This is an optimization exercise on Yosys and OpenROAD, whose aim is small area and a short achievable clock period, not a production implementation.
Where RTL was checked, it was by simulation tests only, not by an equivalence proof against the original.
Some runs may be left out. An edit can pass the tests and still lose a function that they never use.
For runs 2 to 14, only the layout was checked, not whether the RTL still works.
Power is estimated from default activity; no workload was simulated.

### run.sh
#!/bin/bash
# synth_recipe.tcl (not shown) runs the flow's synth.tcl, then flattens the netlist and writes it again
# the make line also repeats each setting of config.mk as NAME=value (left out here)
make -C /OpenROAD-flow-scripts/flow DESIGN_CONFIG=/design/flow/config.mk WORK_HOME=/design/flow/orfs CLKGATE_MAP_FILE= SYNTH_SCRIPT=/design/flow/synth_recipe.tcl finish
### constraint.sdc
create_clock -name core_clock -period 5.0 [get_ports {clk}]
set_input_delay 1.0000 -clock core_clock [delete_from_list [all_inputs] [get_ports {clk}]]
set_output_delay 1.0000 -clock core_clock [all_outputs]
set_load 0.01 [all_outputs]
### config.mk
export PLATFORM = sky130hd
export DESIGN_NAME = ALU
export DESIGN_NICKNAME = ALU
export VERILOG_FILES = /design/flow/design.v
export SDC_FILE = /design/flow/constraint.sdc
export NUM_CORES = 4
export LEC_CHECK = 0
export CAP_MARGIN = 20
export CORE_MARGIN = 2
export CORE_UTILIZATION = 40
export SLEW_MARGIN = 20
### design.v
module ALU(
    input [31:0] rs1,
    input [31:0] rs2,
    input clk,
    input [3:0] sel,
    output reg[31:0] out
);
    always @(posedge clk) begin
        case(sel)
            4'b0000: begin
                out = rs1+rs2;
            end
            4'b0001: begin
                out = rs1-rs2;
            end
            4'b0010: begin
                if($signed(rs1)<$signed(rs2)) begin
                    out = 1;
                end
                else begin
                    out = 0;
                end
            end    
            4'b0011: begin
                if(rs1<rs2) begin
                    out = 1;
                end
                else begin
                    out = 0;
                end
            end
            4'b0100: begin
                out = rs1 & rs2;
            end
            4'b0101: begin
                out = rs1 | rs2;
            end
            4'b0110: begin
               out = rs1 ^ rs2;
            end
            4'b0111: begin
                out = rs1<<rs2[4:0];
            end
            4'b1000: begin
                out = rs1>>rs2[4:0];
            end
            4'b1001: begin
                out = $signed(rs1)>>>rs2[4:0];
            end
        endcase
    end
endmodule
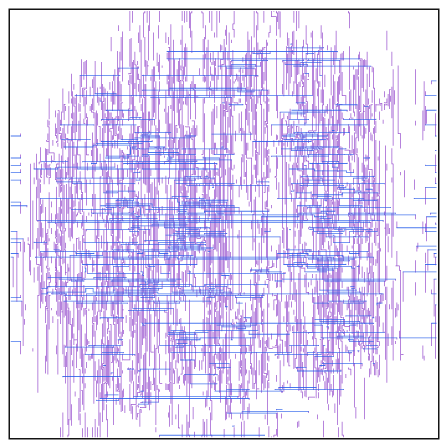
Run 1: signal wires by layer
Two of the layers only.
Key: blue = met3 [wire length 5380 um]; purple = met2 [wire length 17700 um]
drt wl/cell: 24.8 um
via count: 11300

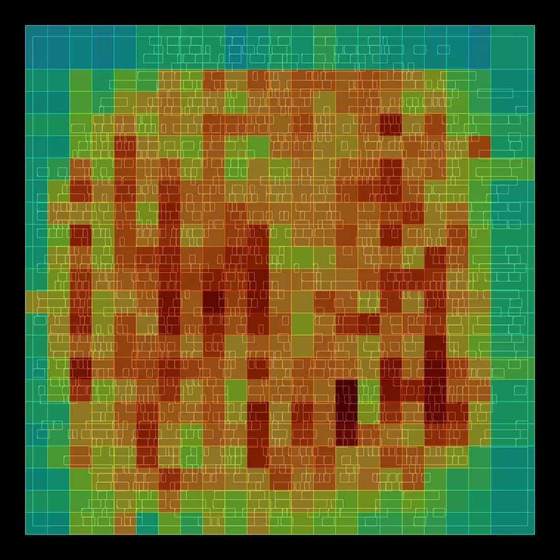
Run 1: routing congestion
fin util: 47.2%
GR met2 Demand/Resource: 48.9%
met1 Usage GRT: 49.0%
met3 track utilization from global routing: 6.97%

==> flow_summary.json, run 1 <==
{
  "clkSinkCount": 32,
  "p_per_area_nw_per_um2": 175,
  "drive_gt1_share_pct": 11.3,
  "yosys.area_share.simple_pct": 21.2,
  "yosysSeqAreaShare_pct": 10.1,
  "most-common-layout-cells": "139 x nor2_1, 130 x nand2_1, 124 x a21oi_1",
  "path_clk_slew_ns": 0.07,
  "post-cts-setup-buffers": 0,
  "fin_crit_ns": 4.47,
  "rows": 56,
  "hold_class": "input port to flip-flop",
  "drtIter0Drc": 1515,
  "cp.buffers_inverters": 3,
  "drt_pass1_iterations": 6,
  "synth-xor-area-share_pct": 0.275,
  "hpwlAfterDp_mm": 34.1,
  "globalRouteOverflowTotal": 0,
  "n_antenna_cell": 0,
  "synth_top_family_by_area": "compound AO/OA/AOI/OAI gates",
  "synth-seq-cells": 32,
  "timing_hold_violations_final": 0,
  "synth_edf_count": 32,
  "outcome": "finished clean",
  "vias_per_cell": 6.52,
  "grt_pass1_wl_mm": 63.0
}
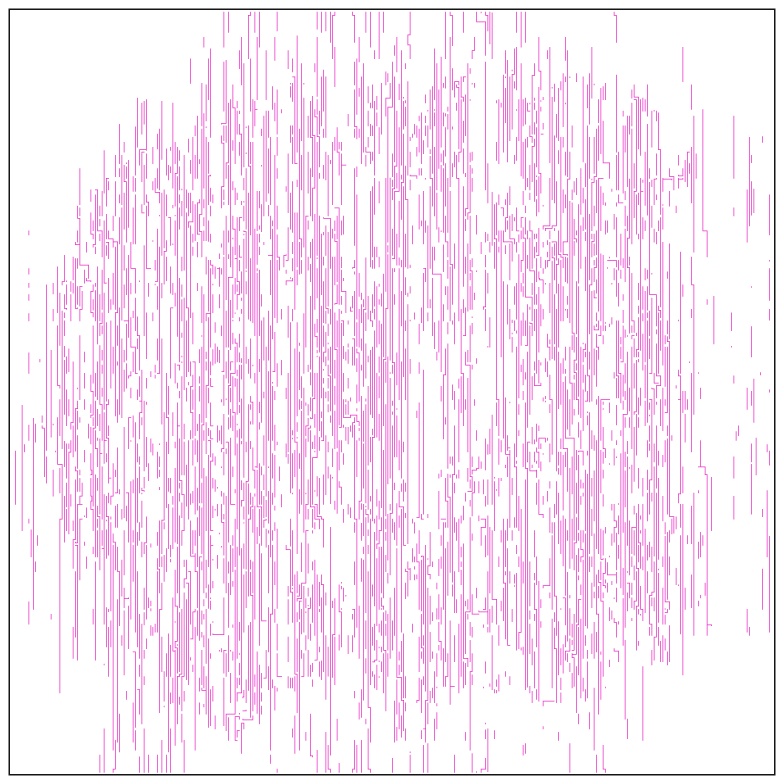
Run 1: signal wires on met2
The layer carries 17700 um of wire. The wires run mostly vertical.
DRT Wirelength: 42.9 mm

-- run 1: worst paths after layout --
check | startpoint | to | slack, ns | depth (start not counted)
setup / recovery | rs1[0] | out[30] | 0.53 | 15
hold / removal | rs2[3] | out[3] | 1.40 | 4
-- run 1: layout make-up --
type	instances	area (um2)	share of cell area, %
Clock buffer	5	125	1.13
Sequential cell	32	961	8.67
Inverter	97	364	3.28
Clock inverter	3	13.8	0.124
Multi-Input combinational cell	1106	7690	69.3
Timing Repair Buffer	169	1540	13.9
Tap cell	319	399	3.60
-- run 1: stage by stage --
stage               util, %  setup WS, ns
finish                 47.2         0.531
global route           47.2         0.406
CTS                    47.2         0.656
detailed placement     46.6         0.353
global placement       46.6         0.451
floorplan                 -         0.353
-- run 1: tightest hold or removal path: cells and delay by family --
family	cells	cell delay (ns)
buf+inv	1	0.12
simple gates	1	0.07
compound gates	1	0.13
fa+ha+maj	1	0.25
-- run 1: power by group --
part	switching (mW)	internal (mW)
Sequential	0.0127	0.359
Clock	0.134	0.181
Combinational	0.759	0.494
-- run 1: metal layers --
layer	up-vias	track usage (%)	wire, um
li1	5144	-	-
met1	5314	49.0	18400
met2	738	48.9	17700
met3	87	6.97	5380
met4	0	11.5	1420
met5	-	0	0
-- run 1: synth_stat cells, types with 10 or more instances --
library cell  instances  share of area [%]
mux2_2               15                1.8
nand4_1              10               0.66
nor2_1              139                5.5
nand3_1              19                1.0
a31oi_1              13               0.85
or2_2                12               0.79
a21o_1               19                1.5
o22ai_1              15               0.98
inv_1                93                3.7
mux4_2               13                3.1
o21bai_1             11               0.86
mux2i_1              47                4.9
a21oi_1             124                6.5
o211ai_1             26                2.0
edfxtp_1             32                 10
buf_2                18               0.94
nand2b_1             18                1.2
o21ai_0              98                5.1
a22oi_1              14                1.1
buf_1                16               0.63
o221ai_1             18                1.7
o31ai_1              10               0.79
clkbuf_1             51                2.0
nor3_1               29                1.5
a221oi_1             23                2.1
nor4_1               12               0.79
ha_1                 97                 13
o2111ai_1            11                1.0
nand2_1             130                5.1
a211oi_1             21                1.7
-- run 1: cells by family (layout without fill, tap and decap cells) --
family          Yosys count  in the layout
flops                    32             32
fa+ha+maj                99             99
simple gates            430            430
compound gates          499            499
mux                      75             75
buf+inv                 203            274
xor+xnor                  3              3
## Run 2: files that changed since run 1, shown whole
removed: run.sh
==> design.v <==
module ALU(
    input [31:0] rs1,
    input [31:0] rs2,
    input clk,
    input [3:0] sel,
    output reg [31:0] out
);
    wire sub   = ~sel[3] & ~sel[2] & (sel[1] | sel[0]);    
    wire op_as = ~sel[3] & ~sel[2] & ~sel[1];              
    wire op_slt  = (sel == 4'd2);
    wire op_sltu = (sel == 4'd3);
    wire op_and = (sel == 4'd4);
    wire op_or  = (sel == 4'd5);
    wire op_xor = (sel == 4'd6);
    wire op_sll = (sel == 4'd7);
    wire op_srx = (sel == 4'd8) | (sel == 4'd9);
    wire op_sra = (sel == 4'd9);
    wire hold   = sel[3] & (sel[2] | sel[1]);               
    wire [31:0] b = rs2 ^ {32{sub}};
    wire [31:0] p = rs1 ^ b;
    wire [31:0] g = rs1 & b;
    wire g0c = g[0] | (p[0] & sub);
    wire G0_1 = g[1] | (p[1] & g0c);
    wire G0_3 = g[3] | (p[3] & g[2]);
    wire P0_3 = p[3] & p[2];
    wire G0_5 = g[5] | (p[5] & g[4]);
    wire P0_5 = p[5] & p[4];
    wire G0_7 = g[7] | (p[7] & g[6]);
    wire P0_7 = p[7] & p[6];
    wire G0_9 = g[9] | (p[9] & g[8]);
    wire P0_9 = p[9] & p[8];
    wire G0_11 = g[11] | (p[11] & g[10]);
    wire P0_11 = p[11] & p[10];
    wire G0_13 = g[13] | (p[13] & g[12]);
    wire P0_13 = p[13] & p[12];
    wire G0_15 = g[15] | (p[15] & g[14]);
    wire P0_15 = p[15] & p[14];
    wire G0_17 = g[17] | (p[17] & g[16]);
    wire P0_17 = p[17] & p[16];
    wire G0_19 = g[19] | (p[19] & g[18]);
    wire P0_19 = p[19] & p[18];
    wire G0_21 = g[21] | (p[21] & g[20]);
    wire P0_21 = p[21] & p[20];
    wire G0_23 = g[23] | (p[23] & g[22]);
    wire P0_23 = p[23] & p[22];
    wire G0_25 = g[25] | (p[25] & g[24]);
    wire P0_25 = p[25] & p[24];
    wire G0_27 = g[27] | (p[27] & g[26]);
    wire P0_27 = p[27] & p[26];
    wire G0_29 = g[29] | (p[29] & g[28]);
    wire P0_29 = p[29] & p[28];
    wire G0_31 = g[31] | (p[31] & g[30]);
    wire P0_31 = p[31] & p[30];
    wire G1_2 = g[2] | (p[2] & G0_1);
    wire G1_3 = G0_3 | (P0_3 & G0_1);
    wire G1_6 = g[6] | (p[6] & G0_5);
    wire P1_6 = p[6] & P0_5;
    wire G1_7 = G0_7 | (P0_7 & G0_5);
    wire P1_7 = P0_7 & P0_5;
    wire G1_10 = g[10] | (p[10] & G0_9);
    wire P1_10 = p[10] & P0_9;
    wire G1_11 = G0_11 | (P0_11 & G0_9);
    wire P1_11 = P0_11 & P0_9;
    wire G1_14 = g[14] | (p[14] & G0_13);
    wire P1_14 = p[14] & P0_13;
    wire G1_15 = G0_15 | (P0_15 & G0_13);
    wire P1_15 = P0_15 & P0_13;
    wire G1_18 = g[18] | (p[18] & G0_17);
    wire P1_18 = p[18] & P0_17;
    wire G1_19 = G0_19 | (P0_19 & G0_17);
    wire P1_19 = P0_19 & P0_17;
    wire G1_22 = g[22] | (p[22] & G0_21);
    wire P1_22 = p[22] & P0_21;
    wire G1_23 = G0_23 | (P0_23 & G0_21);
    wire P1_23 = P0_23 & P0_21;
    wire G1_26 = g[26] | (p[26] & G0_25);
    wire P1_26 = p[26] & P0_25;
    wire G1_27 = G0_27 | (P0_27 & G0_25);
    wire P1_27 = P0_27 & P0_25;
    wire G1_30 = g[30] | (p[30] & G0_29);
    wire P1_30 = p[30] & P0_29;
    wire G1_31 = G0_31 | (P0_31 & G0_29);
    wire P1_31 = P0_31 & P0_29;
    wire G2_4 = g[4] | (p[4] & G1_3);
    wire G2_5 = G0_5 | (P0_5 & G1_3);
    wire G2_6 = G1_6 | (P1_6 & G1_3);
    wire G2_7 = G1_7 | (P1_7 & G1_3);
    wire G2_12 = g[12] | (p[12] & G1_11);
    wire P2_12 = p[12] & P1_11;
    wire G2_13 = G0_13 | (P0_13 & G1_11);
    wire P2_13 = P0_13 & P1_11;
    wire G2_14 = G1_14 | (P1_14 & G1_11);
    wire P2_14 = P1_14 & P1_11;
    wire G2_15 = G1_15 | (P1_15 & G1_11);
    wire P2_15 = P1_15 & P1_11;
    wire G2_20 = g[20] | (p[20] & G1_19);
    wire P2_20 = p[20] & P1_19;
    wire G2_21 = G0_21 | (P0_21 & G1_19);
    wire P2_21 = P0_21 & P1_19;
    wire G2_22 = G1_22 | (P1_22 & G1_19);
    wire P2_22 = P1_22 & P1_19;
    wire G2_23 = G1_23 | (P1_23 & G1_19);
    wire P2_23 = P1_23 & P1_19;
    wire G2_28 = g[28] | (p[28] & G1_27);
    wire P2_28 = p[28] & P1_27;
    wire G2_29 = G0_29 | (P0_29 & G1_27);
    wire P2_29 = P0_29 & P1_27;
    wire G2_30 = G1_30 | (P1_30 & G1_27);
    wire P2_30 = P1_30 & P1_27;
    wire G2_31 = G1_31 | (P1_31 & G1_27);
    wire P2_31 = P1_31 & P1_27;
    wire G3_8 = g[8] | (p[8] & G2_7);
    wire G3_9 = G0_9 | (P0_9 & G2_7);
    wire G3_10 = G1_10 | (P1_10 & G2_7);
    wire G3_11 = G1_11 | (P1_11 & G2_7);
    wire G3_12 = G2_12 | (P2_12 & G2_7);
    wire G3_13 = G2_13 | (P2_13 & G2_7);
    wire G3_14 = G2_14 | (P2_14 & G2_7);
    wire G3_15 = G2_15 | (P2_15 & G2_7);
    wire G3_24 = g[24] | (p[24] & G2_23);
    wire P3_24 = p[24] & P2_23;
    wire G3_25 = G0_25 | (P0_25 & G2_23);
    wire P3_25 = P0_25 & P2_23;
    wire G3_26 = G1_26 | (P1_26 & G2_23);
    wire P3_26 = P1_26 & P2_23;
    wire G3_27 = G1_27 | (P1_27 & G2_23);
    wire P3_27 = P1_27 & P2_23;
    wire G3_28 = G2_28 | (P2_28 & G2_23);
    wire P3_28 = P2_28 & P2_23;
    wire G3_29 = G2_29 | (P2_29 & G2_23);
    wire P3_29 = P2_29 & P2_23;
    wire G3_30 = G2_30 | (P2_30 & G2_23);
    wire P3_30 = P2_30 & P2_23;
    wire G3_31 = G2_31 | (P2_31 & G2_23);
    wire P3_31 = P2_31 & P2_23;
    wire G4_16 = g[16] | (p[16] & G3_15);
    wire G4_17 = G0_17 | (P0_17 & G3_15);
    wire G4_18 = G1_18 | (P1_18 & G3_15);
    wire G4_19 = G1_19 | (P1_19 & G3_15);
    wire G4_20 = G2_20 | (P2_20 & G3_15);
    wire G4_21 = G2_21 | (P2_21 & G3_15);
    wire G4_22 = G2_22 | (P2_22 & G3_15);
    wire G4_23 = G2_23 | (P2_23 & G3_15);
    wire G4_24 = G3_24 | (P3_24 & G3_15);
    wire G4_25 = G3_25 | (P3_25 & G3_15);
    wire G4_26 = G3_26 | (P3_26 & G3_15);
    wire G4_27 = G3_27 | (P3_27 & G3_15);
    wire G4_28 = G3_28 | (P3_28 & G3_15);
    wire G4_29 = G3_29 | (P3_29 & G3_15);
    wire G4_30 = G3_30 | (P3_30 & G3_15);
    wire G4_31 = G3_31 | (P3_31 & G3_15);
    wire [32:0] c;
    assign c[0] = sub;
    assign c[1] = g0c;
    assign c[2] = G0_1;
    assign c[3] = G1_2;
    assign c[4] = G1_3;
    assign c[5] = G2_4;
    assign c[6] = G2_5;
    assign c[7] = G2_6;
    assign c[8] = G2_7;
    assign c[9] = G3_8;
    assign c[10] = G3_9;
    assign c[11] = G3_10;
    assign c[12] = G3_11;
    assign c[13] = G3_12;
    assign c[14] = G3_13;
    assign c[15] = G3_14;
    assign c[16] = G3_15;
    assign c[17] = G4_16;
    assign c[18] = G4_17;
    assign c[19] = G4_18;
    assign c[20] = G4_19;
    assign c[21] = G4_20;
    assign c[22] = G4_21;
    assign c[23] = G4_22;
    assign c[24] = G4_23;
    assign c[25] = G4_24;
    assign c[26] = G4_25;
    assign c[27] = G4_26;
    assign c[28] = G4_27;
    assign c[29] = G4_28;
    assign c[30] = G4_29;
    assign c[31] = G4_30;
    assign c[32] = G4_31;
    wire [31:0] sum = p ^ c[31:0];
    wire cout = c[32];
    wire ltu = ~cout;
    wire lt  = (rs1[31] ^ rs2[31]) ? rs1[31] : sum[31];
    wire [31:0] x;
    genvar k;
    generate for (k = 0; k < 32; k = k + 1) begin : rev
        assign x[k] = op_sll ? rs1[31-k] : rs1[k];
    end endgenerate
    wire fill = op_sra & rs1[31];
    wire [31:0] s1 = rs2[0] ? {fill, x[31:1]} : x;
    wire [31:0] s2 = rs2[1] ? {{2{fill}}, s1[31:2]} : s1;
    wire [31:0] s3 = rs2[2] ? {{4{fill}}, s2[31:4]} : s2;
    wire [31:0] s4 = rs2[3] ? {{8{fill}}, s3[31:8]} : s3;
    wire [31:0] sh = rs2[4] ? {{16{fill}}, s4[31:16]} : s4;
    wire [31:0] shl;
    generate for (k = 0; k < 32; k = k + 1) begin : rev2
        assign shl[k] = sh[31-k];
    end endgenerate
    wire [31:0] nxt = ({32{op_as}} & sum) | ({32{op_and | op_or}} & g) | ({32{op_or | op_xor}} & p)
                    | ({32{op_srx}} & sh) | ({32{op_sll}} & shl)
                    | {31'd0, (op_slt & lt) | (op_sltu & ltu)};
    always @(posedge clk)
        if (!hold) out <= nxt;
endmodule
==> flow/run.sh <==
#!/bin/bash
# Standard layout, with plain buf_1 cells as the port buffers instead of the
# resizer's default choice.
set -euo pipefail
export BUFFER_PORTS_ARGS="-buffer_cell sky130_fd_sc_hd__buf_1"
bash standard.sh finish > make_finish.log 2>&1
==> standard.sh <==
#!/bin/bash
# synth_recipe.tcl (not shown) runs the flow's synth.tcl, then flattens the netlist and writes it again
# the make line also repeats each setting of config.mk as NAME=value (left out here)
make -C /OpenROAD-flow-scripts/flow DESIGN_CONFIG=/design/flow/config.mk WORK_HOME=/design/flow/orfs CLKGATE_MAP_FILE= SYNTH_SCRIPT=/design/flow/synth_recipe.tcl "${@:-finish}"
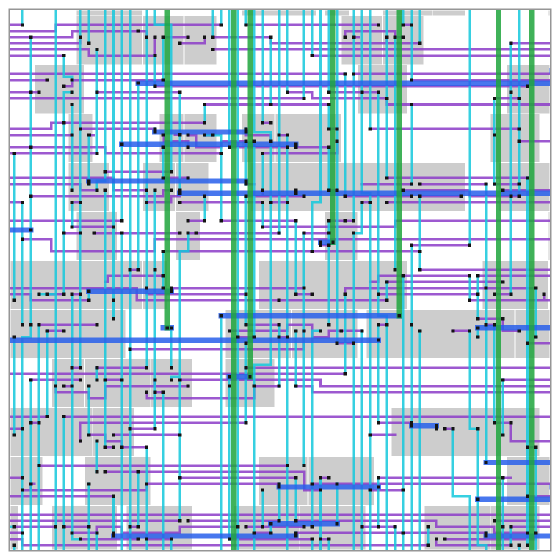
Run 2: a small window of the routed layout
Region (46, 22) to (76, 52) um. Cells in gray, sequential cells in the stronger gray; small squares are vias.
Key: blue = met3; purple = met1; green = met4; cyan = met2
Sequential cells in the window: 0. 49 logic cells have their middle in the window. Most frequent: mux2i_1 (16), mux4_2 (7).

==> flow_summary.json, run 2 <==
{
  "path_clk_slew_ns": 0.06,
  "synth.area.top_cells": "edfxtp_1 17%, mux4_2 16%, mux2i_1 9.7%",
  "p_per_area_nw_per_um2": 230,
  "synth_top_area_share_pct": 17.0,
  "synth_edf_count": 32,
  "post-synth-top-count-cell": "mux2i_1",
  "via_count": 5744,
  "outcome": "finished clean",
  "drtIter0Drc": 655,
  "globalRouteOverflowTotal": 0,
  "final_cells": 880,
  "routedWlPerCell_um": 24.5,
  "cts_buffers": 5,
  "hpwlAfterDp_mm": 16.7,
  "port_buffers": 100,
  "drive_gt1_share_pct": 13.1,
  "worstHoldEndpoint": "out[0]",
  "grt_pass1_wl_mm": 32.6,
  "cts_resized": 0,
  "post-cts-setup-buffers": 0,
  "post-place-ws_ns": 0.449,
  "final_common_cell": "buf_1",
  "min_from": "sel[3]",
  "timing_hold_violations_final": 0,
  "routed_wl_mm": 21.5,
  "min_path_cells": 3,
  "hold_class": "input port to flip-flop",
  "fin_crit_ns": 4.30,
  "clkSinkCount": 32,
  "vias_per_cell": 6.53
}
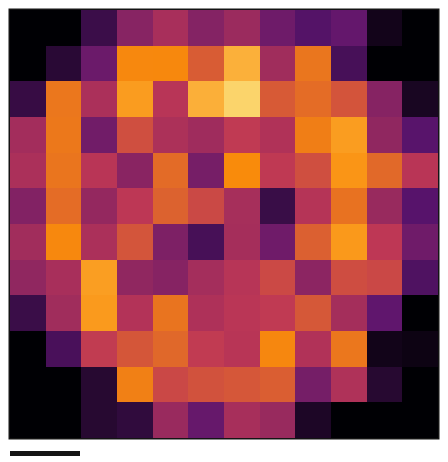
Run 2: cell density map
The bar under the picture is 20 um long. 12 x 12 tiles, from black (low) to pale yellow (high), 0 to 100% covered.
The emptiest ninth of the die: south-east. The fullest tile reaches 91%. 6.2% of the tiles are over 75% full. 11% of the tiles are nearly empty.
core area: 13900 um2
fin util: 46.5%
Initial Utilization: 40.8%

run 2: layer usage:
metal  global-route usage [%]  wire, um  vias to the layer above
met5                        0         0                        -
met4                     13.8      1080                        0
met3                     5.21      1790                       55
met2                     46.8     10000                      326
met1                     37.1      8610                     2766
li1                         -         -                     2597
run 2: cell type report:
cell class	count	area, um2	share of cell area [%]
well taps	180	225	3.49
clock buffers	5	125	1.94
multi-input cells	524	4480	69.4
flip-flops and latches	32	961	14.9
inverters	13	48.8	0.757
repair buffers	123	571	8.85
clock inverters	3	42.5	0.660
run 2: report_power, final:
group | total [mW] | internal [mW] | switching, mW
Clock | 0.359 | 0.234 | 0.125
Combinational | 0.765 | 0.306 | 0.460
Sequential | 0.362 | 0.350 | 0.0119
Total | 1.49 | 0.890 | 0.596
run 2: logic make-up after synthesis:
logic type	share of synthesized area [%]
simple gates	11.4
buf+inv	4.46
fa+ha+maj	8.84
flops	17.0
compound gates	23.6
mux	27.3
xor+xnor	7.42
run 2: worst max-delay path by stage:
stage | to | depth (start not counted) | slack (ns) | from
after floorplan | out[17] | 15 | 0.47 | sel[2]
after global placement | out[16] | 13 | 0.57 | sel[0]
after detailed placement | out[17] | 13 | 0.45 | sel[0]
after CTS | out[17] | 13 | 0.73 | sel[0]
after global routing | out[17] | 13 | 0.42 | sel[0]
final | out[17] | 13 | 0.70 | sel[0]
run 2: metrics by stage:
stage               power, mW  util (%)  area [um2]
floorplan               0.878         -        5660
global placement         1.10      45.1        6250
detailed placement       1.11      45.1        6250
CTS                      1.47      46.3        6420
global route             1.57      46.5        6450
finish                   1.49      46.5        6450
run 2: worst max-delay path, stage by stage:
cell and delay [ns]:
buf_1 0.27, o21a_2 0.25, buf_4 0.38, xor2_1 0.12
ha_1 0.35, o21ai_0 0.13, a211oi_1 0.32, a21o_1 0.22
a31oi_1 0.14, fa_1 0.44, a21o_1 0.17, a221o_1 0.29
a221o_1 0.25
==> run 3, diff against run 2 <==
--- a/config.mk
+++ b/config.mk
@@ -8,4 +8,5 @@
 export CAP_MARGIN = 20
 export CORE_MARGIN = 2
 export CORE_UTILIZATION = 40
+export SETUP_SLACK_MARGIN = 1.5
 export SLEW_MARGIN = 20
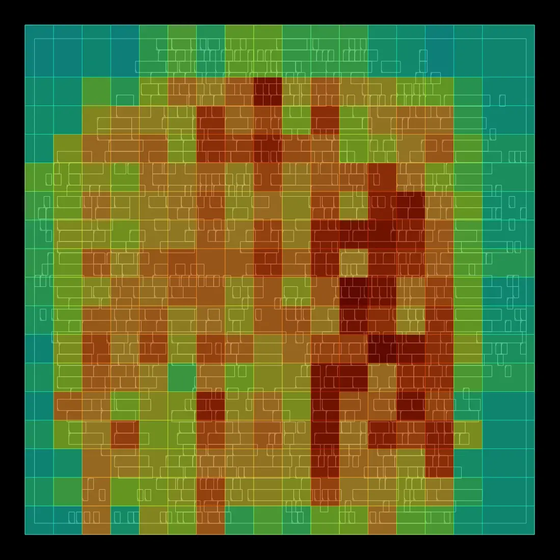
Run 3: routing congestion
GRT busiest layer: met1
GR met2 Demand/Resource: 42.6%
fin util: 54.9%
met1 Usage GRT: 43.5%

==> flow_summary.json, run 3 <==
{
  "synth_edf_count": 32,
  "leakagePower_nw": 2.98,
  "ioPinCount": 101,
  "synth.avg_cell_area_um2": 9.21,
  "cpMaxStageDelayCell": "fa_2",
  "hold_class": "input port to flip-flop",
  "drtIter0Drc": 869,
  "synth-seq-cells": 32,
  "met3_usage_pct": 4.29,
  "via_count": 6087,
  "min_from": "rs1[15]",
  "endpoint_kind": "flip-flop",
  "max_stage_delay_ns": 0.45,
  "ys_types": 58,
  "yosysTopAreaCell": "edfxtp_1",
  "rows": 43,
  "n_antenna_cell": 0,
  "globalRouteOverflowTotal": 0,
  "clkSinkCount": 32,
  "vias_per_cell": 6.47,
  "final_cells": 941,
  "path_clk_slew_ns": 0.06,
  "port_buffers": 100,
  "yosysSeqAreaShare_pct": 17.0,
  "cp_cell_sequence": "buf_6 -> o21a_4 -> buf_6 -> xor2_4 -> fa_2 -> a211oi_4 -> o211ai_1 -> buf_4 -> nand3_1 -> nand2_2 -> a21oi_4 -> buf_12 -> o211ai_1 -> xor2_1 -> a221o_1",
  "synth_top_area_share_pct": 17.0,
  "synth.area.top_cells": "edfxtp_1 17%, mux4_2 16%, mux2i_1 9.7%",
  "initial_core_util_pct": 40.8,
  "timing_hold_violations_final": 0,
  "cts_buffers": 5,
  "hpwlAfterDp_mm": 16.4,
  "post-place-ws_ns": 0.352,
  "synth_area_um2": 5660,
  "drive_gt1_share_pct": 30.1,
  "post-synth-top-count-cell": "mux2i_1",
  "fin_crit_ns": 3.87,
  "fp.coreArea_um2": 13900,
  "cts_max_path_buffers": 2,
  "worst_slack_ns": 1.13,
  "dp.cells": 868,
  "most-common-layout-cells": "93 x buf_1, 63 x buf_4, 46 x mux2i_1",
  "min_path_cells": 4,
  "worstHoldEndpoint": "out[15]",
  "final_common_cell": "buf_1",
  "antenna_left": 0,
  "routed_wl_mm": 22.8,
  "synthTopCellsByCount": "55 x mux2i_1, 49 x o21ai_0, 48 x nand2_1",
  "outcome": "finished clean",
  "drc_errors": 0,
  "p_per_area_nw_per_um2": 217,
  "die_y_um": 123,
  "drt_pass1_iterations": 6
}
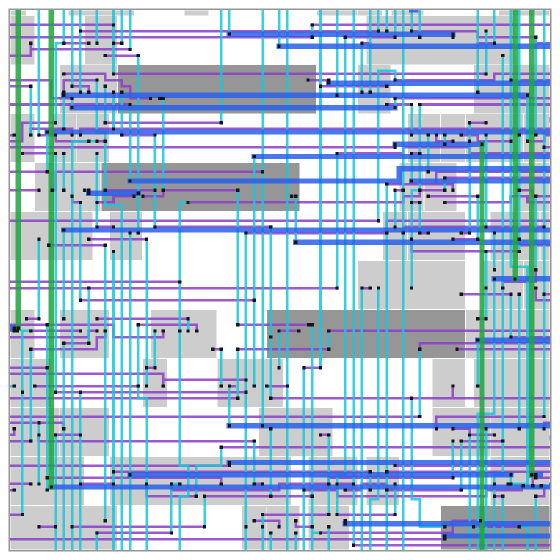
Run 3: a small window of the routed layout
Region (46, 22) to (76, 52) um. Cells in gray, sequential cells in the stronger gray; small squares are vias.
Key: cyan = met2; purple = met1; blue = met3; green = met4
47 logic cells have their middle in the window. Most frequent: o21ai_0 (5). Netlist names of flops here include `out` (4). Sequential cells in the window: 4.

==> run 3: cell counts after synthesis <==
Identical to the previous run, type by type.
==> run 3: worst max path at each step <==
stage                          to  startpoint  depth (start not counted)
final                     out[31]      sel[1]                         15
after global routing       out[8]      sel[2]                         14
after CTS                 out[16]      sel[3]                         15
after detailed placement  out[16]      sel[2]                         14
after global placement    out[16]      sel[2]                         14
after floorplan           out[17]      sel[1]                         14
==> run 3: cells by family (layout without fill, tap and decap cells) <==
kind of cell               Yosys count  in the layout  share of synthesized area (%)
buffers and inverters               59            205                           4.46
DFF                                 32             32                           17.0
adders and majority gates           37             37                           8.84
xor gates and xnor gates            48             48                           7.42
muxes                              102            102                           27.3
AOI/OAI and AO/OA                  199            199                           23.6
and+or+nand+nor                    138            138                           11.4
==> run 3: cell type report <==
class	count	area (um2)
Fill cell	1257	6260
Sequential cell	32	961
Clock inverter	3	13.8
Tap cell	180	225
Multi-Input combinational cell	524	4970
Inverter	13	75.1
Timing Repair Buffer	184	1250
Clock buffer	5	125
==> run 3: through the flow <==
| stage | area [um2] | total power [mW] |
|---|---|---|
| 2_1_floorplan | 5870 | 0.909 |
| 3_3_place_gp | 6350 | 1.12 |
| 3_5_place_dp | 6350 | 1.13 |
| 4_1_cts | 7110 | 1.54 |
| 5_1_grt | 7620 | 1.72 |
| 6_report | 7620 | 1.65 |
==> run 3: power by group <==
group,switching [mW],leakage [nW],internal [mW]
registers,0.0127,0.324,0.350
clock network,0.120,0.0710,0.181
logic,0.545,2.58,0.441
total,0.678,2.98,0.972
==> run 3: layer usage <==
layer  routed length, um  vias to the layer above  share of wire, %
met4                 684                        0               3.0
met1                9600                     2963                42
li1                    -                     2722                 -
met2               10300                      357                45
met3                2290                       45                10
met5                   0                        -                 0
==> run 3: timing repair <==
action / 4_1_cts / 5_1_grt
pin swaps: 38 / 40
hold buffers: 0 / 0
gates resized for setup: 66 / 50
endpoints found under the setup margin: 32 / 30
setup buffers: 37 / 25
hold endpoints to repair: 0 / 0
cloned: 2 / 1
==> run 3: worst max-delay path, delay by kind of cell <==
kind	cells	cell delay, ns
AND/OR/NAND/NOR	2	0.32
XOR/XNOR	2	0.32
AO/OA/AOI/OAI	6	1.25
adder cells (fa/ha/maj)	1	0.45
buffers and inverters	4	0.56
==> run 4, diff against run 3 <==
--- a/config.mk
+++ b/config.mk
@@ -8,5 +8,5 @@
 export CAP_MARGIN = 20
 export CORE_MARGIN = 2
 export CORE_UTILIZATION = 40
-export SETUP_SLACK_MARGIN = 1.5
+export SETUP_SLACK_MARGIN = 2.2
 export SLEW_MARGIN = 20
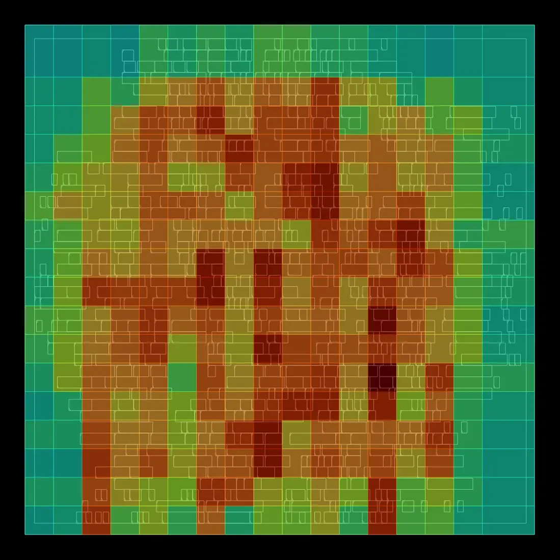
Run 4: routing congestion
met3 track utilization from global routing: 5.86%
GR met2 Demand/Resource: 45.3%
GRT Total Usage: 29.7%
met1 Usage GRT: 42.1%

==> flow_summary.json, run 4 <==
{
  "drive_gt1_share_pct": 30.4,
  "drt_pass1_iterations": 8,
  "leakagePower_nw": 2.97,
  "drtIter0Drc": 791,
  "critPathCapture": "out[13]",
  "routedWlPerCell_um": 24.2,
  "fill_cells": 1241,
  "ys_types": 58,
  "initial_core_util_pct": 40.8,
  "p_per_area_nw_per_um2": 213,
  "synth.avg_cell_area_um2": 9.21,
  "n_antenna_cell": 0,
  "synth-compound-area-share_pct": 23.6,
  "cts_buffers": 5,
  "fin_crit_ns": 3.90,
  "htreeDepth": 2,
  "clkSinkCount": 32,
  "post-cts-setup-buffers": 44,
  "outcome": "finished clean",
  "synth-xor-area-share_pct": 7.42,
  "yosysTopAreaCell": "edfxtp_1",
  "rows": 43,
  "final_common_cell": "buf_1",
  "multiInputGateArea_um2": 5070,
  "crit_arrival_ns": 3.90,
  "grt_pass1_wl_mm": 33.5,
  "synth_top_area_share_pct": 17.0,
  "post-synth-top-count-cell": "mux2i_1",
  "yosysSeqAreaShare_pct": 17.0,
  "dp.cells": 868,
  "path_clk_slew_ns": 0.06,
  "drc_errors": 0,
  "hold_class": "input port to flip-flop",
  "vias_per_cell": 6.54,
  "cts_resized": 82,
  "synth.area.top_cells": "edfxtp_1 17%, mux4_2 16%, mux2i_1 9.7%",
  "final_cells": 936,
  "fp.coreArea_um2": 13900,
  "antenna_left": 0,
  "synthMuxAreaShare_pct": 27.3,
  "synthAdderAreaFrac_pct": 8.84,
  "synth_edf_count": 32,
  "hpwlAfterDp_mm": 16.3,
  "synth_top_family_by_area": "multiplexers",
  "synthTopCellsByCount": "55 x mux2i_1, 49 x o21ai_0, 48 x nand2_1",
  "crit_start": "sel[1]",
  "endpoint_kind": "flip-flop",
  "hold_buffers": 0,
  "synth-seq-cells": 32,
  "port_buffers": 100,
  "seq_area_um2": 961,
  "ioPinCount": 101,
  "cts_max_path_buffers": 2,
  "die_y_um": 123,
  "globalRouteOverflowTotal": 0
}
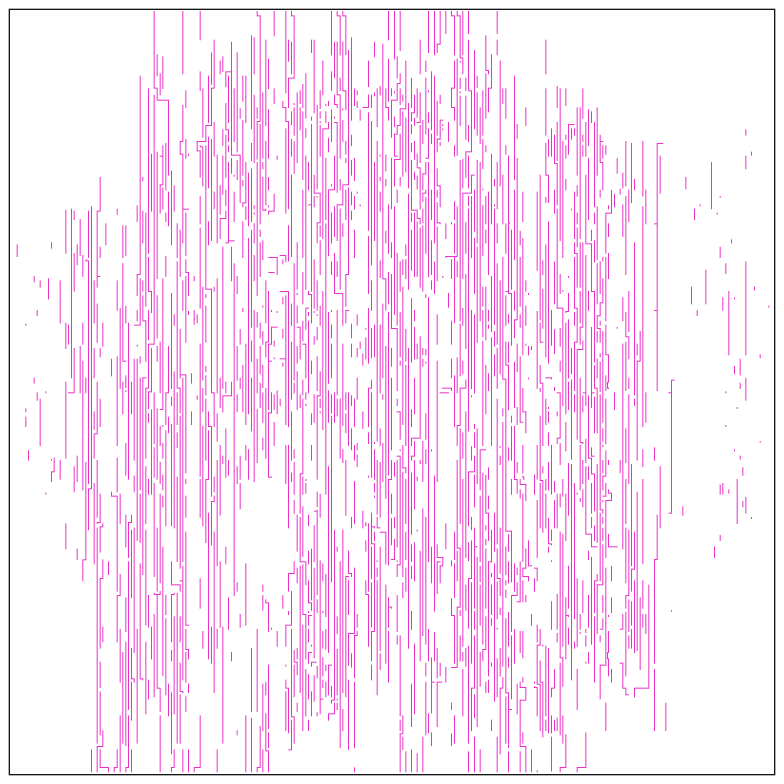
Run 4: signal wires on met2
751 nets have wire on it. The layer carries 10100 um of wire. The layer holds 45% of the routed length. The longest straight run is 53.4 um. The wires run mostly vertical.
via count: 6119
DRT Wirelength: 22.7 mm

[run 4: cell types whose count changed in the layout (fill, tap and decap cells not counted), moves of 3 or more]
cell / before / now
buf_12: 8 / 5
o21ai_1: 6 / 14
a21oi_2: 7 / 10
buf_4: 63 / 57
buf_8: 3 / 6
o21ai_0: 38 / 32
a21oi_1: 36 / 32
xor2_4: 1 / 4
[run 4: power by group]
group / switching (mW) / total [mW] / internal (mW)
Combinational: 0.545 / 0.976 / 0.431
Clock: 0.109 / 0.287 / 0.178
Sequential: 0.0128 / 0.363 / 0.350
[run 4: layer usage]
| metal | global-route usage (%) | vias to the layer above | wire length [um] |
|---|---|---|---|
| met5 | 0 | - | 0 |
| met4 | 10.0 | 0 | 711 |
| met3 | 5.86 | 52 | 2450 |
| met2 | 45.3 | 392 | 10100 |
| met1 | 42.1 | 2964 | 9410 |
| li1 | - | 2711 | - |
[run 4: how the worst min path moves through the flow]
stage / start / end / cells past startpoint
5_1_grt: sel[3] / out[0] / 4
2_1_floorplan: sel[3] / out[5] / 2
6_report: sel[3] / out[0] / 4
3_3_place_gp: out[26] / out[26] / 1
3_5_place_dp: out[9] / out[9] / 1
4_1_cts: sel[2] / out[0] / 4
[run 4: layout make-up]
type / instances / area share, %
Multi-Input combinational cell: 525 / 66.4
Clock buffer: 5 / 1.64
Inverter: 13 / 0.982
Sequential cell: 32 / 12.6
Tap cell: 180 / 2.95
Clock inverter: 2 / 0.0982
Timing Repair Buffer: 179 / 15.4
[run 4: through the flow]
stage | instance area [um2] | hold slack [ns] | setup WS [ns] | util, % | power (mW)
after global routing | 7640 | 1.30 | 0.975 | 55.1 | 1.71
final | 7640 | 1.30 | 1.10 | 55.1 | 1.63
after CTS | 7220 | 1.25 | 1.16 | 52.0 | 1.52
after floorplan | 5890 | 1.33 | 1.02 | - | 0.911
after global placement | 6360 | 1.44 | 0.443 | 45.8 | 1.12
after detailed placement | 6360 | 1.44 | 0.384 | 45.8 | 1.13
[run 4: critical path, stage by stage]
cell,delay [ns]
buf_2,0.14
o21a_4,0.26
buf_6,0.14
xor2_4,0.15
fa_2,0.40
a211oi_2,0.28
o211ai_1,0.19
a21o_1,0.26
buf_4,0.15
buf_6,0.12
a21oi_4,0.18
xnor2_1,0.08
a222oi_1,0.37
o221ai_1,0.18
==> run 5, diff against run 4 <==
==> run.sh (new file) <==
#!/bin/bash
# synth_recipe.tcl (not shown) runs the flow's synth.tcl, then flattens the netlist and writes it again
# the make line also repeats each setting of config.mk as NAME=value (left out here)
make -C /OpenROAD-flow-scripts/flow DESIGN_CONFIG=/design/flow/config.mk WORK_HOME=/design/flow/orfs CLKGATE_MAP_FILE= SYNTH_SCRIPT=/design/flow/synth_recipe.tcl finish
--- a/config.mk
+++ b/config.mk
@@ -8,5 +8,4 @@
 export CAP_MARGIN = 20
 export CORE_MARGIN = 2
 export CORE_UTILIZATION = 40
-export SETUP_SLACK_MARGIN = 2.2
 export SLEW_MARGIN = 20
removed: flow/run.sh
removed: standard.sh
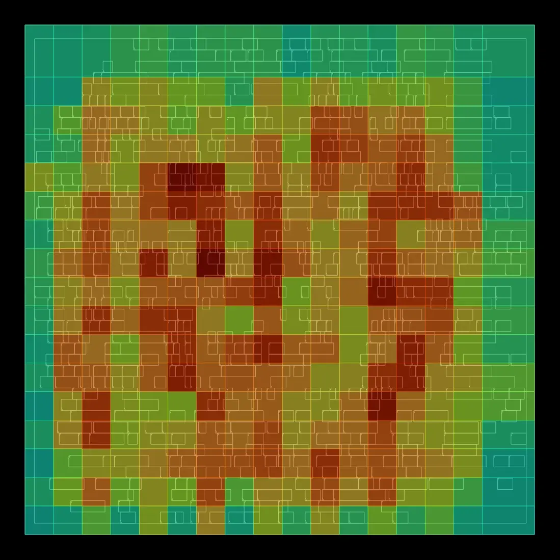
Run 5: routing congestion
fin util: 50.9%
GRT busiest layer: met2
met1 Usage GRT: 40.1%
met3 track utilization from global routing: 4.75%
GR met2 Demand/Resource: 50.1%

==> flow_summary.json, run 5 <==
{
  "synth_top_family_by_area": "multiplexers",
  "cts_max_path_buffers": 2,
  "antenna_left": 0,
  "largest_reg_flops": 32,
  "synth_area_um2": 5660,
  "async_flop_share_pct": 0,
  "routedWlPerCell_um": 25.7,
  "synth-xor-area-share_pct": 7.42,
  "yosysTopAreaCell": "edfxtp_1",
  "cts_resized": 0,
  "timing_hold_violations_final": 0,
  "final_common_cell": "clkdlybuf4s50_1",
  "synthMuxAreaShare_pct": 27.3,
  "path_clk_slew_ns": 0.05,
  "clkSinkCount": 32,
  "post-cts-setup-buffers": 0,
  "initial_core_util_pct": 40.8,
  "die_y_um": 123,
  "synth.area.top_cells": "edfxtp_1 17%, mux4_2 16%, mux2i_1 9.7%",
  "grtUsageTotal_pct": 30.3,
  "fp.coreArea_um2": 13900,
  "hpwlAfterDp_mm": 17.9,
  "synthAdderAreaFrac_pct": 8.84,
  "synth_edf_count": 32,
  "post-synth-top-count-cell": "mux2i_1",
  "endpoint_kind": "flip-flop",
  "grt_pass1_wl_mm": 34.2,
  "synth-compound-area-share_pct": 23.6,
  "htreeDepth": 2,
  "drive_gt1_share_pct": 13.7,
  "outcome": "finished clean",
  "fill_cells": 1334,
  "fin_crit_ns": 4.76,
  "rows": 43,
  "drtIter0Drc": 808,
  "crit_arrival_ns": 4.76,
  "ioPinCount": 101,
  "synthTopCellsByCount": "55 x mux2i_1, 49 x o21ai_0, 48 x nand2_1",
  "n_antenna_cell": 0,
  "routed_wl_mm": 22.8,
  "ys_types": 58,
  "globalRouteOverflowTotal": 0,
  "synth.avg_cell_area_um2": 9.21,
  "leakagePower_nw": 2.82,
  "synth-seq-cells": 32,
  "hold_class": "input port to flip-flop",
  "drt_pass1_iterations": 8
}
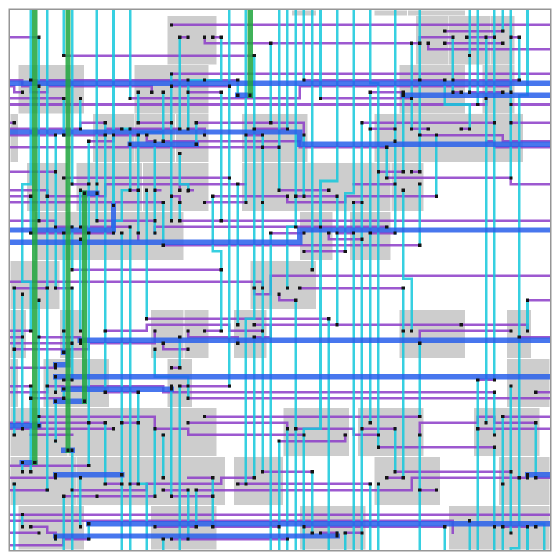
Run 5: a small window of the routed layout
Region (46, 22) to (76, 52) um. Cells in gray, sequential cells in the stronger gray; small squares are vias.

run 5: changes by cell type in the layout (fill, tap and decap cells not counted), moves of 6 or more:
cell,change
mux2i_2,-6
a21oi_1,+14
buf_1,-93
xor2_1,+10
mux2i_1,+9
buf_6,-12
o21ai_1,-13
xor2_2,-6
o21ai_0,+16
buf_4,-26
a21oi_2,-10
ha_1,+7
clkdlybuf4s50_1,+98
buf_8,-6
run 5: metrics by stage:
stage	cell area, um2	hold slack [ns]	cells	total power, mW	setup slack [ns]
4_1_cts	7060	1.63	887	1.51	0.304
6_report	7060	1.64	887	1.52	0.237
3_3_place_gp	6930	1.81	880	1.21	0.0849
2_1_floorplan	5660	1.34	615	0.878	0.466
5_1_grt	7060	1.69	887	1.61	0.0000675
3_5_place_dp	6930	1.81	880	1.22	0.0462
run 5: critical path: stages:
cell,delay [ns]
clkdlybuf4s50_1,0.42
nor2_1,0.19
o21a_2,0.53
xor2_1,0.21
fa_1,0.49
a211oi_1,0.33
o21ai_0,0.22
nor3_1,0.28
nor2_1,0.12
fa_1,0.48
a222oi_1,0.33
o211ai_1,0.15
run 5: final cells by class:
class / instances / area (um2) / area share (%)
sequential: 32 / 961 / 13.6
multi-input combinational: 524 / 4470 / 63.3
inverter: 13 / 48.8 / 0.691
timing repair buffer: 131 / 1220 / 17.3
clock inverter: 1 / 5.00 / 0.0709
tap: 180 / 225 / 3.19
clock buffer: 6 / 129 / 1.83
run 5: final timing paths:
kind                    from      to  cells past startpoint
worst max-delay path  sel[3]  out[8]                     12
worst min-delay path  rs2[1]  out[1]                      5
run 5: kinds of logic after synthesis:
| family | after synthesis |
|---|---|
| AO/OA/AOI/OAI | 199 |
| flip-flops | 32 |
| adder cells (fa/ha/maj) | 37 |
| AND/OR/NAND/NOR | 138 |
| multiplexers | 102 |
| buffers and inverters | 59 |
| XOR/XNOR | 48 |
run 5: power by group:
part           switching, mW  internal [mW]
clock                  0.111          0.181
sequential            0.0133          0.350
combinational          0.473          0.395
run 5: layer usage:
metal  wire [um]  global-route usage, %  part of all wire, %
met5          13                      0                0.057
met4         940                   11.2                  4.1
met3        1930                   4.75                  8.5
met2       10600                   50.1                   47
met1        9240                   40.1                   41
==> run 6, diff against run 5 <==
--- a/design.v
+++ b/design.v
@@ -1,3 +1,15 @@
+module alu_aoi22(input a1, input a2, input b1, input b2, output y);
+    assign y = ~((a1 & a2) | (b1 & b2));
+endmodule
+module alu_aoi222(input a1, input a2, input b1, input b2, input c1, input c2, output y);
+    assign y = ~((a1 & a2) | (b1 & b2) | (c1 & c2));
+endmodule
+module alu_nand2(input a, input b, output y);
+    assign y = ~(a & b);
+endmodule
+module alu_nand3(input a, input b, input c, output y);
+    assign y = ~(a & b & c);
+endmodule
 module ALU(
     input [31:0] rs1,
     input [31:0] rs2,
@@ -6,16 +18,19 @@
     output reg [31:0] out
 );
     wire sub   = ~sel[3] & ~sel[2] & (sel[1] | sel[0]);    
-    wire op_as = ~sel[3] & ~sel[2] & ~sel[1];              
-    wire op_slt  = (sel == 4'd2);
-    wire op_sltu = (sel == 4'd3);
-    wire op_and = (sel == 4'd4);
-    wire op_or  = (sel == 4'd5);
-    wire op_xor = (sel == 4'd6);
-    wire op_sll = (sel == 4'd7);
-    wire op_srx = (sel == 4'd8) | (sel == 4'd9);
-    wire op_sra = (sel == 4'd9);
-    wire hold   = sel[3] & (sel[2] | sel[1]);               
+    wire m_s   = ~sel[3] & ~sel[2] & ~sel[1];              
+    wire m_c   = ~sel[3] & ~sel[2] &  sel[1];              
+    wire m_g   = (sel == 4'd4) | (sel == 4'd5);            
+    wire m_p   = (sel == 4'd5) | (sel == 4'd6);            
+    wire m_l   = (sel == 4'd7);                            
+    wire m_r   = (sel == 4'd8) | (sel == 4'd9);            
+    wire m_h   = sel[3] & (sel[2] | sel[1]);               
+    wire fill  = (sel == 4'd9) & rs1[31];
+    wire fill_n = ~fill;
+    wire rev   = m_l;
+    wire rev_n = ~m_l;
+    wire [4:0] sa   = rs2[4:0];
+    wire [4:0] sa_n = ~rs2[4:0];
     wire [31:0] b = rs2 ^ {32{sub}};
     wire [31:0] p = rs1 ^ b;
     wire [31:0] g = rs1 & b;
@@ -185,26 +200,34 @@
     assign c[32] = G4_31;
     wire [31:0] sum = p ^ c[31:0];
     wire cout = c[32];
-    wire ltu = ~cout;
-    wire lt  = (rs1[31] ^ rs2[31]) ? rs1[31] : sum[31];
-    wire [31:0] x;
-    genvar k;
-    generate for (k = 0; k < 32; k = k + 1) begin : rev
-        assign x[k] = op_sll ? rs1[31-k] : rs1[k];
+    wire lt = (sel[0] | (rs1[31] == rs2[31])) ? ~cout : rs1[31];
+    wire [31:0] x_n, s1, s2_n, s3, s4_n, sh;
+    genvar i;
+    generate for (i = 0; i < 32; i = i + 1) begin : shf
+        alu_aoi22 u_rev (.a1(rev), .a2(rs1[31-i]), .b1(rev_n), .b2(rs1[i]), .y(x_n[i]));
+        alu_aoi22 u_s1 (.a1(sa[0]), .a2(i + 1 < 32 ? x_n[(i + 1) % 32] : fill_n),
+                        .b1(sa_n[0]), .b2(x_n[i]), .y(s1[i]));
+        alu_aoi22 u_s2 (.a1(sa[1]), .a2(i + 2 < 32 ? s1[(i + 2) % 32] : fill),
+                        .b1(sa_n[1]), .b2(s1[i]), .y(s2_n[i]));
+        alu_aoi22 u_s3 (.a1(sa[2]), .a2(i + 4 < 32 ? s2_n[(i + 4) % 32] : fill_n),
+                        .b1(sa_n[2]), .b2(s2_n[i]), .y(s3[i]));
+        alu_aoi22 u_s4 (.a1(sa[3]), .a2(i + 8 < 32 ? s3[(i + 8) % 32] : fill),
+                        .b1(sa_n[3]), .b2(s3[i]), .y(s4_n[i]));
+        alu_aoi22 u_s5 (.a1(sa[4]), .a2(i + 16 < 32 ? s4_n[(i + 16) % 32] : fill_n),
+                        .b1(sa_n[4]), .b2(s4_n[i]), .y(sh[i]));
     end endgenerate
-    wire fill = op_sra & rs1[31];
-    wire [31:0] s1 = rs2[0] ? {fill, x[31:1]} : x;
-    wire [31:0] s2 = rs2[1] ? {{2{fill}}, s1[31:2]} : s1;
-    wire [31:0] s3 = rs2[2] ? {{4{fill}}, s2[31:4]} : s2;
-    wire [31:0] s4 = rs2[3] ? {{8{fill}}, s3[31:8]} : s3;
-    wire [31:0] sh = rs2[4] ? {{16{fill}}, s4[31:16]} : s4;
-    wire [31:0] shl;
-    generate for (k = 0; k < 32; k = k + 1) begin : rev2
-        assign shl[k] = sh[31-k];
+    wire [31:0] ra_n, rb_n, nxt;
+    wire lt_n;
+    alu_nand2 u_lt (.a(m_c), .b(lt), .y(lt_n));
+    generate for (i = 0; i < 32; i = i + 1) begin : res
+        alu_aoi222 u_a (.a1(m_s), .a2(sum[i]), .b1(m_r), .b2(sh[i]), .c1(m_l), .c2(sh[31-i]), .y(ra_n[i]));
+        alu_aoi222 u_b (.a1(m_g), .a2(g[i]), .b1(m_p), .b2(p[i]), .c1(m_h), .c2(out[i]), .y(rb_n[i]));
+        if (i == 0) begin : b0
+            alu_nand3 u_o (.a(ra_n[i]), .b(rb_n[i]), .c(lt_n), .y(nxt[i]));
+        end else begin : bn
+            alu_nand2 u_o (.a(ra_n[i]), .b(rb_n[i]), .y(nxt[i]));
+        end
     end endgenerate
-    wire [31:0] nxt = ({32{op_as}} & sum) | ({32{op_and | op_or}} & g) | ({32{op_or | op_xor}} & p)
-                    | ({32{op_srx}} & sh) | ({32{op_sll}} & shl)
-                    | {31'd0, (op_slt & lt) | (op_sltu & ltu)};
     always @(posedge clk)
-        if (!hold) out <= nxt;
-endmodule
+        out <= nxt;
+endmodule
==> flow/run.sh (new file) <==
#!/bin/bash
# Standard layout with two changes: plain buf_1 cells as the port buffers, and
# every synthesized cell swapped for its smallest size before placement (the
# resizer sizes up again where needed).
set -euo pipefail
export BUFFER_PORTS_ARGS="-buffer_cell sky130_fd_sc_hd__buf_1"
bash standard.sh finish > make_finish.log 2>&1
==> standard.sh (new file) <==
#!/bin/bash
# synth_recipe.tcl (not shown) runs the flow's synth.tcl, then flattens the netlist and writes it again
# the make line also repeats each setting of config.mk as NAME=value (left out here)
make -C /OpenROAD-flow-scripts/flow DESIGN_CONFIG=/design/flow/config.mk WORK_HOME=/design/flow/orfs CLKGATE_MAP_FILE= SYNTH_SCRIPT=/design/flow/synth_recipe.tcl "${@:-finish}"
--- a/config.mk
+++ b/config.mk
@@ -9,3 +9,4 @@
 export CORE_MARGIN = 2
 export CORE_UTILIZATION = 40
 export SLEW_MARGIN = 20
+export SYNTH_HIERARCHICAL = 1
removed: run.sh
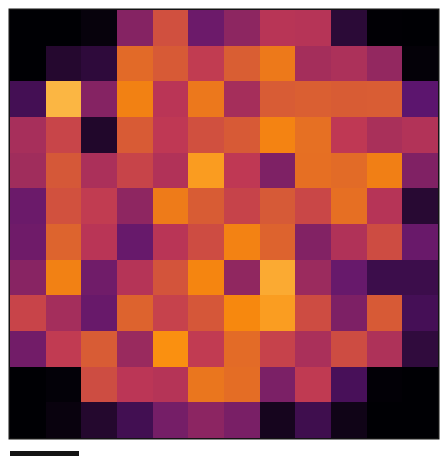
Run 6: cell density map
The bar under the picture is 20 um long. 12 x 12 tiles, from black (low) to pale yellow (high), 0 to 100% covered.
3.5% of the tiles are over 75% full. 9.7% of the tiles are nearly empty. The fullest tile reaches 84%. The emptiest ninth of the die: south-east.
Initial Utilization: 40.4%
fin util: 47.4%

==> flow_summary.json, run 6 <==
{
  "outcome": "finished clean",
  "post-synth-top-count-cell": "a22oi_2",
  "yosysTopAreaCell": "a22oi_2",
  "synth_top_area_share_pct": 41.4,
  "ys_types": 54,
  "drc_errors": 0,
  "leakagePower_nw": 2.45,
  "synth_area_um2": 5800,
  "hold_slack_ns": 0.484,
  "largest_reg_flops": 32,
  "most-common-layout-cells": "192 x a22oi_2, 95 x buf_1, 64 x a222oi_1",
  "cts_resized": 0,
  "post-cts-setup-buffers": 0,
  "postPlaceCellArea_um2": 6680,
  "met3_usage_pct": 3.82,
  "cts_max_path_buffers": 2,
  "max_stage_delay_ns": 0.64,
  "vias_per_cell": 6.85,
  "ioPinCount": 101,
  "n_antenna_cell": 0,
  "grt_pass1_wl_mm": 33.5,
  "htreeDepth": 2,
  "drive_gt1_share_pct": 36.4,
  "synth_edf_count": 0,
  "drt_pass1_iterations": 6,
  "final_cell_area_um2": 6820,
  "routedWlPerCell_um": 23.5,
  "rows": 44,
  "cp_top_family": "compound AO/OA/AOI/OAI gates",
  "async_flop_share_pct": 0,
  "port_buffers": 100,
  "fp.coreArea_um2": 14400,
  "crit_arrival_ns": 4.75,
  "cp.buffers_inverters": 4,
  "die_y_um": 124,
  "antenna_left": 0,
  "yosysSeqAreaShare_pct": 11.0,
  "final_common_cell": "a22oi_2",
  "path_clk_slew_ns": 0.06,
  "met1_usage_pct": 37.2,
  "grt_busiest_layer": "met2",
  "p_per_area_nw_per_um2": 233,
  "timing_hold_violations_final": 0,
  "hpwlAfterDp_mm": 15.9
}
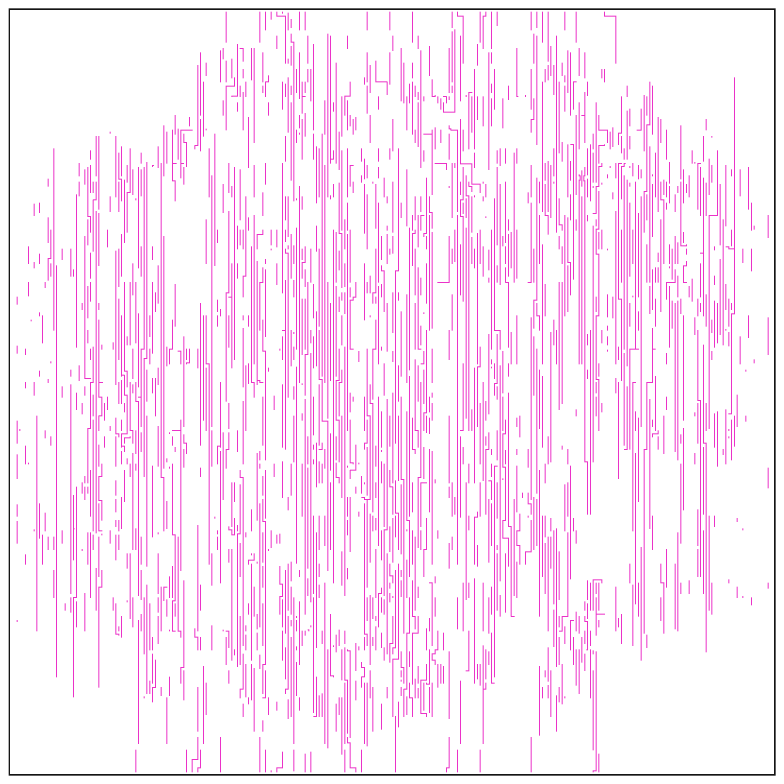
Run 6: signal wires on met2
The longest straight run is 67.0 um. 725 nets have wire on it. The layer holds 47% of the routed length.
DRT Wirelength: 20.9 mm
GR met2 Demand/Resource: 43.3%

## run 6: logic make-up after synthesis
family	synth area share (%)
AO/OA/AOI/OAI	61.8
AND/OR/NAND/NOR	8.24
XOR/XNOR	8.00
adder cells (fa/ha/maj)	8.63
flip-flops	11.0
buffers and inverters	1.94
multiplexers	0.345
## run 6: metal layers
metal	part of all wire, %	vias to the layer above	wire length, um
li1	-	2789	-
met1	45	3043	9410
met2	47	242	9790
met3	6.6	26	1380
met4	1.7	0	359
met5	0	-	0
## run 6: final timing paths
kind | start | to | slack, ns | cells after the start
worst max-delay path | sel[0] | out[16] | 0.42 | 15
worst min-delay path | out[30] | out[30] | 0.48 | 2
worst min register to register | out[30] | out[30] | 0.48 | 2
worst max register to register | out[24] | out[24] | 4.08 | 2
## run 6: final cells by class
type	instances	area, um2
clock buffer	5	125
clock inverter	2	12.5
fill	1394	7550
inverter	25	97.6
multi-input combinational	512	5080
sequential	32	641
tap	184	230
timing repair buffer	131	627
## run 6: Yosys stat by module, one instance, submodules excluded
module | copies in the design | flip-flops and latches | cell area [um2]
alu_aoi222 | 64 | 0 | 10.0
alu_nand3 | 1 | 0 | 5.00
alu_aoi22 | 192 | 0 | 12.5
ALU | 1 | 32 | 2630
alu_nand2 | 32 | 0 | 3.75
## run 6: worst reg2reg max path, stage by stage, from the launching register on
cell and delay (ns):
dfxtp_1 0.32, a222oi_1 0.36, nand2_1 0.11
## run 6: per-stage QoR
step	cells	setup WS, ns
floorplan	573	0.0985
global placement	884	0.320
CTS	891	0.473
finish	891	0.421
global route	891	0.209
detailed placement	884	0.179
## run 6: power by group
group	total [mW]	switching, mW	internal (mW)	leakage (nW)
Clock	0.317	0.136	0.181	0.0657
Sequential	0.337	0.0281	0.309	0.268
Combinational	0.933	0.558	0.375	2.12
==> run 7, diff against run 6 <==
--- a/flow/run.sh
+++ b/flow/run.sh
@@ -4,4 +4,5 @@
 # resizer sizes up again where needed).
 set -euo pipefail
 export BUFFER_PORTS_ARGS="-buffer_cell sky130_fd_sc_hd__buf_1"
+export POST_FLOORPLAN_TCL="$PWD/flow/downsize.tcl"
 bash standard.sh finish > make_finish.log 2>&1
==> flow/downsize.tcl (new file) <==
# Swap every cell for the smallest cell of the same function (the same name
# without its drive-strength suffix); the resizer's repair steps that follow
# size up again where slew, capacitance or timing need it.
set dont_use [split $::env(DONT_USE_CELLS)]
set smallest [dict create]
foreach lc [get_lib_cells sky130_fd_sc_hd__*] {
  set n [get_name $lc]
  if {[lsearch -exact $dont_use $n] >= 0} { continue }
  if {![regexp {^(.+)_([0-9]+)$} $n -> fam drv]} { continue }
  set a [get_property $lc area]
  if {![dict exists $smallest $fam] || $a < [lindex [dict get $smallest $fam] 1]} {
    dict set smallest $fam [list $n $a]
  }
}
set count 0
foreach inst [get_cells *] {
  set lc [get_lib_cells -of_objects $inst]
  set n [get_name $lc]
  if {![regexp {^(.+)_([0-9]+)$} $n -> fam drv]} { continue }
  if {![dict exists $smallest $fam]} { continue }
  lassign [dict get $smallest $fam] best a
  if {$best ne $n && $a < [get_property $lc area]} {
    replace_cell $inst $best
    incr count
  }
}
puts "downsize.tcl: replaced $count cells"
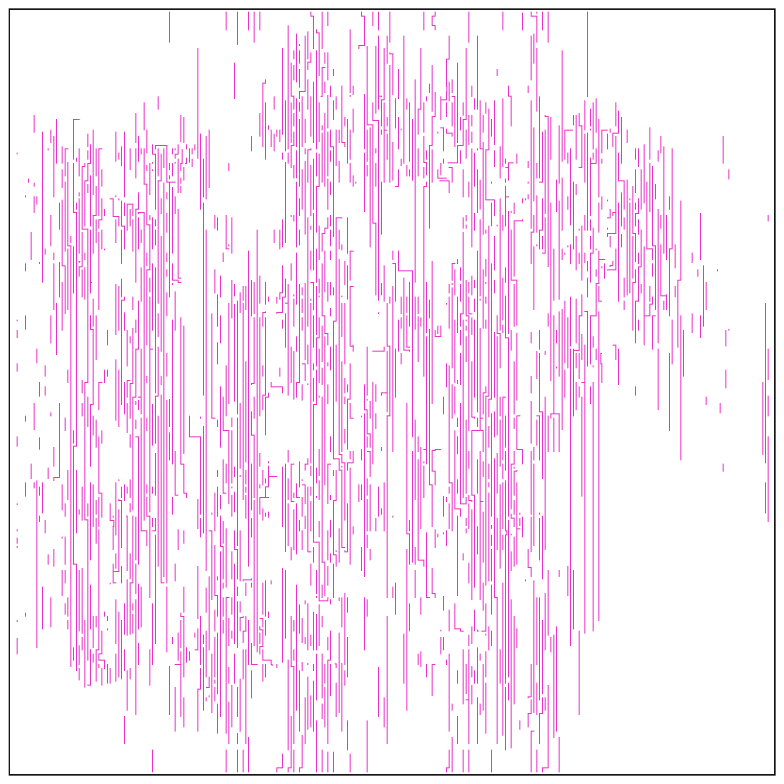
Run 7: signal wires on met2
The layer holds 46% of the routed length. The longest straight run is 68.7 um.
via count: 6143
GR met2 Demand/Resource: 40.3%

==> flow_summary.json, run 7 <==
{
  "outcome": "finished clean",
  "globalRouteOverflowTotal": 0,
  "cp_cell_sequence": "buf_1 -> nor2_1 -> nor3_2 -> buf_12 -> buf_4 -> xor2_1 -> ha_1 -> a21oi_1 -> o21ai_1 -> a211oi_1 -> buf_4 -> a21oi_1 -> a21oi_1 -> xnor2_1 -> a222oi_1 -> nand2_1",
  "synth.avg_cell_area_um2": 10.1,
  "drt_pass1_iterations": 11,
  "final_cells": 889,
  "final_cell_area_um2": 5720,
  "synth-seq-cells": 32,
  "path_clk_slew_ns": 0.05,
  "synth_area_um2": 5800,
  "crit_arrival_ns": 4.94,
  "grt_pass1_wl_mm": 31.6,
  "leakagePower_nw": 2.37,
  "hpwlAfterDp_mm": 15.6,
  "combPwrFrac_pct": 55.2,
  "vias_per_cell": 6.91,
  "cts_max_path_buffers": 2,
  "p_per_area_nw_per_um2": 252,
  "fin_crit_ns": 4.77,
  "p_sw_share_pct": 44.5,
  "initial_core_util_pct": 40.4,
  "postPlaceCellArea_um2": 5580,
  "largest_reg_flops": 32,
  "synthTopCellsByCount": "192 x a22oi_2, 64 x a222oi_1, 46 x nand2_1",
  "hold_class": "flip-flop to flip-flop",
  "htreeDepth": 2,
  "drc_errors": 0,
  "cellInternalPower_uw": 802,
  "max_stage_delay_ns": 0.58,
  "drtIter0Drc": 1043,
  "grtUsageTotal_pct": 25.2,
  "cp.buffers_inverters": 4,
  "yosysSeqAreaShare_pct": 11.0,
  "met1_usage_pct": 33.1,
  "clock_power_share_pct": 21.3,
  "hold_buffers": 0,
  "synth.area.top_cells": "a22oi_2 41%, a222oi_1 11%, dfxtp_1 11%",
  "power_frac_seq_pct": 23.5,
  "drive_gt1_share_pct": 6.10,
  "die_y_um": 124,
  "dp.cells": 882,
  "post-place-ws_ns": -0.250,
  "synth_top_area_share_pct": 41.4,
  "most-common-layout-cells": "192 x a22oi_1, 100 x buf_1, 64 x a222oi_1",
  "cp_top_family": "compound AO/OA/AOI/OAI gates",
  "ioPinCount": 101,
  "ys_types": 54,
  "routedWlPerCell_um": 23.2,
  "met3_usage_pct": 4.25,
  "worst_slack_ns": 0.232,
  "cts_buffers": 5,
  "cp_common_cell": "a21oi_1",
  "async_flop_share_pct": 0,
  "port_buffers": 100
}
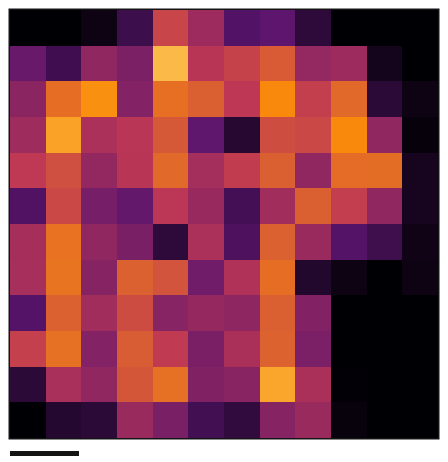
Run 7: cell density map
The bar under the picture is 20 um long. 12 x 12 tiles, from black (low) to pale yellow (high), 0 to 100% covered.
The mean over all tiles is 36%. 14% of the tiles are nearly empty. The densest ninth of the die: north. The fullest tile reaches 85%. The emptiest ninth of the die: south-east.
fin util: 39.8%
core area: 14400 um2

==> run 7: cell counts after synthesis <==
No cell type changed its count.
==> run 7: what timing repair did <==
action | 4_1_cts | 5_1_grt
gates resized for setup | 0 | 1
setup endpoints to repair | 0 | 1
buffers inserted | 0 | 0
==> run 7: logic make-up (layout without fill, tap and decap cells) <==
group | count (synthesis) | after routing | share of synthesized area, %
compound gates | 321 | 321 | 61.8
xor+xnor | 53 | 53 | 8.00
fa+ha+maj | 37 | 37 | 8.63
buf+inv | 29 | 161 | 1.94
flops | 32 | 32 | 11.0
mux | 2 | 2 | 0.345
simple gates | 99 | 99 | 8.24
==> run 7: area by class of cell <==
| cell class | instances | area [um2] |
|---|---|---|
| flip-flops and latches | 32 | 641 |
| clock buffers | 6 | 129 |
| well taps | 184 | 230 |
| repair buffers | 129 | 606 |
| multi-input cells | 512 | 4010 |
| inverters | 25 | 97.6 |
| clock inverters | 1 | 5.00 |
| fillers | 1481 | 8650 |
==> run 7: power groups by stage <==
stage	Clock (mW)	Combinational [mW]	Sequential, mW
global route	0.324	0.867	0.344
detailed placement	0	0.776	0.343
CTS	0.315	0.779	0.338
floorplan	0	0.611	0.364
global placement	0	0.765	0.342
finish	0.308	0.798	0.339
==> run 7: Yosys stat by module, one instance, submodules excluded <==
module / cells inside / area [um2] / flip-flops and latches
alu_aoi222: 1 / 10.0 / 0
alu_nand2: 1 / 3.75 / 0
alu_nand3: 1 / 5.00 / 0
ALU: 284 / 2630 / 32
alu_aoi22: 1 / 12.5 / 0
==> run 7: per-layer routing <==
metal,up-vias,wire (um)
met4,0,889
met1,2929,8360
met3,51,1930
met5,-,0
met2,374,9410
li1,2789,-
==> run 7: worst paths after layout <==
check                             start      end  cells after the start
worst max-delay path             sel[0]  out[28]                     16
worst min-delay path            out[28]  out[28]                      2
worst min register to register  out[28]  out[28]                      2
worst max register to register   out[0]   out[0]                      2
==> run 7: worst reg2reg max path, cell delays in order, from the launching register on <==
cell	delay, ns
dfxtp_1	0.32
a222oi_1	0.31
nand3_1	0.11
==> run 7: per-stage QoR <==
| step | hold WS (ns) | TNS, ns | power, mW |
|---|---|---|---|
| after detailed placement | 0.472 | -0.276 | 1.12 |
| after global routing | 0.511 | 0 | 1.54 |
| after floorplan | 0.526 | 0 | 0.975 |
| after CTS | 0.485 | 0 | 1.43 |
| after global placement | 0.471 | -0.237 | 1.11 |
| final | 0.486 | 0 | 1.44 |
--- run 8: outline of the changes from run 7 ---
design.v: 233 -> 1367 lines; modules unchanged: 4
  alu_inv: new, 3 lines
  alu_nor2: new, 3 lines
  alu_and2: new, 3 lines
  alu_xor2: new, 3 lines
  alu_xnor2: new, 3 lines
  alu_aoi21: new, 3 lines
  alu_oai21: new, 3 lines
  alu_maj3: new, 3 lines
  ALU: edited, 221 -> 1331 lines
==> module alu_nor2 as of run 8 <==
module alu_nor2(input a, input b, output y);
    assign y = ~(a | b);
endmodule
==> module alu_oai21 as of run 8 <==
module alu_oai21(input a1, input a2, input b1, output y);
    assign y = ~((a1 | a2) & b1);
endmodule
==> module alu_xor2 as of run 8 <==
module alu_xor2(input a, input b, output y);
    assign y = a ^ b;
endmodule
==> module alu_inv as of run 8 <==
module alu_inv(input a, output y);
    assign y = ~a;
endmodule
==> module alu_and2 as of run 8 <==
module alu_and2(input a, input b, output y);
    assign y = a & b;
endmodule
==> module alu_maj3 as of run 8 <==
module alu_maj3(input a, input b, input c, output y);
    assign y = (a & b) | (c & (a | b));
endmodule
==> module alu_xnor2 as of run 8 <==
module alu_xnor2(input a, input b, output y);
    assign y = ~(a ^ b);
endmodule
==> module alu_aoi21 as of run 8 <==
module alu_aoi21(input a1, input a2, input b1, output y);
    assign y = ~((a1 & a2) | b1);
endmodule
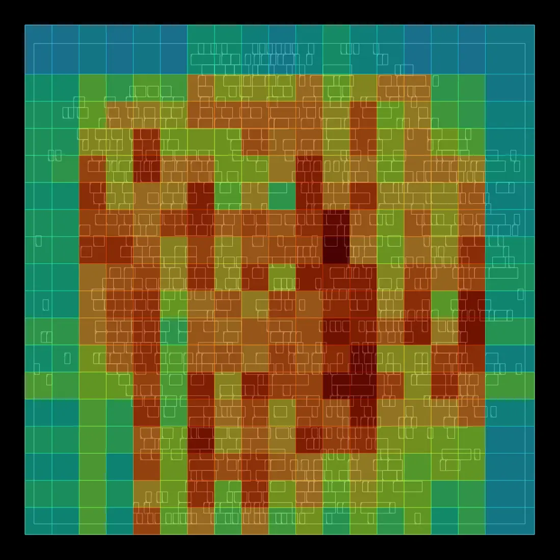
Run 8: routing congestion
GR met2 Demand/Resource: 43.4%
drt wl/cell: 23.2 um

==> flow_summary.json, run 8 <==
{
  "outcome": "finished clean",
  "p_per_area_nw_per_um2": 263,
  "drc_errors": 0,
  "hold_buffers": 0,
  "cp_cell_sequence": "buf_1 -> nor2_1 -> o21a_2 -> buf_4 -> xor2_1 -> xor2_1 -> nand2_1 -> o21ai_1 -> a21oi_1 -> o21ai_1 -> a21oi_1 -> xnor2_1 -> a222oi_1 -> nand2_1",
  "fill_cells": 1730,
  "worst_slack_ns": 0.370,
  "fp.coreArea_um2": 15300,
  "yosysTopAreaCell": "a22oi_2",
  "postPlaceCellArea_um2": 5900,
  "cts_buffers": 5,
  "dp.cells": 1042,
  "synth.avg_cell_area_um2": 8.93,
  "total_power_mw": 1.59,
  "r2r_end": "out[6]",
  "synth-seq-cells": 32,
  "synth.area.top_cells": "a22oi_2 38%, xor2_1 11%, a21oi_2 10%",
  "final_cell_area_um2": 6040,
  "routed_wl_mm": 24.3,
  "post-cts-setup-buffers": 0,
  "synthTopCellsByCount": "192 x a22oi_2, 85 x nand2_1, 81 x xor2_1",
  "cts_resized": 0,
  "synth_edf_count": 0,
  "drtIter0Drc": 1232,
  "min_path_cells": 2,
  "grt_pass1_wl_mm": 35.9,
  "clkSinkCount": 32,
  "hold_class": "flip-flop to flip-flop",
  "hold_slack_ns": 0.485,
  "die_y_um": 130,
  "utilization_pct": 39.5,
  "globalRouteOverflowTotal": 0,
  "cts_max_path_buffers": 2,
  "worstHoldEndpoint": "out[19]",
  "path_clk_slew_ns": 0.06,
  "r2r_setup_slack_ns": 4.14,
  "fin_tns_setup_ns": 0,
  "synth_area_um2": 6330,
  "via_count": 6999,
  "rows": 45,
  "post-synth-top-count-cell": "a22oi_2",
  "min_from": "out[19]",
  "max_stage_delay_ns": 0.57,
  "yosysSeqAreaShare_pct": 10.1,
  "largest_reg_flops": 32,
  "timing_hold_violations_final": 0,
  "cpMaxStageDelayCell": "o21a_2",
  "drt_pass1_iterations": 8,
  "grtUsageTotal_pct": 27.9,
  "multiInputGateArea_um2": 4390,
  "async_flop_share_pct": 0,
  "rr_worst_depth": 2
}
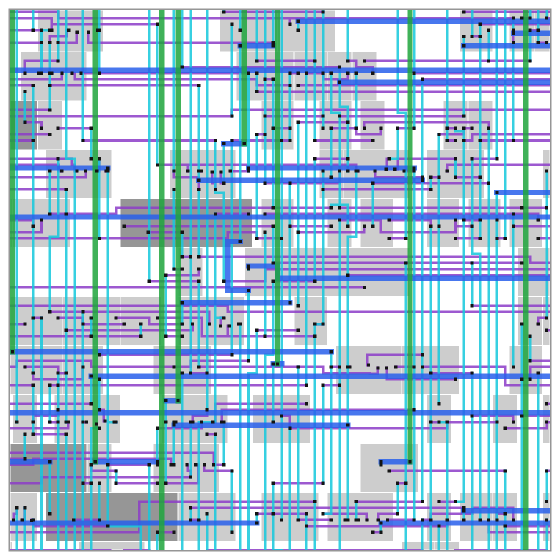
Run 8: a small window of the routed layout
Region (50, 24) to (80, 54) um. Cells in gray, sequential cells in the stronger gray; small squares are vias.
Key: green = met4; blue = met3; purple = met1; cyan = met2
61 logic cells have their middle in the window. Most frequent: nand2_1 (13), a222oi_1 (11), xor2_1 (10). Netlist names of flops here include `out` (3). Sequential cells in the window: 3.

## run 8: cell type report
| cell class | count | area share, % |
|---|---|---|
| timing repair buffer | 123 | 9.07 |
| multi-input combinational | 662 | 72.7 |
| tap | 211 | 4.37 |
| inverter | 14 | 0.870 |
| sequential | 32 | 10.6 |
| clock buffer | 8 | 2.42 |
## run 8: kinds of logic after synthesis
logic type | share of synthesized area [%]
simple gates | 12.2
xor+xnor | 13.4
flops | 10.1
fa+ha+maj | 0.178
compound gates | 63.1
buf+inv | 1.01
## run 8: modules after synthesis, one instance, submodules excluded, a selection
| module | cells inside | cell area [um2] | times used |
|---|---|---|---|
| ALU | 57 | 792 | 1 |
| alu_aoi22 | 1 | 12.5 | 192 |
| alu_maj3 | 1 | 11.3 | 1 |
| alu_aoi222 | 1 | 10.0 | 64 |
| alu_aoi21 | 1 | 8.76 | 75 |
| alu_xor2 | 1 | 8.76 | 81 |
| alu_xnor2 | 1 | 8.76 | 15 |
| alu_and2 | 1 | 6.26 | 32 |
| alu_oai21 | 1 | 5.00 | 54 |
| alu_nand3 | 1 | 5.00 | 1 |
| alu_nor2 | 1 | 3.75 | 44 |
| alu_inv | 1 | 3.75 | 8 |
## run 8: how the worst max path moves through the flow
stage                 from       to  slack (ns)  cells after the start
finish              sel[2]  out[31]        0.37                     14
global route        sel[1]  out[31]        0.18                     13
CTS                 sel[1]  out[31]        0.48                     13
detailed placement  sel[1]  out[31]        0.19                     13
global placement    sel[1]  out[31]        0.17                     13
floorplan           sel[2]   out[0]        0.12                     11
## run 8: metal layers
metal  routed length, um  vias to the layer above  GRT usage (%)  part of all wire (%)
li1                    -                     3176              -                     -
met1               10200                     3332           37.2                    42
met2               10700                      422           43.4                    44
met3                2390                       69           5.86                   9.8
met4                1020                        0           12.1                   4.2
met5                   0                        -              0                     0
## run 8: where the power goes
| part | switching, mW | leakage, nW | internal [mW] |
|---|---|---|---|
| Sequential | 0.0339 | 0.268 | 0.310 |
| Clock | 0.133 | 0.0712 | 0.199 |
| Combinational | 0.606 | 1.98 | 0.310 |
| Total | 0.773 | 2.32 | 0.819 |
## Run 9: large edit since run 8, in outline
design.v: 1367 -> 1343 lines; modules unchanged: 12
  alu_nand4: new, 3 lines
  alu_and2b: new, 3 lines
  alu_a21o: new, 3 lines
  alu_mux2i: new, 3 lines
  alu_subdec: new, 3 lines
  ALU: edited, 1331 -> 1292 lines
==> module alu_and2b as of run 9 <==
module alu_and2b(input an, input b, output y);
    assign y = ~an & b;
endmodule
==> module alu_a21o as of run 9 <==
module alu_a21o(input a1, input a2, input b1, output y);
    assign y = (a1 & a2) | b1;
endmodule
==> module alu_subdec as of run 9 <==
module alu_subdec(input s2, input s1, input s0, output y);
    assign y = ~s2 & (s1 | s0);
endmodule
==> module alu_nand4 as of run 9 <==
module alu_nand4(input a, input b, input c, input d, output y);
    assign y = ~(a & b & c & d);
endmodule
==> module alu_mux2i as of run 9 <==
module alu_mux2i(input a0, input a1, input s, output y);
    assign y = ~(s ? a1 : a0);
endmodule
--- a/config.mk
+++ b/config.mk
@@ -8,5 +8,7 @@
 export CAP_MARGIN = 20
 export CORE_MARGIN = 2
-export CORE_UTILIZATION = 40
+export CORE_UTILIZATION = 65
+export PLACE_DENSITY = 0.8
+export SETUP_SLACK_MARGIN = 1.5
 export SLEW_MARGIN = 20
 export SYNTH_HIERARCHICAL = 1
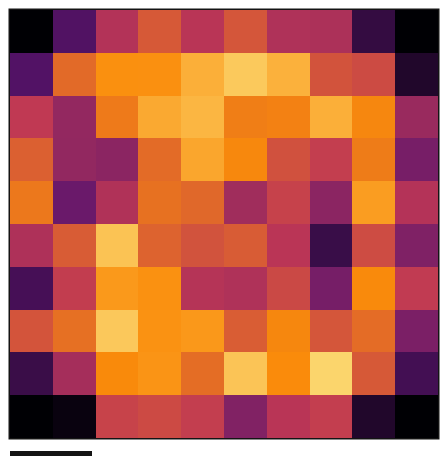
Run 9: cell density map
The bar under the picture is 20 um long. 10 x 10 tiles, from black (low) to pale yellow (high), 0 to 100% covered.
core area: 9730 um2
fin util: 61.3%
Initial Utilization: 66.7%

==> flow_summary.json, run 9 <==
{
  "outcome": "finished clean",
  "synthMuxAreaShare_pct": 0.154,
  "cts_buffers": 5,
  "antenna_left": 0,
  "timing_hold_violations_final": 0,
  "cpMaxStageDelayCell": "inv_1",
  "drc_errors": 0,
  "p_per_area_nw_per_um2": 251,
  "fin_crit_ns": 3.46,
  "ioPinCount": 101,
  "cp_cell_sequence": "buf_1 -> inv_1 -> a22oi_1 -> a22oi_1 -> a22oi_1 -> a22oi_1 -> a22oi_1 -> a22oi_1 -> nand3_1",
  "synth_area_um2": 6490,
  "path_clk_slew_ns": 0.08,
  "htreeDepth": 2,
  "multiInputGateArea_um2": 4380,
  "synth_top_family_by_area": "compound AO/OA/AOI/OAI gates",
  "cp.buffers_inverters": 2,
  "yosysSeqAreaShare_pct": 9.87,
  "drive_gt1_share_pct": 8.59,
  "max_stage_delay_ns": 0.71,
  "post-cts-setup-buffers": 0,
  "final_cells": 948,
  "synth.avg_cell_area_um2": 9.45,
  "cp_common_cell": "a22oi_1",
  "combPwrFrac_pct": 61.9,
  "hold_buffers": 0,
  "globalRouteOverflowTotal": 0,
  "vias_per_cell": 6.96,
  "hold_slack_ns": 0.524,
  "min_path_cells": 2,
  "cellInternalPower_uw": 760,
  "post-synth-top-count-cell": "a22oi_2",
  "power_frac_seq_pct": 23.0,
  "rows": 36,
  "synth.area.top_cells": "a22oi_2 43%, xor2_1 11%, dfxtp_1 9.9%",
  "synthTopCellsByCount": "224 x a22oi_2, 80 x xor2_1, 62 x nand2_1",
  "die_y_um": 104,
  "synth-compound-area-share_pct": 59.3,
  "ys_types": 21,
  "routed_wl_mm": 19.5,
  "seq_area_um2": 641,
  "min_from": "out[25]",
  "drtIter0Drc": 1136,
  "dp.cells": 933,
  "synthAdderAreaFrac_pct": 0,
  "yosys.area_share.simple_pct": 15.3,
  "clkSinkCount": 32,
  "fill_cells": 935,
  "cts_max_path_buffers": 2,
  "p_sw_uw": 738,
  "clock_power_share_pct": 15.1,
  "cts_resized": 7,
  "synth-seq-cells": 32,
  "final_common_cell": "a22oi_1",
  "via_count": 6598,
  "drt_pass1_iterations": 9,
  "rr_worst_depth": 2,
  "r2r-start": "out[11]",
  "port_buffers": 100,
  "endpoint_kind": "flip-flop"
}
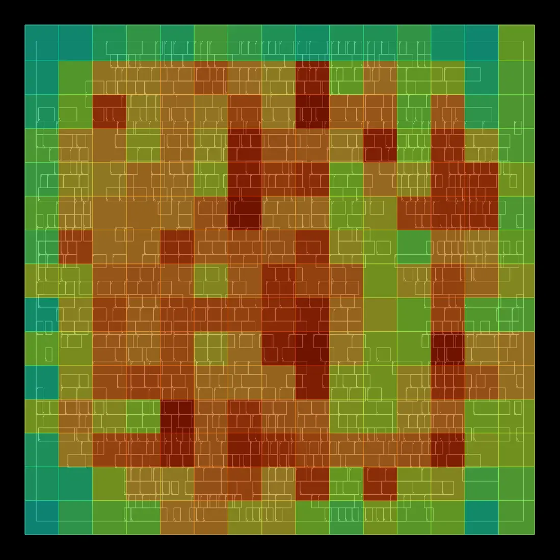
Run 9: routing congestion
drt wl/cell: 20.6 um
GRT Total Usage: 33.4%
met1 Usage GRT: 44.3%

-- run 9: area by class of cell --
| type | count | area share (%) |
|---|---|---|
| clock buffer | 6 | 1.38 |
| clock inverter | 2 | 0.168 |
| inverter | 38 | 2.52 |
| multi-input combinational | 617 | 73.3 |
| sequential | 32 | 10.7 |
| tap | 133 | 2.79 |
| timing repair buffer | 118 | 8.81 |
| timing repair inverter | 2 | 0.252 |
-- run 9: stage by stage --
stage	power, mW	instance area (um2)	setup slack, ns
floorplan	1.18	6500	1.53
global placement	1.19	5600	0.873
detailed placement	1.21	5600	0.782
CTS	1.44	5710	1.51
global route	1.60	5970	1.45
finish	1.50	5970	1.54
-- run 9: power by group through the flow --
stage / Clock [mW] / Sequential, mW / Combinational (mW)
floorplan: 0 / 0.374 / 0.807
global placement: 0 / 0.347 / 0.839
detailed placement: 0 / 0.351 / 0.856
CTS: 0.229 / 0.345 / 0.864
global route: 0.241 / 0.352 / 1.01
finish: 0.226 / 0.345 / 0.927
-- run 9: modules after synthesis (local to each module, per instance), a selection --
module,flops+latches,cell area (um2)
ALU,32,752
alu_a21o,0,7.51
alu_aoi21,0,8.76
alu_aoi22,0,12.5
alu_mux2i,0,10.0
alu_nand2,0,3.75
alu_nand3,0,5.00
alu_nand4,0,6.26
alu_nor2,0,3.75
alu_oai21,0,5.00
alu_subdec,0,10.0
-- run 9: worst max-delay path by stage --
stage          startpoint       to  slack, ns  cells after the start
3_5_place_dp       sel[1]   out[0]       0.78                     13
3_3_place_gp       sel[1]   out[0]       0.87                     13
6_report           rs2[0]   out[8]       1.54                      9
2_1_floorplan      sel[3]   out[0]       1.53                      9
4_1_cts            sel[1]  out[18]       1.51                     15
5_1_grt            rs2[0]   out[5]       1.45                      9
-- run 9: worst reg2reg max path: stages (launching register included) --
cell	delay (ns)
dfxtp_1	0.33
a222oi_1	0.32
nand3_1	0.14
-- run 9: cells by family (layout without fill, tap and decap cells) --
family | count (synthesis) | after routing
compound gates | 356 | 356
xor+xnor | 97 | 97
buf+inv | 38 | 166
flops | 32 | 32
mux | 1 | 1
simple gates | 163 | 163
-- run 9: layer usage --
metal  up-vias  track usage [%]  share of wire [%]  wire length (um)
li1       3005                -                  -                 -
met1      3077             44.3                 39              7700
met4         0             10.4                2.2               424
met5         -                0                  0                 0
met3        44             7.96                 11              2170
met2       472             53.7                 47              9220
==> run 10, diff against run 9 <==
--- a/config.mk
+++ b/config.mk
@@ -7,8 +7,8 @@
 export LEC_CHECK = 0
 export CAP_MARGIN = 20
 export CORE_MARGIN = 2
-export CORE_UTILIZATION = 65
-export PLACE_DENSITY = 0.8
+export CORE_UTILIZATION = 55
+export PLACE_DENSITY = 0.7
 export SETUP_SLACK_MARGIN = 1.5
 export SLEW_MARGIN = 20
 export SYNTH_HIERARCHICAL = 1
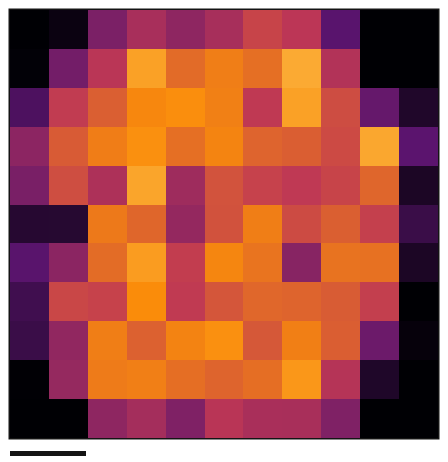
Run 10: cell density map
The bar under the picture is 20 um long. 11 x 11 tiles, from black (low) to pale yellow (high), 0 to 100% covered.
12% of the tiles are nearly empty. 8.3% of the tiles are over 75% full. The mean over all tiles is 46%. The fullest tile reaches 82%.
fin util: 52.5%
Initial Utilization: 56.6%
core area: 11500 um2

==> flow_summary.json, run 10 <==
{
  "async_flop_share_pct": 0,
  "hold_class": "flip-flop to flip-flop",
  "grt_pass1_wl_mm": 28.9,
  "leakagePower_nw": 2.27,
  "die_y_um": 113,
  "drive_gt1_share_pct": 8.60,
  "final_cell_area_um2": 6020,
  "combPwrFrac_pct": 57.5,
  "crit_start": "sel[3]",
  "via_count": 6399,
  "p_sw_uw": 739,
  "path_clk_slew_ns": 0.06,
  "dp.cells": 945,
  "hold_buffers": 0,
  "r2r-start": "out[8]",
  "globalRouteOverflowTotal": 0,
  "cellInternalPower_uw": 849,
  "synth_top_area_share_pct": 43.2,
  "endpoint_kind": "flip-flop",
  "vias_per_cell": 6.69,
  "final_cells": 957,
  "htreeDepth": 2,
  "top_layer": "met4",
  "p_per_area_nw_per_um2": 264,
  "wl_met3_mm": 1.54,
  "crit_arrival_ns": 3.56,
  "wl_met2_mm": 8.86,
  "grtUsageTotal_pct": 28.1,
  "drtIter0Drc": 1037,
  "synth-seq-cells": 32,
  "drt_pass1_iterations": 8,
  "postPlaceCellArea_um2": 5620,
  "post-synth-top-count-cell": "a22oi_2",
  "yosysSeqAreaShare_pct": 9.87,
  "routed_wl_mm": 18.9,
  "ys_types": 21,
  "fill_cells": 1153,
  "cts_buffers": 5,
  "outcome": "finished clean"
}
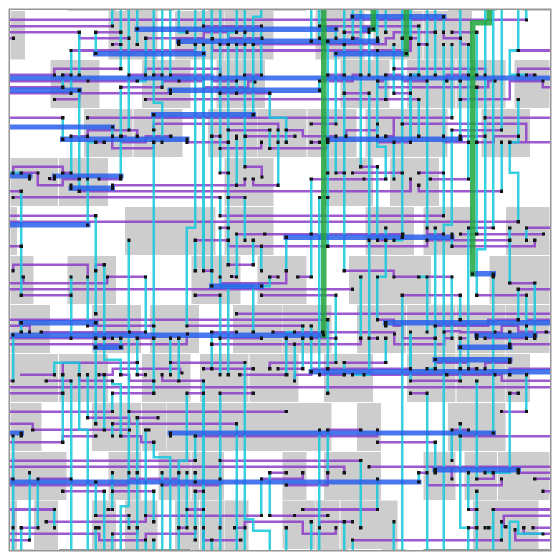
Run 10: a small window of the routed layout
Region (41, 19) to (71, 49) um. Cells in gray, sequential cells in the stronger gray; small squares are vias.
Key: blue = met3; green = met4; purple = met1; cyan = met2
Sequential cells in the window: 0. Most frequent: a22oi_1 (49), nand2_1 (5), o21ai_1 (4). 76 logic cells have their middle in the window.

run 10: cell counts after synthesis:
Identical to the previous run, type by type.
run 10: routing by layer:
metal  track usage (%)  up-vias
met5                 0        -
met4              7.97        0
met3              3.67       32
met2              45.0      356
met1              39.5     3006
li1                  -     3005
run 10: how the worst min path moves through the flow:
stage | slack, ns | from | endpoint | cells past startpoint
finish | 0.52 | out[21] | out[21] | 2
global route | 0.54 | out[21] | out[21] | 2
CTS | 0.52 | out[19] | out[19] | 2
detailed placement | 0.50 | out[7] | out[7] | 2
global placement | 0.50 | out[26] | out[26] | 2
floorplan | 0.56 | out[11] | out[11] | 2
run 10: what timing repair did:
action                                  in CTS  in global routing
endpoints found under the setup margin      30                 31
gates resized for setup                     15                 31
buffers inserted                             1                  2
pin swaps                                    0                  1
gates cloned                                 1                  0
run 10: logic make-up (layout without fill, tap and decap cells):
family | count (synthesis) | after routing | synth area share (%)
xor gates and xnor gates | 97 | 97 | 13.1
and+or+nand+nor | 163 | 163 | 15.3
DFF | 32 | 32 | 9.87
buffers and inverters | 38 | 165 | 2.20
muxes | 1 | 1 | 0.154
AOI/OAI and AO/OA | 356 | 356 | 59.3
run 10: power by group through the flow:
stage,clock network [mW],registers [mW],logic (mW)
2_1_floorplan,0,0.374,0.807
5_1_grt,0.345,0.352,0.999
6_report,0.328,0.347,0.914
3_3_place_gp,0,0.352,0.848
3_5_place_dp,0,0.352,0.852
4_1_cts,0.337,0.347,0.865
run 10: per-stage QoR:
stage          util [%]  setup slack, ns  power [mW]
6_report           52.5             1.60        1.59
5_1_grt            52.5             1.44        1.70
4_1_cts            50.9             1.53        1.55
3_5_place_dp       49.0            0.960        1.20
3_3_place_gp       49.0            0.990        1.20
2_1_floorplan         -             1.53        1.18
run 10: critical path: stages:
cell,delay (ns)
buf_1,0.08
clkbuf_8,0.28
clkinvlp_4,0.12
buf_4,0.20
a22oi_1,0.27
a22oi_1,0.16
a22oi_1,0.29
a22oi_1,0.16
a22oi_1,0.29
a22oi_1,0.18
a22oi_1,0.38
nand3_1,0.12
run 10: layout make-up:
class	instances	area, um2	area share (%)
multi-input cells	617	4370	72.5
flip-flops and latches	32	641	10.6
repair buffers	118	531	8.81
well taps	143	179	2.97
inverters	38	150	2.49
clock buffers	8	146	2.43
repair inverters	1	7.51	0.125
==> run 11, diff against run 10 <==
--- a/config.mk
+++ b/config.mk
@@ -7,8 +7,7 @@
 export LEC_CHECK = 0
 export CAP_MARGIN = 20
 export CORE_MARGIN = 2
-export CORE_UTILIZATION = 55
-export PLACE_DENSITY = 0.7
+export CORE_UTILIZATION = 40
 export SETUP_SLACK_MARGIN = 1.5
 export SLEW_MARGIN = 20
 export SYNTH_HIERARCHICAL = 1
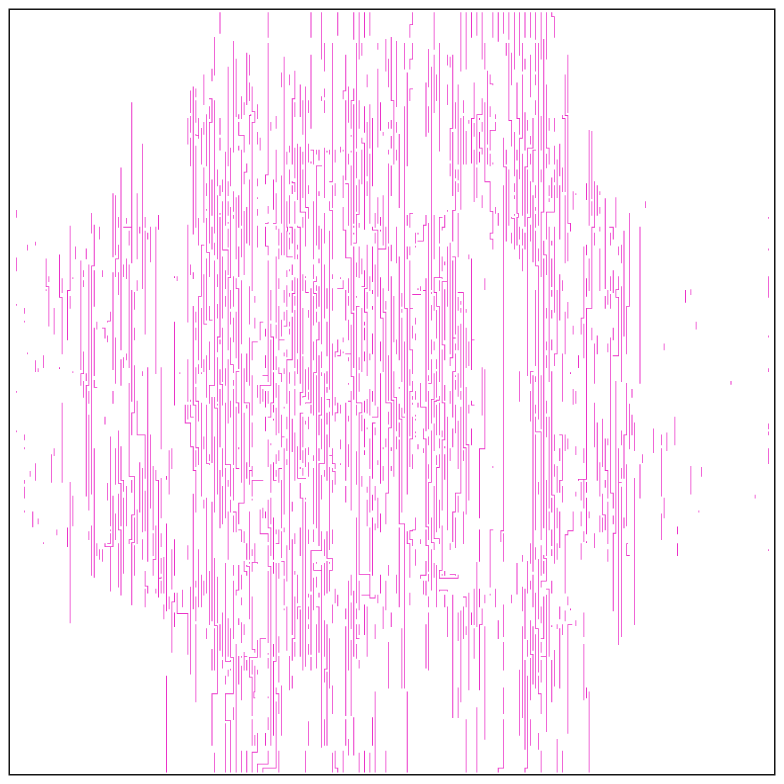
Run 11: signal wires on met2
DRT Wirelength: 19.8 mm
via count: 6339

==> flow_summary.json, run 11 <==
{
  "outcome": "finished clean",
  "n_antenna_cell": 0,
  "rr_worst_depth": 2,
  "r2r_end": "out[12]",
  "postPlaceCellArea_um2": 5720,
  "min_path_cells": 2,
  "synth_top_area_share_pct": 43.2,
  "timing_hold_violations_final": 0,
  "synth.avg_cell_area_um2": 9.45,
  "routedWlPerCell_um": 19.1,
  "fin_tns_setup_ns": 0,
  "yosysSeqAreaShare_pct": 9.87,
  "vias_per_cell": 6.13,
  "synth-seq-cells": 32,
  "most-common-layout-cells": "223 x a22oi_1, 96 x buf_1, 63 x xor2_1",
  "htreeDepth": 2,
  "final_cell_area_um2": 6210,
  "r2r_setup_slack_ns": 4.09,
  "cpMaxStageDelayCell": "a22oi_1",
  "cp_common_cell": "a22oi_1",
  "drt_pass1_iterations": 8,
  "drive_gt1_share_pct": 9.54,
  "ys_types": 21,
  "ioPinCount": 101,
  "final_common_cell": "a22oi_1",
  "synth_warnings": 7,
  "synth_edf_count": 0,
  "cp_cell_sequence": "clkbuf_2 -> buf_6 -> nand3_1 -> buf_4 -> inv_1 -> a22oi_1 -> a22oi_1 -> a22oi_1 -> a22oi_1 -> a22oi_1 -> nand3_1",
  "globalRouteOverflowTotal": 0,
  "crit_arrival_ns": 3.55,
  "grtUsageTotal_pct": 21.9,
  "endpoint_kind": "flip-flop",
  "min_from": "out[14]",
  "port_buffers": 100,
  "cp_top_family": "compound AO/OA/AOI/OAI gates",
  "async_flop_share_pct": 0,
  "die_y_um": 131,
  "hold_class": "flip-flop to flip-flop",
  "drc_errors": 0,
  "p_per_area_nw_per_um2": 270,
  "post-synth-top-count-cell": "a22oi_2",
  "cp.buffers_inverters": 4,
  "max_stage_delay_ns": 0.42,
  "antenna_left": 0,
  "dp.cells": 1019,
  "drtIter0Drc": 1232,
  "r2r-start": "out[12]",
  "cts_max_path_buffers": 2,
  "leakagePower_nw": 2.31,
  "synth_area_um2": 6490,
  "worstHoldEndpoint": "out[14]",
  "synthTopCellsByCount": "224 x a22oi_2, 80 x xor2_1, 62 x nand2_1",
  "cts_buffers": 5
}
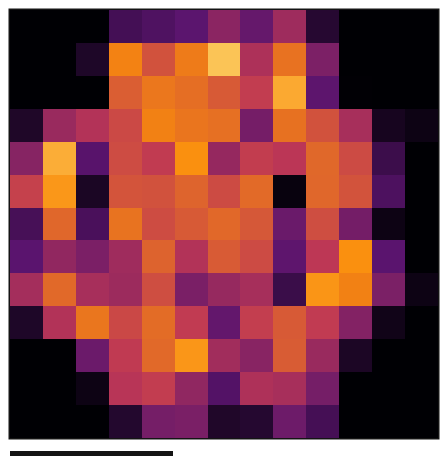
Run 11: cell density map
The bar under the picture is 50 um long. 13 x 13 tiles, from black (low) to pale yellow (high), 0 to 100% covered.
core area: 15900 um2
fin util: 39.1%
Initial Utilization: 40.8%

[run 11: cell counts after synthesis]
Identical to the previous run, type by type.
[run 11: cell type report]
class,count,area (um2)
multi-input combinational,617,4400
timing repair inverter,2,15.0
timing repair buffer,121,542
tap,216,270
clock inverter,1,30.0
sequential,32,641
fill,1769,9680
clock buffer,7,153
inverter,38,154
[run 11: routing by layer]
layer  vias to the layer above  GRT usage [%]  part of all wire [%]
li1                       3008              -                     -
met1                      2953           30.3                    43
met2                       334           34.6                    45
met3                        44           4.01                   9.3
met4                         0           6.58                   2.9
met5                         -              0                     0
[run 11: power breakdown]
group          leakage [nW]  total (mW)  internal, mW  switching (mW)
clock network        0.0901       0.405         0.263           0.142
registers             0.268       0.345         0.314          0.0314
logic                  1.95       0.926         0.342           0.584
total                  2.31        1.68         0.919           0.757
[run 11: logic make-up (layout without fill, tap and decap cells)]
logic type      Yosys count  after routing  share of synthesized area (%)
flops                    32             32                           9.87
mux                       1              1                          0.154
compound gates          356            356                           59.3
buf+inv                  38            169                           2.20
simple gates            163            163                           15.3
xor+xnor                 97             97                           13.1
[run 11: worst max path at each step]
| stage | start | endpoint | slack (ns) | cells past startpoint |
|---|---|---|---|---|
| after floorplan | sel[3] | out[0] | 1.53 | 9 |
| final | sel[3] | out[3] | 1.62 | 11 |
| after CTS | sel[3] | out[3] | 1.51 | 10 |
| after global placement | sel[0] | out[0] | 0.80 | 14 |
| after detailed placement | sel[1] | out[0] | 0.72 | 13 |
| after global routing | sel[0] | out[27] | 1.47 | 13 |
[run 11: what timing repair did]
action                                  in CTS  in global routing
gates cloned                                 0                  2
pin swaps                                    0                  1
endpoints found under the setup margin      25                 32
hold buffers                                 0                  0
resized for setup                            9                 40
hold endpoints to repair                     0                  0
setup buffers                                0                  5
[run 11: per-stage QoR]
step	total power [mW]	worst slack [ns]	utilization [%]	hold WS (ns)
floorplan	1.18	1.53	-	0.556
global placement	1.21	0.798	36.0	0.498
detailed placement	1.21	0.718	36.0	0.504
CTS	1.63	1.51	37.3	0.520
global route	1.79	1.47	39.1	0.544
finish	1.68	1.62	39.1	0.514
[run 11: worst min-delay path, stage by stage, from the launching register on]
cell and delay (ns):
dfxtp_1 0.33, a222oi_1 0.08, nand3_1 0.08
## Run 12: large edit since run 11, in outline
design.v: 1343 -> 1350 lines; modules unchanged: 17
  alu_nor2b: new, 3 lines
  ALU: edited, 1292 -> 1296 lines
==> module alu_nor2b as of run 12 <==
module alu_nor2b(input a, input bn, output y);
    assign y = ~(a | ~bn);
endmodule
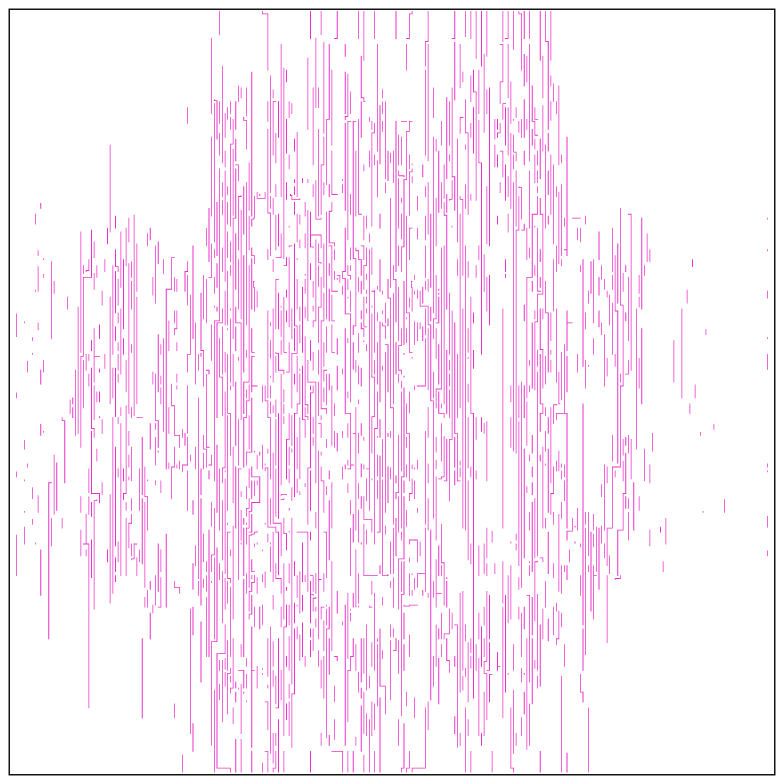
Run 12: signal wires on met2
The layer holds 45% of the routed length. 752 nets have wire on it. The layer carries 9120 um of wire. The longest straight run is 49.0 um.
DRT Wirelength: 20.1 mm
via count: 6393
GR met2 Demand/Resource: 34.4%

==> flow_summary.json, run 12 <==
{
  "htreeDepth": 2,
  "die_y_um": 132,
  "cts_buffers": 5,
  "largest_reg_flops": 32,
  "crit_start": "rs2[0]",
  "r2r_end": "out[9]",
  "cp.buffers_inverters": 2,
  "drtIter0Drc": 1098,
  "synth_edf_count": 0,
  "inv_count": 39,
  "multi_input_area_share_pct": 71.5,
  "crit_arrival_ns": 3.55,
  "p_per_area_nw_per_um2": 265,
  "max_stage_delay_ns": 0.68,
  "synth_area_um2": 6510,
  "multi_input_cells": 619,
  "p_sw_share_pct": 46.1,
  "signal_buffers": 121,
  "grt_pass1_wl_mm": 30.8,
  "outcome": "finished clean",
  "endpoint_kind": "flip-flop",
  "clk_share_pct": 2.68,
  "seq_area_um2": 641,
  "worst_slack_ns": 1.61,
  "multiInputGateArea_um2": 4460,
  "synth.avg_cell_area_um2": 9.45,
  "p_sw_uw": 762,
  "r2r-start": "out[9]",
  "port_buffers": 100,
  "initial_core_util_pct": 41.0,
  "yosysSeqAreaShare_pct": 9.84,
  "synth-seq-cells": 32,
  "drive_gt1_share_pct": 8.67,
  "fill_cells": 1772,
  "cellInternalPower_uw": 891,
  "r2r_setup_slack_ns": 4.11,
  "ys_types": 20,
  "path_clk_slew_ns": 0.06,
  "power_frac_seq_pct": 20.9,
  "cpMaxStageDelayCell": "inv_1",
  "dp.cells": 1020,
  "fin_crit_ns": 3.39,
  "hold_class": "flip-flop to flip-flop",
  "clockBufferCount": 5
}
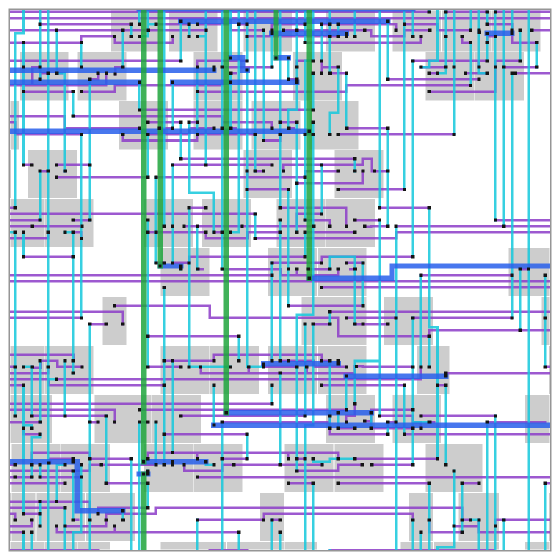
Run 12: a small window of the routed layout
Region (51, 24) to (81, 54) um. Cells in gray, sequential cells in the stronger gray; small squares are vias.
Key: green = met4; blue = met3; cyan = met2; purple = met1
Sequential cells in the window: 0. 58 logic cells have their middle in the window. Most frequent: a22oi_1 (46), nand2_1 (4), buf_4 (2).

run 12: power by group through the flow:
stage | Sequential, mW | Combinational [mW] | Clock (mW)
2_1_floorplan | 0.373 | 0.806 | 0
3_3_place_gp | 0.352 | 0.862 | 0
3_5_place_dp | 0.351 | 0.863 | 0
4_1_cts | 0.346 | 0.874 | 0.385
5_1_grt | 0.353 | 1.02 | 0.395
6_report | 0.346 | 0.931 | 0.377
run 12: worst min-delay path by stage:
stage	end	slack (ns)	depth (start not counted)	startpoint
detailed placement	out[17]	0.50	2	out[17]
floorplan	out[11]	0.56	2	out[11]
global route	out[29]	0.55	2	out[29]
CTS	out[17]	0.51	2	out[17]
global placement	out[17]	0.49	2	out[17]
finish	out[17]	0.52	2	out[17]
run 12: metal layers:
metal	share of wire [%]	track usage, %	routed length, um	up-vias
met3	5.9	3.13	1190	34
met1	46	31.0	9240	3063
met4	2.8	7.31	573	0
li1	-	-	-	3012
met5	0	0	0	-
met2	45	34.4	9120	284
run 12: metrics by stage:
stage | hold WS (ns) | area [um2] | power, mW
floorplan | 0.556 | 6520 | 1.18
global placement | 0.494 | 5730 | 1.21
detailed placement | 0.498 | 5740 | 1.21
CTS | 0.514 | 5960 | 1.61
global route | 0.546 | 6240 | 1.77
finish | 0.521 | 6240 | 1.65
run 12: what timing repair did:
item	CTS	global route
gates resized for setup	10	40
setup endpoints to repair	19	32
buffers inserted	0	6
hold buffers	0	0
gates cloned	0	1
pin swaps	0	1
run 12: kinds of logic (layout without fill, tap and decap cells):
group,count (synthesis),in the layout,synth area share [%]
simple gates,165,165,15.6
mux,2,2,0.308
xor+xnor,97,97,13.1
compound gates,355,355,59.0
buf+inv,38,168,2.19
flops,32,32,9.84
run 12: modules after synthesis, one instance, submodules excluded, excerpt:
module / cells / flops+latches / area (um2)
ALU: 54 / 32 / 752
alu_and2b: 1 / 0 / 13.8
alu_nor2b: 1 / 0 / 13.8
alu_aoi22: 1 / 0 / 12.5
alu_mux2i: 1 / 0 / 10.0
alu_aoi222: 1 / 0 / 10.0
alu_xor2: 1 / 0 / 8.76
alu_aoi21: 1 / 0 / 8.76
alu_xnor2: 1 / 0 / 8.76
alu_oai21: 1 / 0 / 5.00
alu_nand2: 1 / 0 / 3.75
alu_nor2: 1 / 0 / 3.75
==> run 13: too many edits to list; what changed since run 12 <==
design.v: 1350 -> 1282 lines; modules unchanged: 13
  ALU: edited, 1296 -> 1243 lines
  removed: alu_and2b, alu_nor2b, alu_a21o, alu_mux2i, alu_subdec
--- a/config.mk
+++ b/config.mk
@@ -9,5 +9,5 @@
 export CORE_MARGIN = 2
 export CORE_UTILIZATION = 40
-export SETUP_SLACK_MARGIN = 1.5
+export SETUP_SLACK_MARGIN = 1.2
 export SLEW_MARGIN = 20
 export SYNTH_HIERARCHICAL = 1
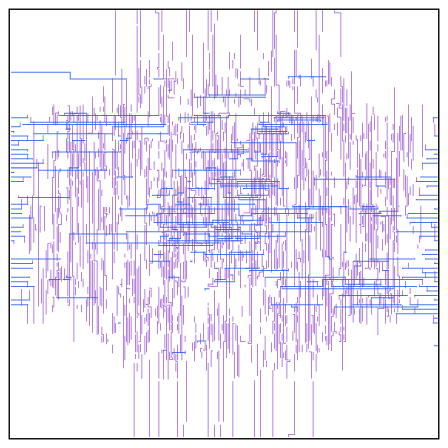
Run 13: signal wires by layer
Two of the layers only.
Key: purple = met2 [wire length 8320 um]; blue = met3 [wire length 1900 um]
via count: 6356
drt wl/cell: 19.5 um
GRT Total Usage: 22.2%
DRT Wirelength: 19.4 mm

==> flow_summary.json, run 13 <==
{
  "synth_area_um2": 6120,
  "async_flop_share_pct": 0,
  "globalRouteOverflowTotal": 0,
  "fp.coreArea_um2": 15100,
  "hold_slack_ns": 0.512,
  "hold_class": "flip-flop to flip-flop",
  "wl_met3_mm": 1.90,
  "n_antenna_cell": 0,
  "fin_tns_setup_ns": 0,
  "synth_top_area_share_pct": 45.8,
  "htreeDepth": 2,
  "synth-seq-cells": 32,
  "wl_met2_mm": 8.32,
  "final_common_cell": "a22oi_1",
  "crit_arrival_ns": 3.86,
  "cts_max_path_buffers": 2,
  "initial_core_util_pct": 40.5,
  "grt_busiest_layer": "met2",
  "post-synth-top-count-cell": "a22oi_2",
  "fin_crit_ns": 3.69,
  "met1_usage_pct": 31.5,
  "yosysTopAreaCell": "a22oi_2",
  "path_clk_slew_ns": 0.06,
  "synth_edf_count": 0,
  "final_cells": 997,
  "synth.avg_cell_area_um2": 9.20,
  "worstMarginPinSlew_ns": 0.957,
  "dp.cells": 970,
  "drt_pass1_iterations": 9,
  "hpwlAfterDp_mm": 13.9,
  "drive_gt1_share_pct": 10.1,
  "outcome": "finished clean",
  "antenna_left": 0,
  "die_y_um": 128,
  "wl_met1_mm": 8.56,
  "most-common-layout-cells": "215 x a22oi_1, 98 x buf_1, 71 x xor2_1",
  "drtIter0Drc": 1047,
  "cts_buffers": 5,
  "synth_warnings": 7,
  "endpoint_kind": "flip-flop",
  "ioPinCount": 101,
  "p_per_area_nw_per_um2": 247,
  "synthTopCellsByCount": "224 x a22oi_2, 80 x xor2_1, 59 x nand2_1",
  "timing_hold_violations_final": 0,
  "clkSinkCount": 32,
  "vias_per_cell": 6.38,
  "rows": 45,
  "grt_pass1_wl_mm": 28.9,
  "port_buffers": 100,
  "drc_errors": 0
}
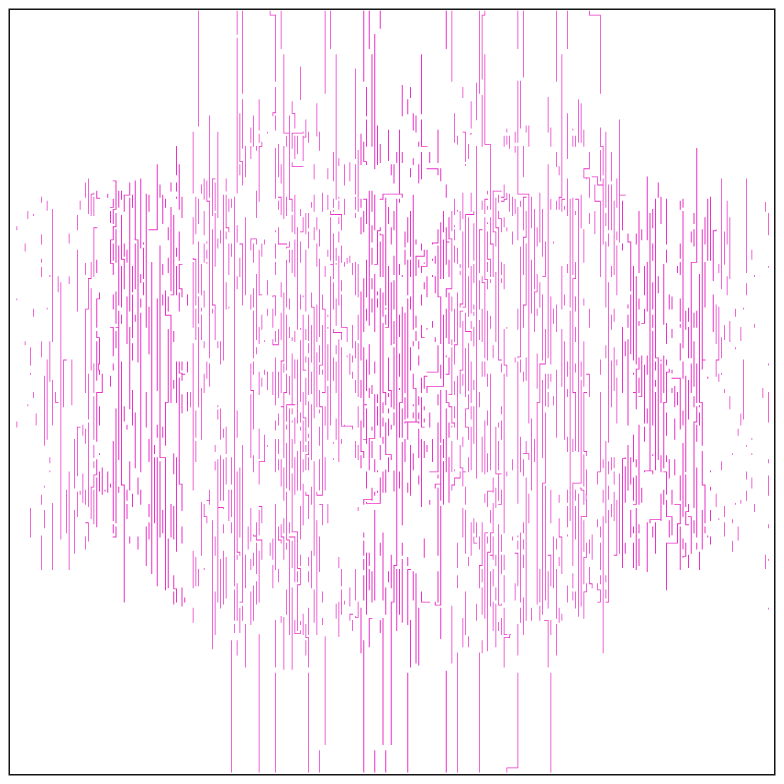
Run 13: signal wires on met2
The wires run mostly vertical. The layer holds 43% of the routed length. The layer carries 8320 um of wire. 773 nets have wire on it. The longest straight run is 64.9 um.
GR met2 Demand/Resource: 33.2%

-- run 13: repair_timing --
action / CTS / global route
pin swaps: 0 / 3
gates resized for setup: 3 / 37
endpoints found under the setup margin: 8 / 32
hold buffers: 0 / 0
setup buffers: 0 / 15
gates cloned: 1 / 3
-- run 13: area by class of cell --
| cell class | instances | area (um2) |
|---|---|---|
| Fill cell | 1623 | 9030 |
| Sequential cell | 32 | 641 |
| Multi-Input combinational cell | 596 | 4210 |
| Inverter | 36 | 139 |
| Clock inverter | 2 | 10.0 |
| Tap cell | 188 | 235 |
| Timing Repair inverter | 3 | 20.0 |
| Clock buffer | 6 | 139 |
| Timing Repair Buffer | 134 | 673 |
-- run 13: final timing paths --
check          start  endpoint  slack, ns  cells after the start
max           sel[2]   out[14]       1.31                     12
min          out[27]   out[27]       0.51                      2
max reg2reg   out[0]    out[0]       4.12                      2
min reg2reg  out[27]   out[27]       0.51                      2
-- run 13: logic make-up (layout without fill, tap and decap cells) --
kind of cell	after synthesis	count (layout)	synth area share (%)
AOI/OAI and AO/OA	339	339	60.8
and+or+nand+nor	159	159	12.3
xor gates and xnor gates	97	97	13.9
buffers and inverters	37	181	2.39
DFF	32	32	10.5
adders and majority gates	1	1	0.184
-- run 13: per-module statistics from Yosys (local to each module, per instance), a selection --
| module | cells inside | times used |
|---|---|---|
| alu_aoi222 | 1 | 32 |
| alu_xor2 | 1 | 80 |
| alu_oai21 | 1 | 34 |
| alu_inv | 1 | 30 |
| alu_maj3 | 1 | 1 |
| alu_aoi22 | 1 | 224 |
| ALU | 57 | 1 |
| alu_and2 | 1 | 32 |
-- run 13: where the power goes --
group          total [mW]  internal (mW)  switching, mW
registers           0.339          0.310         0.0297
logic               0.825          0.319          0.505
clock network       0.332          0.197          0.136
total                1.50          0.825          0.671
-- run 13: critical path, stage by stage --
cell,delay (ns)
buf_1,0.20
nor2b_1,0.27
nand3_4,0.21
buf_6,0.24
a22oi_1,0.29
a22oi_1,0.19
a22oi_1,0.34
a22oi_1,0.16
a22oi_1,0.38
a22oi_1,0.17
a22oi_1,0.27
nand3_1,0.11
-- run 13: metrics by stage --
stage | power, mW | util [%] | setup slack (ns)
after global routing | 1.59 | 40.2 | 1.17
after floorplan | 1.02 | - | 0.528
after global placement | 1.09 | 37.0 | 0.698
after detailed placement | 1.09 | 37.0 | 0.656
final | 1.50 | 40.2 | 1.31
after CTS | 1.43 | 38.1 | 1.17
==> run 14, diff against run 13 <==
--- a/config.mk
+++ b/config.mk
@@ -8,6 +8,6 @@
 export CAP_MARGIN = 20
 export CORE_MARGIN = 2
 export CORE_UTILIZATION = 40
-export SETUP_SLACK_MARGIN = 1.2
+export SETUP_SLACK_MARGIN = 1.8
 export SLEW_MARGIN = 20
 export SYNTH_HIERARCHICAL = 1
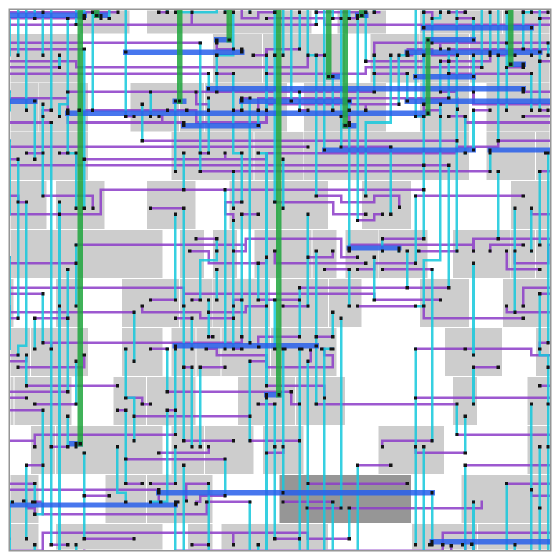
Run 14: a small window of the routed layout
Region (49, 23) to (79, 53) um. Cells in gray, sequential cells in the stronger gray; small squares are vias.

==> flow_summary.json, run 14 <==
{
  "final_common_cell": "a22oi_1",
  "async_flop_share_pct": 0,
  "synth_edf_count": 0,
  "drc_errors": 0,
  "synth-seq-cells": 32,
  "path_clk_slew_ns": 0.06,
  "grt_pass1_wl_mm": 32.9,
  "crit_start": "sel[2]",
  "grt_busiest_layer": "met2",
  "crit_arrival_ns": 3.50,
  "drt_pass1_iterations": 8,
  "timing_hold_violations_final": 0,
  "worstMarginPinSlew_ns": 1.16,
  "antenna_left": 0,
  "rows": 45,
  "outcome": "finished clean",
  "initial_core_util_pct": 40.5,
  "hold_buffers": 0,
  "cts_buffers": 5,
  "grtUsageTotal_pct": 25.4,
  "synthTopCellsByCount": "224 x a22oi_2, 80 x xor2_1, 59 x nand2_1",
  "htreeDepth": 2,
  "postPlaceCellArea_um2": 5580,
  "endpoint_kind": "flip-flop",
  "max_stage_delay_ns": 0.25,
  "hpwlAfterDp_mm": 13.9,
  "die_y_um": 128,
  "drtIter0Drc": 1050,
  "yosysSeqAreaShare_pct": 10.5,
  "utilization_pct": 51.9,
  "post-synth-top-count-cell": "a22oi_2",
  "min_from": "out[18]",
  "met3_usage_pct": 5.93,
  "p_per_area_nw_per_um2": 227,
  "cts_max_path_buffers": 2,
  "ys_types": 25,
  "r2r-start": "out[0]",
  "leakagePower_nw": 2.87,
  "total_power_mw": 1.78,
  "fp.coreArea_um2": 15100,
  "final_cell_area_um2": 7830,
  "vias_per_cell": 6.48,
  "clkSinkCount": 32,
  "synth_area_um2": 6120,
  "grt_util_met2_pct": 38.8,
  "port_buffers": 100,
  "routed_wl_mm": 22.7,
  "yosysTopAreaCell": "a22oi_2",
  "globalRouteOverflowTotal": 0,
  "n_antenna_cell": 0,
  "cp-start-kind": "input port",
  "synth_warnings": 7,
  "cpMaxStageDelayCell": "o21a_4",
  "fin_tns_setup_ns": 0,
  "synth.area.top_cells": "a22oi_2 46%, xor2_1 11%, dfxtp_1 10%",
  "fin_crit_ns": 3.34,
  "hold_class": "flip-flop to flip-flop",
  "largest_reg_flops": 32,
  "most-common-layout-cells": "114 x a22oi_1, 110 x a22oi_2, 96 x buf_1"
}
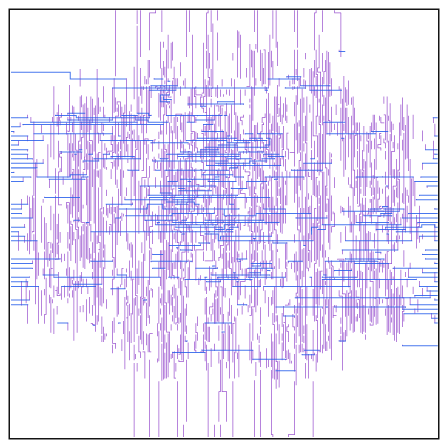
Run 14: signal wires by layer
Two of the layers only.
Key: purple = met2 [wire length 10200 um]; blue = met3 [wire length 2240 um]
via count: 6964
drt wl/cell: 21.1 um

## run 14: area by class of cell
class	instances	area, um2
Clock buffer	6	139
Tap cell	188	235
Fill cell	1412	7260
Timing Repair inverter	6	45.0
Sequential cell	32	641
Multi-Input combinational cell	597	5220
Clock inverter	2	10.0
Inverter	36	158
Timing Repair Buffer	208	1390
## run 14: cells by family after synthesis
kind of cell    count (synthesis)  synth area share (%)
compound gates                339                  60.8
xor+xnor                       97                  13.9
fa+ha+maj                       1                 0.184
buf+inv                        37                  2.39
flops                          32                  10.5
simple gates                  159                  12.3
## run 14: worst paths after layout
check        endpoint  slack (ns)  depth (start not counted)
max            out[0]        1.66                         17
min           out[18]        0.51                          2
max reg2reg    out[0]        4.06                          2
min reg2reg   out[18]        0.51                          2
## run 14: per-stage QoR
stage          hold WS [ns]  instances  setup slack, ns
2_1_floorplan         0.556        665            0.528
3_3_place_gp          0.501        970            0.698
3_5_place_dp          0.502        970            0.656
4_1_cts               0.514       1052             1.75
5_1_grt               0.528       1075             1.58
6_report              0.509       1075             1.66
## run 14: power breakdown
group	internal [mW]	switching (mW)	total (mW)
combinational	0.472	0.632	1.10
sequential	0.310	0.0293	0.339
clock	0.197	0.137	0.334
## run 14: per-layer routing
layer | share of wire [%] | vias to the layer above
met2 | 45 | 462
met5 | 0 | -
met3 | 9.9 | 74
met1 | 41 | 3335
li1 | - | 3093
met4 | 4.3 | 0
## run 14: timing repair
action | CTS | global route
setup endpoints to repair | 32 | 32
resized for setup | 137 | 131
cloned | 8 | 2
pin swaps | 36 | 40
buffers inserted | 66 | 21
## run 14: worst max-delay path, delay by kind of cell
kind                     cells  cell delay (ns)
adder cells (fa/ha/maj)      1             0.25
XOR/XNOR                     1             0.20
AND/OR/NAND/NOR              3             0.31
buffers and inverters        4             0.53
AO/OA/AOI/OAI                8             1.18
## run 14: Yosys stat by module, one instance, submodules excluded, a selection
module,times used,cell area [um2],flip-flops and latches,cells
alu_aoi22,224,12.5,0,1
alu_nand3,31,5.00,0,1
alu_inv,30,3.75,0,1
alu_and2,32,6.26,0,1
alu_nand4,1,6.26,0,1
ALU,1,792,32,57
alu_nor2,22,3.75,0,1
alu_aoi222,32,10.0,0,1
alu_xnor2,16,8.76,0,1
alu_oai21,34,5.00,0,1
alu_nand2,59,3.75,0,1
==> run 15: too many edits to list; what changed since run 14 <==
design.v: 1282 -> 1215 lines; modules unchanged: 12
  ALU: edited, 1243 -> 1179 lines
  removed: alu_nand4
--- a/config.mk
+++ b/config.mk
@@ -9,5 +9,4 @@
 export CORE_MARGIN = 2
 export CORE_UTILIZATION = 40
-export SETUP_SLACK_MARGIN = 1.8
 export SLEW_MARGIN = 20
 export SYNTH_HIERARCHICAL = 1
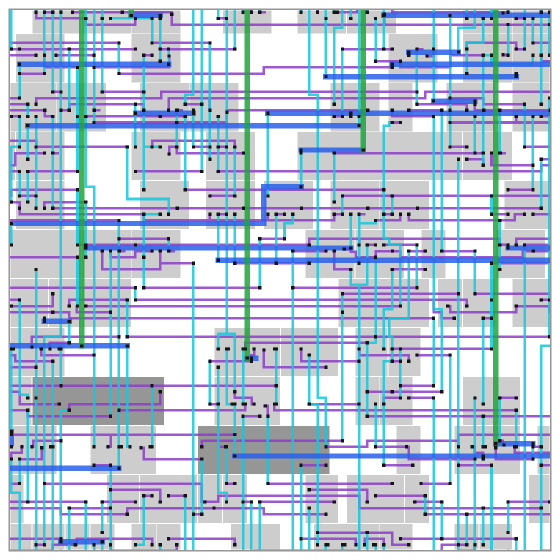
Run 15: a small window of the routed layout
Region (48, 23) to (78, 53) um. Cells in gray, sequential cells in the stronger gray; small squares are vias.
Key: blue = met3; cyan = met2; green = met4; purple = met1
Netlist names of flops here include `out` (2). Sequential cells in the window: 2. Most frequent: a22oi_1 (28), a222oi_1 (7). 70 logic cells have their middle in the window.

==> flow_summary.json, run 15 <==
{
  "postPlaceCellArea_um2": 5510,
  "cp-start-kind": "input port",
  "via_count": 6093,
  "drt_pass1_iterations": 9,
  "outcome": "finished clean",
  "post-place-ws_ns": 0.549,
  "drive_gt1_share_pct": 4.59,
  "max_stage_delay_ns": 0.46,
  "hold_slack_ns": 0.480,
  "most-common-layout-cells": "192 x a22oi_1, 100 x buf_1, 80 x xor2_1",
  "path_clk_slew_ns": 0.06,
  "cpMaxStageDelayCell": "o21ai_1",
  "synth.avg_cell_area_um2": 9.29,
  "worstMarginPinSlew_ns": 1.02,
  "largest_reg_flops": 32,
  "synth_top_area_share_pct": 40.9,
  "timing_hold_violations_final": 0,
  "drc_errors": 0,
  "synth-seq-cells": 32,
  "globalRouteOverflowTotal": 0,
  "grtUsageTotal_pct": 22.8,
  "fin_crit_ns": 4.19,
  "crit_arrival_ns": 4.36,
  "rows": 44,
  "async_flop_share_pct": 0,
  "top_layer": "met4",
  "cts_resized": 0,
  "initial_core_util_pct": 40.8,
  "cts_buffers": 5,
  "routed_wl_mm": 18.9,
  "n_antenna_cell": 0,
  "ioPinCount": 101,
  "hold_class": "flip-flop to flip-flop",
  "p_per_area_nw_per_um2": 266,
  "total_power_mw": 1.51,
  "synth_area_um2": 5880,
  "clkSinkCount": 32,
  "met3_usage_pct": 2.18,
  "die_y_um": 125,
  "synth.area.top_cells": "a22oi_2 41%, xor2_1 12%, a222oi_1 11%",
  "grt_util_met2_pct": 35.0,
  "wl_met1_mm": 8.45,
  "hold_buffers": 0,
  "final_common_cell": "a22oi_1",
  "cp_cell_sequence": "buf_1 -> o21a_2 -> xor2_1 -> xor2_1 -> nand2_1 -> o21ai_1 -> a21oi_1 -> buf_4 -> o21ai_1 -> buf_4 -> a21oi_1 -> xnor2_1 -> a222oi_1 -> nand2_1",
  "yosysSeqAreaShare_pct": 10.9,
  "post-cts-setup-buffers": 0,
  "htreeDepth": 2,
  "cp.buffers_inverters": 3,
  "grt_busiest_layer": "met2",
  "cts_max_path_buffers": 2,
  "drtIter0Drc": 1074,
  "synthTopCellsByCount": "192 x a22oi_2, 80 x xor2_1, 64 x a222oi_1",
  "fin_tns_setup_ns": 0,
  "worst_slack_ns": 0.807,
  "fp.coreArea_um2": 14400,
  "antenna_left": 0,
  "leakagePower_nw": 2.32,
  "endpoint_kind": "flip-flop"
}
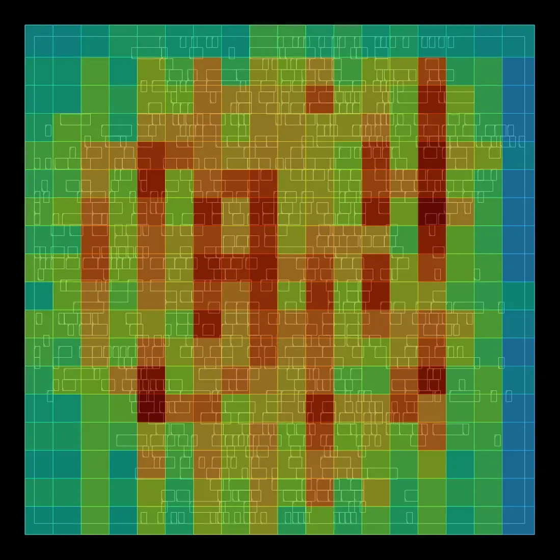
Run 15: routing congestion
met1 Usage GRT: 33.5%
fin util: 39.5%

## run 15: changes by cell type in the layout (fill, tap and decap cells not counted), moves of 12 or more
cell | before | now
a22oi_2 | 110 | 0
a22oi_1 | 114 | 192
buf_4 | 93 | 22
xor2_1 | 42 | 80
a222oi_1 | 32 | 64
xor2_2 | 31 | 0
nand3_1 | 32 | 4
a21oi_1 | 25 | 46
a21oi_2 | 20 | 0
clkinvlp_4 | 12 | 0
## run 15: through the flow
stage,instances,utilization [%]
6_report,946,39.5
3_3_place_gp,938,38.2
3_5_place_dp,938,38.2
4_1_cts,946,39.5
2_1_floorplan,633,-
5_1_grt,946,39.5
## run 15: kinds of logic (layout without fill, tap and decap cells)
group                    count (synthesis)  after routing  share of synthesized area, %
AO/OA/AOI/OAI                          339            339                          61.9
AND/OR/NAND/NOR                        127            127                          10.0
XOR/XNOR                                97             97                          14.5
buffers and inverters                   37            166                          2.49
flip-flops                              32             32                          10.9
adder cells (fa/ha/maj)                  1              1                         0.192
## run 15: power breakdown
group | total [mW] | leakage, nW | internal (mW) | switching [mW]
clock | 0.394 | 0.0901 | 0.263 | 0.132
sequential | 0.340 | 0.268 | 0.310 | 0.0303
combinational | 0.779 | 1.96 | 0.291 | 0.488
total | 1.51 | 2.32 | 0.863 | 0.650
## run 15: final cells by class
type                            instances  area [um2]
Timing Repair Buffer                  122         541
Clock inverter                          1        30.0
Multi-Input combinational cell        564        3970
Sequential cell                        32         641
Tap cell                              184         230
Inverter                               36         135
Clock buffer                            7         153
Fill cell                            1567        8730
## run 15: Yosys stat by module, one instance, submodules excluded, a selection
module      cells  cell area, um2  flops+latches  copies in the design
alu_xnor2       1            8.76              0                    16
alu_aoi222      1            10.0              0                    64
alu_aoi21       1            8.76              0                    46
alu_xor2        1            8.76              0                    80
alu_oai21       1            5.00              0                    34
alu_nor2        1            3.75              0                    22
alu_nand3       1            5.00              0                     1
alu_aoi22       1            12.5              0                   192
alu_inv         1            3.75              0                    30
alu_nand2       1            3.75              0                    58
alu_and2        1            6.26              0                    32
## run 15: worst paths after layout
check / slack, ns / start / depth (start not counted) / to
max reg2reg: 4.15 / out[20] / 2 / out[20]
min: 0.48 / out[3] / 2 / out[3]
max: 0.81 / sel[1] / 14 / out[25]
min reg2reg: 0.48 / out[3] / 2 / out[3]
==> run 16: too many edits to list; what changed since run 15 <==
design.v: 1215 -> 1303 lines; modules unchanged: 12
  alu_nand4: new, 3 lines
  alu_and2b: new, 3 lines
  alu_a21o: new, 3 lines
  alu_mux2i: new, 3 lines
  alu_subdec: new, 3 lines
  ALU: edited, 1179 -> 1252 lines
==> module alu_mux2i as of run 16 <==
module alu_mux2i(input a0, input a1, input s, output y);
    assign y = ~(s ? a1 : a0);
endmodule
==> module alu_nand4 as of run 16 <==
module alu_nand4(input a, input b, input c, input d, output y);
    assign y = ~(a & b & c & d);
endmodule
==> module alu_and2b as of run 16 <==
module alu_and2b(input an, input b, output y);
    assign y = ~an & b;
endmodule
==> module alu_a21o as of run 16 <==
module alu_a21o(input a1, input a2, input b1, output y);
    assign y = (a1 & a2) | b1;
endmodule
==> module alu_subdec as of run 16 <==
module alu_subdec(input s2, input s1, input s0, output y);
    assign y = ~s2 & (s1 | s0);
endmodule
--- a/config.mk
+++ b/config.mk
@@ -9,4 +9,5 @@
 export CORE_MARGIN = 2
 export CORE_UTILIZATION = 40
+export SETUP_SLACK_MARGIN = 1.8
 export SLEW_MARGIN = 20
 export SYNTH_HIERARCHICAL = 1
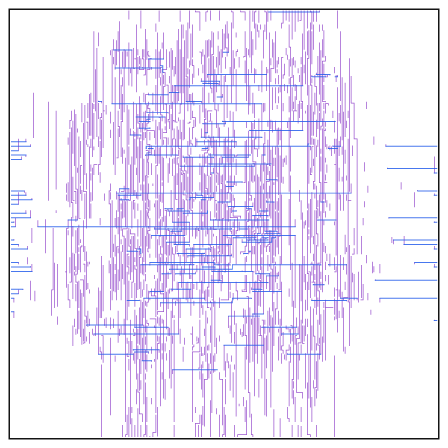
Run 16: signal wires by layer
Two of the layers only.
Key: purple = met2 [wire length 9620 um]; blue = met3 [wire length 1440 um]
DRT Wirelength: 19.8 mm
via count: 6378
drt wl/cell: 19.0 um

==> flow_summary.json, run 16 <==
{
  "outcome": "finished clean",
  "r2r_end": "out[16]",
  "post-place-ws_ns": 0.837,
  "crit_start": "sel[1]",
  "critPathCapture": "out[0]",
  "clkSinkCount": 32,
  "timing_hold_violations_final": 0,
  "synth.avg_cell_area_um2": 9.54,
  "cpMaxStageDelayCell": "xor2_2",
  "cp_cell_sequence": "buf_1 -> buf_4 -> o21ba_4 -> buf_4 -> buf_4 -> xor2_2 -> nor2b_1 -> a21oi_1 -> o21ai_1 -> a21oi_4 -> o21ai_1 -> a21oi_2 -> mux2i_1 -> nand4_1",
  "hold_slack_ns": 0.512,
  "most-common-layout-cells": "165 x a22oi_1, 96 x buf_1, 59 x nand2_1, 59 x a22oi_2, 49 x xor2_1",
  "utilization_pct": 44.9,
  "hold_buffers": 0,
  "r2r_setup_slack_ns": 4.09,
  "initial_core_util_pct": 40.5,
  "drtIter0Drc": 781,
  "worstMarginPinSlew_ns": 1.06,
  "synthTopCellsByCount": "224 x a22oi_2, 80 x xor2_1, 60 x nand2_1",
  "rr_worst_depth": 2,
  "hold_class": "flip-flop to flip-flop",
  "antenna_left": 0,
  "die_y_um": 130,
  "fp.coreArea_um2": 15700,
  "drt_pass1_iterations": 11,
  "crit_arrival_ns": 3.28,
  "fin_tns_setup_ns": 0,
  "n_antenna_cell": 0,
  "leakagePower_nw": 2.51,
  "min_from": "out[18]",
  "r2r-start": "out[16]",
  "synth_top_area_share_pct": 44.0,
  "globalRouteOverflowTotal": 0,
  "cp_top_family": "compound AO/OA/AOI/OAI gates",
  "htreeDepth": 2,
  "cp.buffers_inverters": 4,
  "cts_buffers": 5,
  "synth-seq-cells": 32,
  "final_common_cell": "a22oi_1",
  "cts_max_path_buffers": 2,
  "synth_edf_count": 0,
  "drive_gt1_share_pct": 24.8,
  "fin_crit_ns": 3.12,
  "post-synth-top-count-cell": "a22oi_2",
  "hpwlAfterDp_mm": 14.0,
  "grt_pass1_wl_mm": 29.5,
  "endpoint_kind": "flip-flop",
  "rows": 46,
  "yosysTopAreaCell": "a22oi_2",
  "port_buffers": 100,
  "cp_num_cells": 14,
  "ioPinCount": 101,
  "synth.area.top_cells": "a22oi_2 44%, xor2_1 11%, dfxtp_1 10%",
  "cp-start-kind": "input port",
  "ys_types": 21,
  "path_clk_slew_ns": 0.06,
  "worstHoldEndpoint": "out[18]"
}
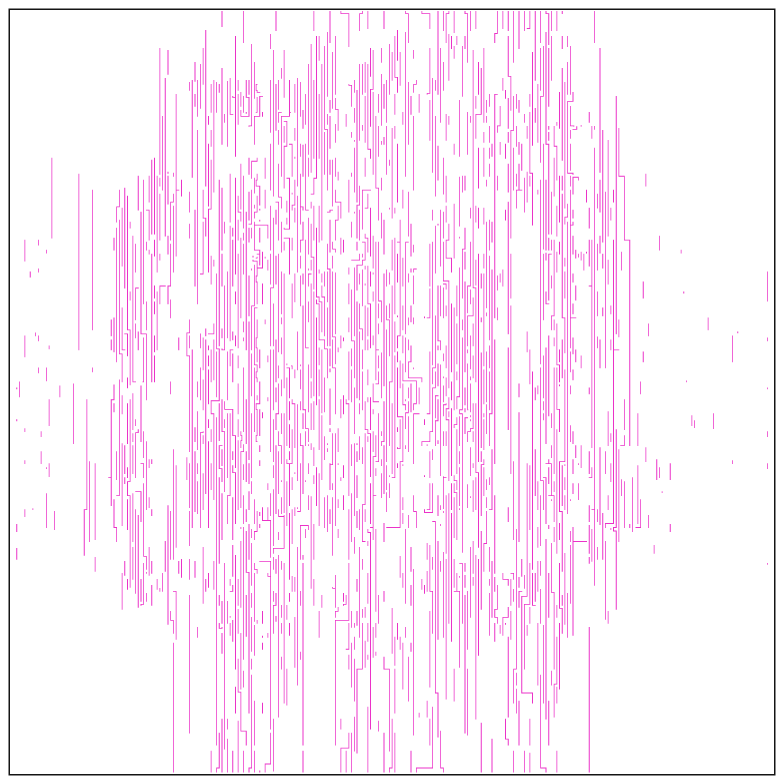
Run 16: signal wires on met2
772 nets have wire on it. The wires run mostly vertical.
GR met2 Demand/Resource: 36.2%

## run 16: stage by stage
step,cell area (um2),total power [mW],std cells
after floorplan,6670,1.20,667
after global placement,5640,1.19,1000
after detailed placement,5640,1.19,1000
after CTS,6290,1.60,1019
after global routing,7060,1.85,1046
final,7060,1.73,1046
## run 16: worst min-delay path: stages, from the launching register on
cell and delay [ns]:
dfxtp_1 0.32, a222oi_1 0.08, nand3_1 0.08
## run 16: routing by layer
layer | vias to the layer above | track usage [%] | wire length (um)
met5 | - | 0 | 0
met4 | 0 | 6.70 | 465
met3 | 28 | 3.24 | 1440
met2 | 295 | 36.2 | 9620
met1 | 3063 | 29.6 | 8320
li1 | 2992 | - | -
## run 16: power by group
part | total (mW) | switching (mW) | internal (mW)
clock network | 0.328 | 0.131 | 0.197
logic | 1.06 | 0.638 | 0.422
registers | 0.347 | 0.0327 | 0.314
total | 1.73 | 0.802 | 0.932
## run 16: kinds of logic (layout without fill, tap and decap cells)
| logic type | count (synthesis) | after routing | share of synthesized area (%) |
|---|---|---|---|
| buffers and inverters | 37 | 199 | 2.18 |
| multiplexers | 1 | 1 | 0.157 |
| XOR/XNOR | 97 | 97 | 13.3 |
| AO/OA/AOI/OAI | 342 | 343 | 58.9 |
| flip-flops | 32 | 32 | 10.1 |
| AND/OR/NAND/NOR | 158 | 158 | 15.4 |
## run 16: modules after synthesis, one instance, submodules excluded, a selection
| module | area [um2] | cells inside | copies in the design | flip-flops and latches |
|---|---|---|---|---|
| alu_subdec | 10.0 | 1 | 4 | 0 |
| alu_xor2 | 8.76 | 1 | 80 | 0 |
| alu_a21o | 7.51 | 1 | 1 | 0 |
| alu_aoi22 | 12.5 | 1 | 224 | 0 |
| alu_nand4 | 6.26 | 1 | 1 | 0 |
| alu_aoi222 | 10.0 | 1 | 32 | 0 |
| alu_mux2i | 10.0 | 1 | 1 | 0 |
| alu_xnor2 | 8.76 | 1 | 16 | 0 |
## run 16: cell type report
class                           instances  area (um2)
Tap cell                              216         270
Fill cell                            1594        8650
Multi-Input combinational cell        599        4970
Inverter                               37         160
Timing Repair Buffer                  152         858
Clock buffer                            6         139
Sequential cell                        32         641
Timing Repair inverter                  2        15.0
Clock inverter                          2        10.0
## run 16: what timing repair did
action                                  in CTS  in global routing
gates cloned                                 3                  1
setup buffers                                8                 26
resized for setup                           72                111
pin swaps                                    1                 20
endpoints found under the setup margin      32                 32

Setup slack of run 16, layout unchanged: 1.880 ns with ideal ports, 1.894 ns with driving cells assumed (clock clkbuf_16, inputs buf_2), 1.568 ns with port delays also shifted by the 0.327 ns mid clock arrival.
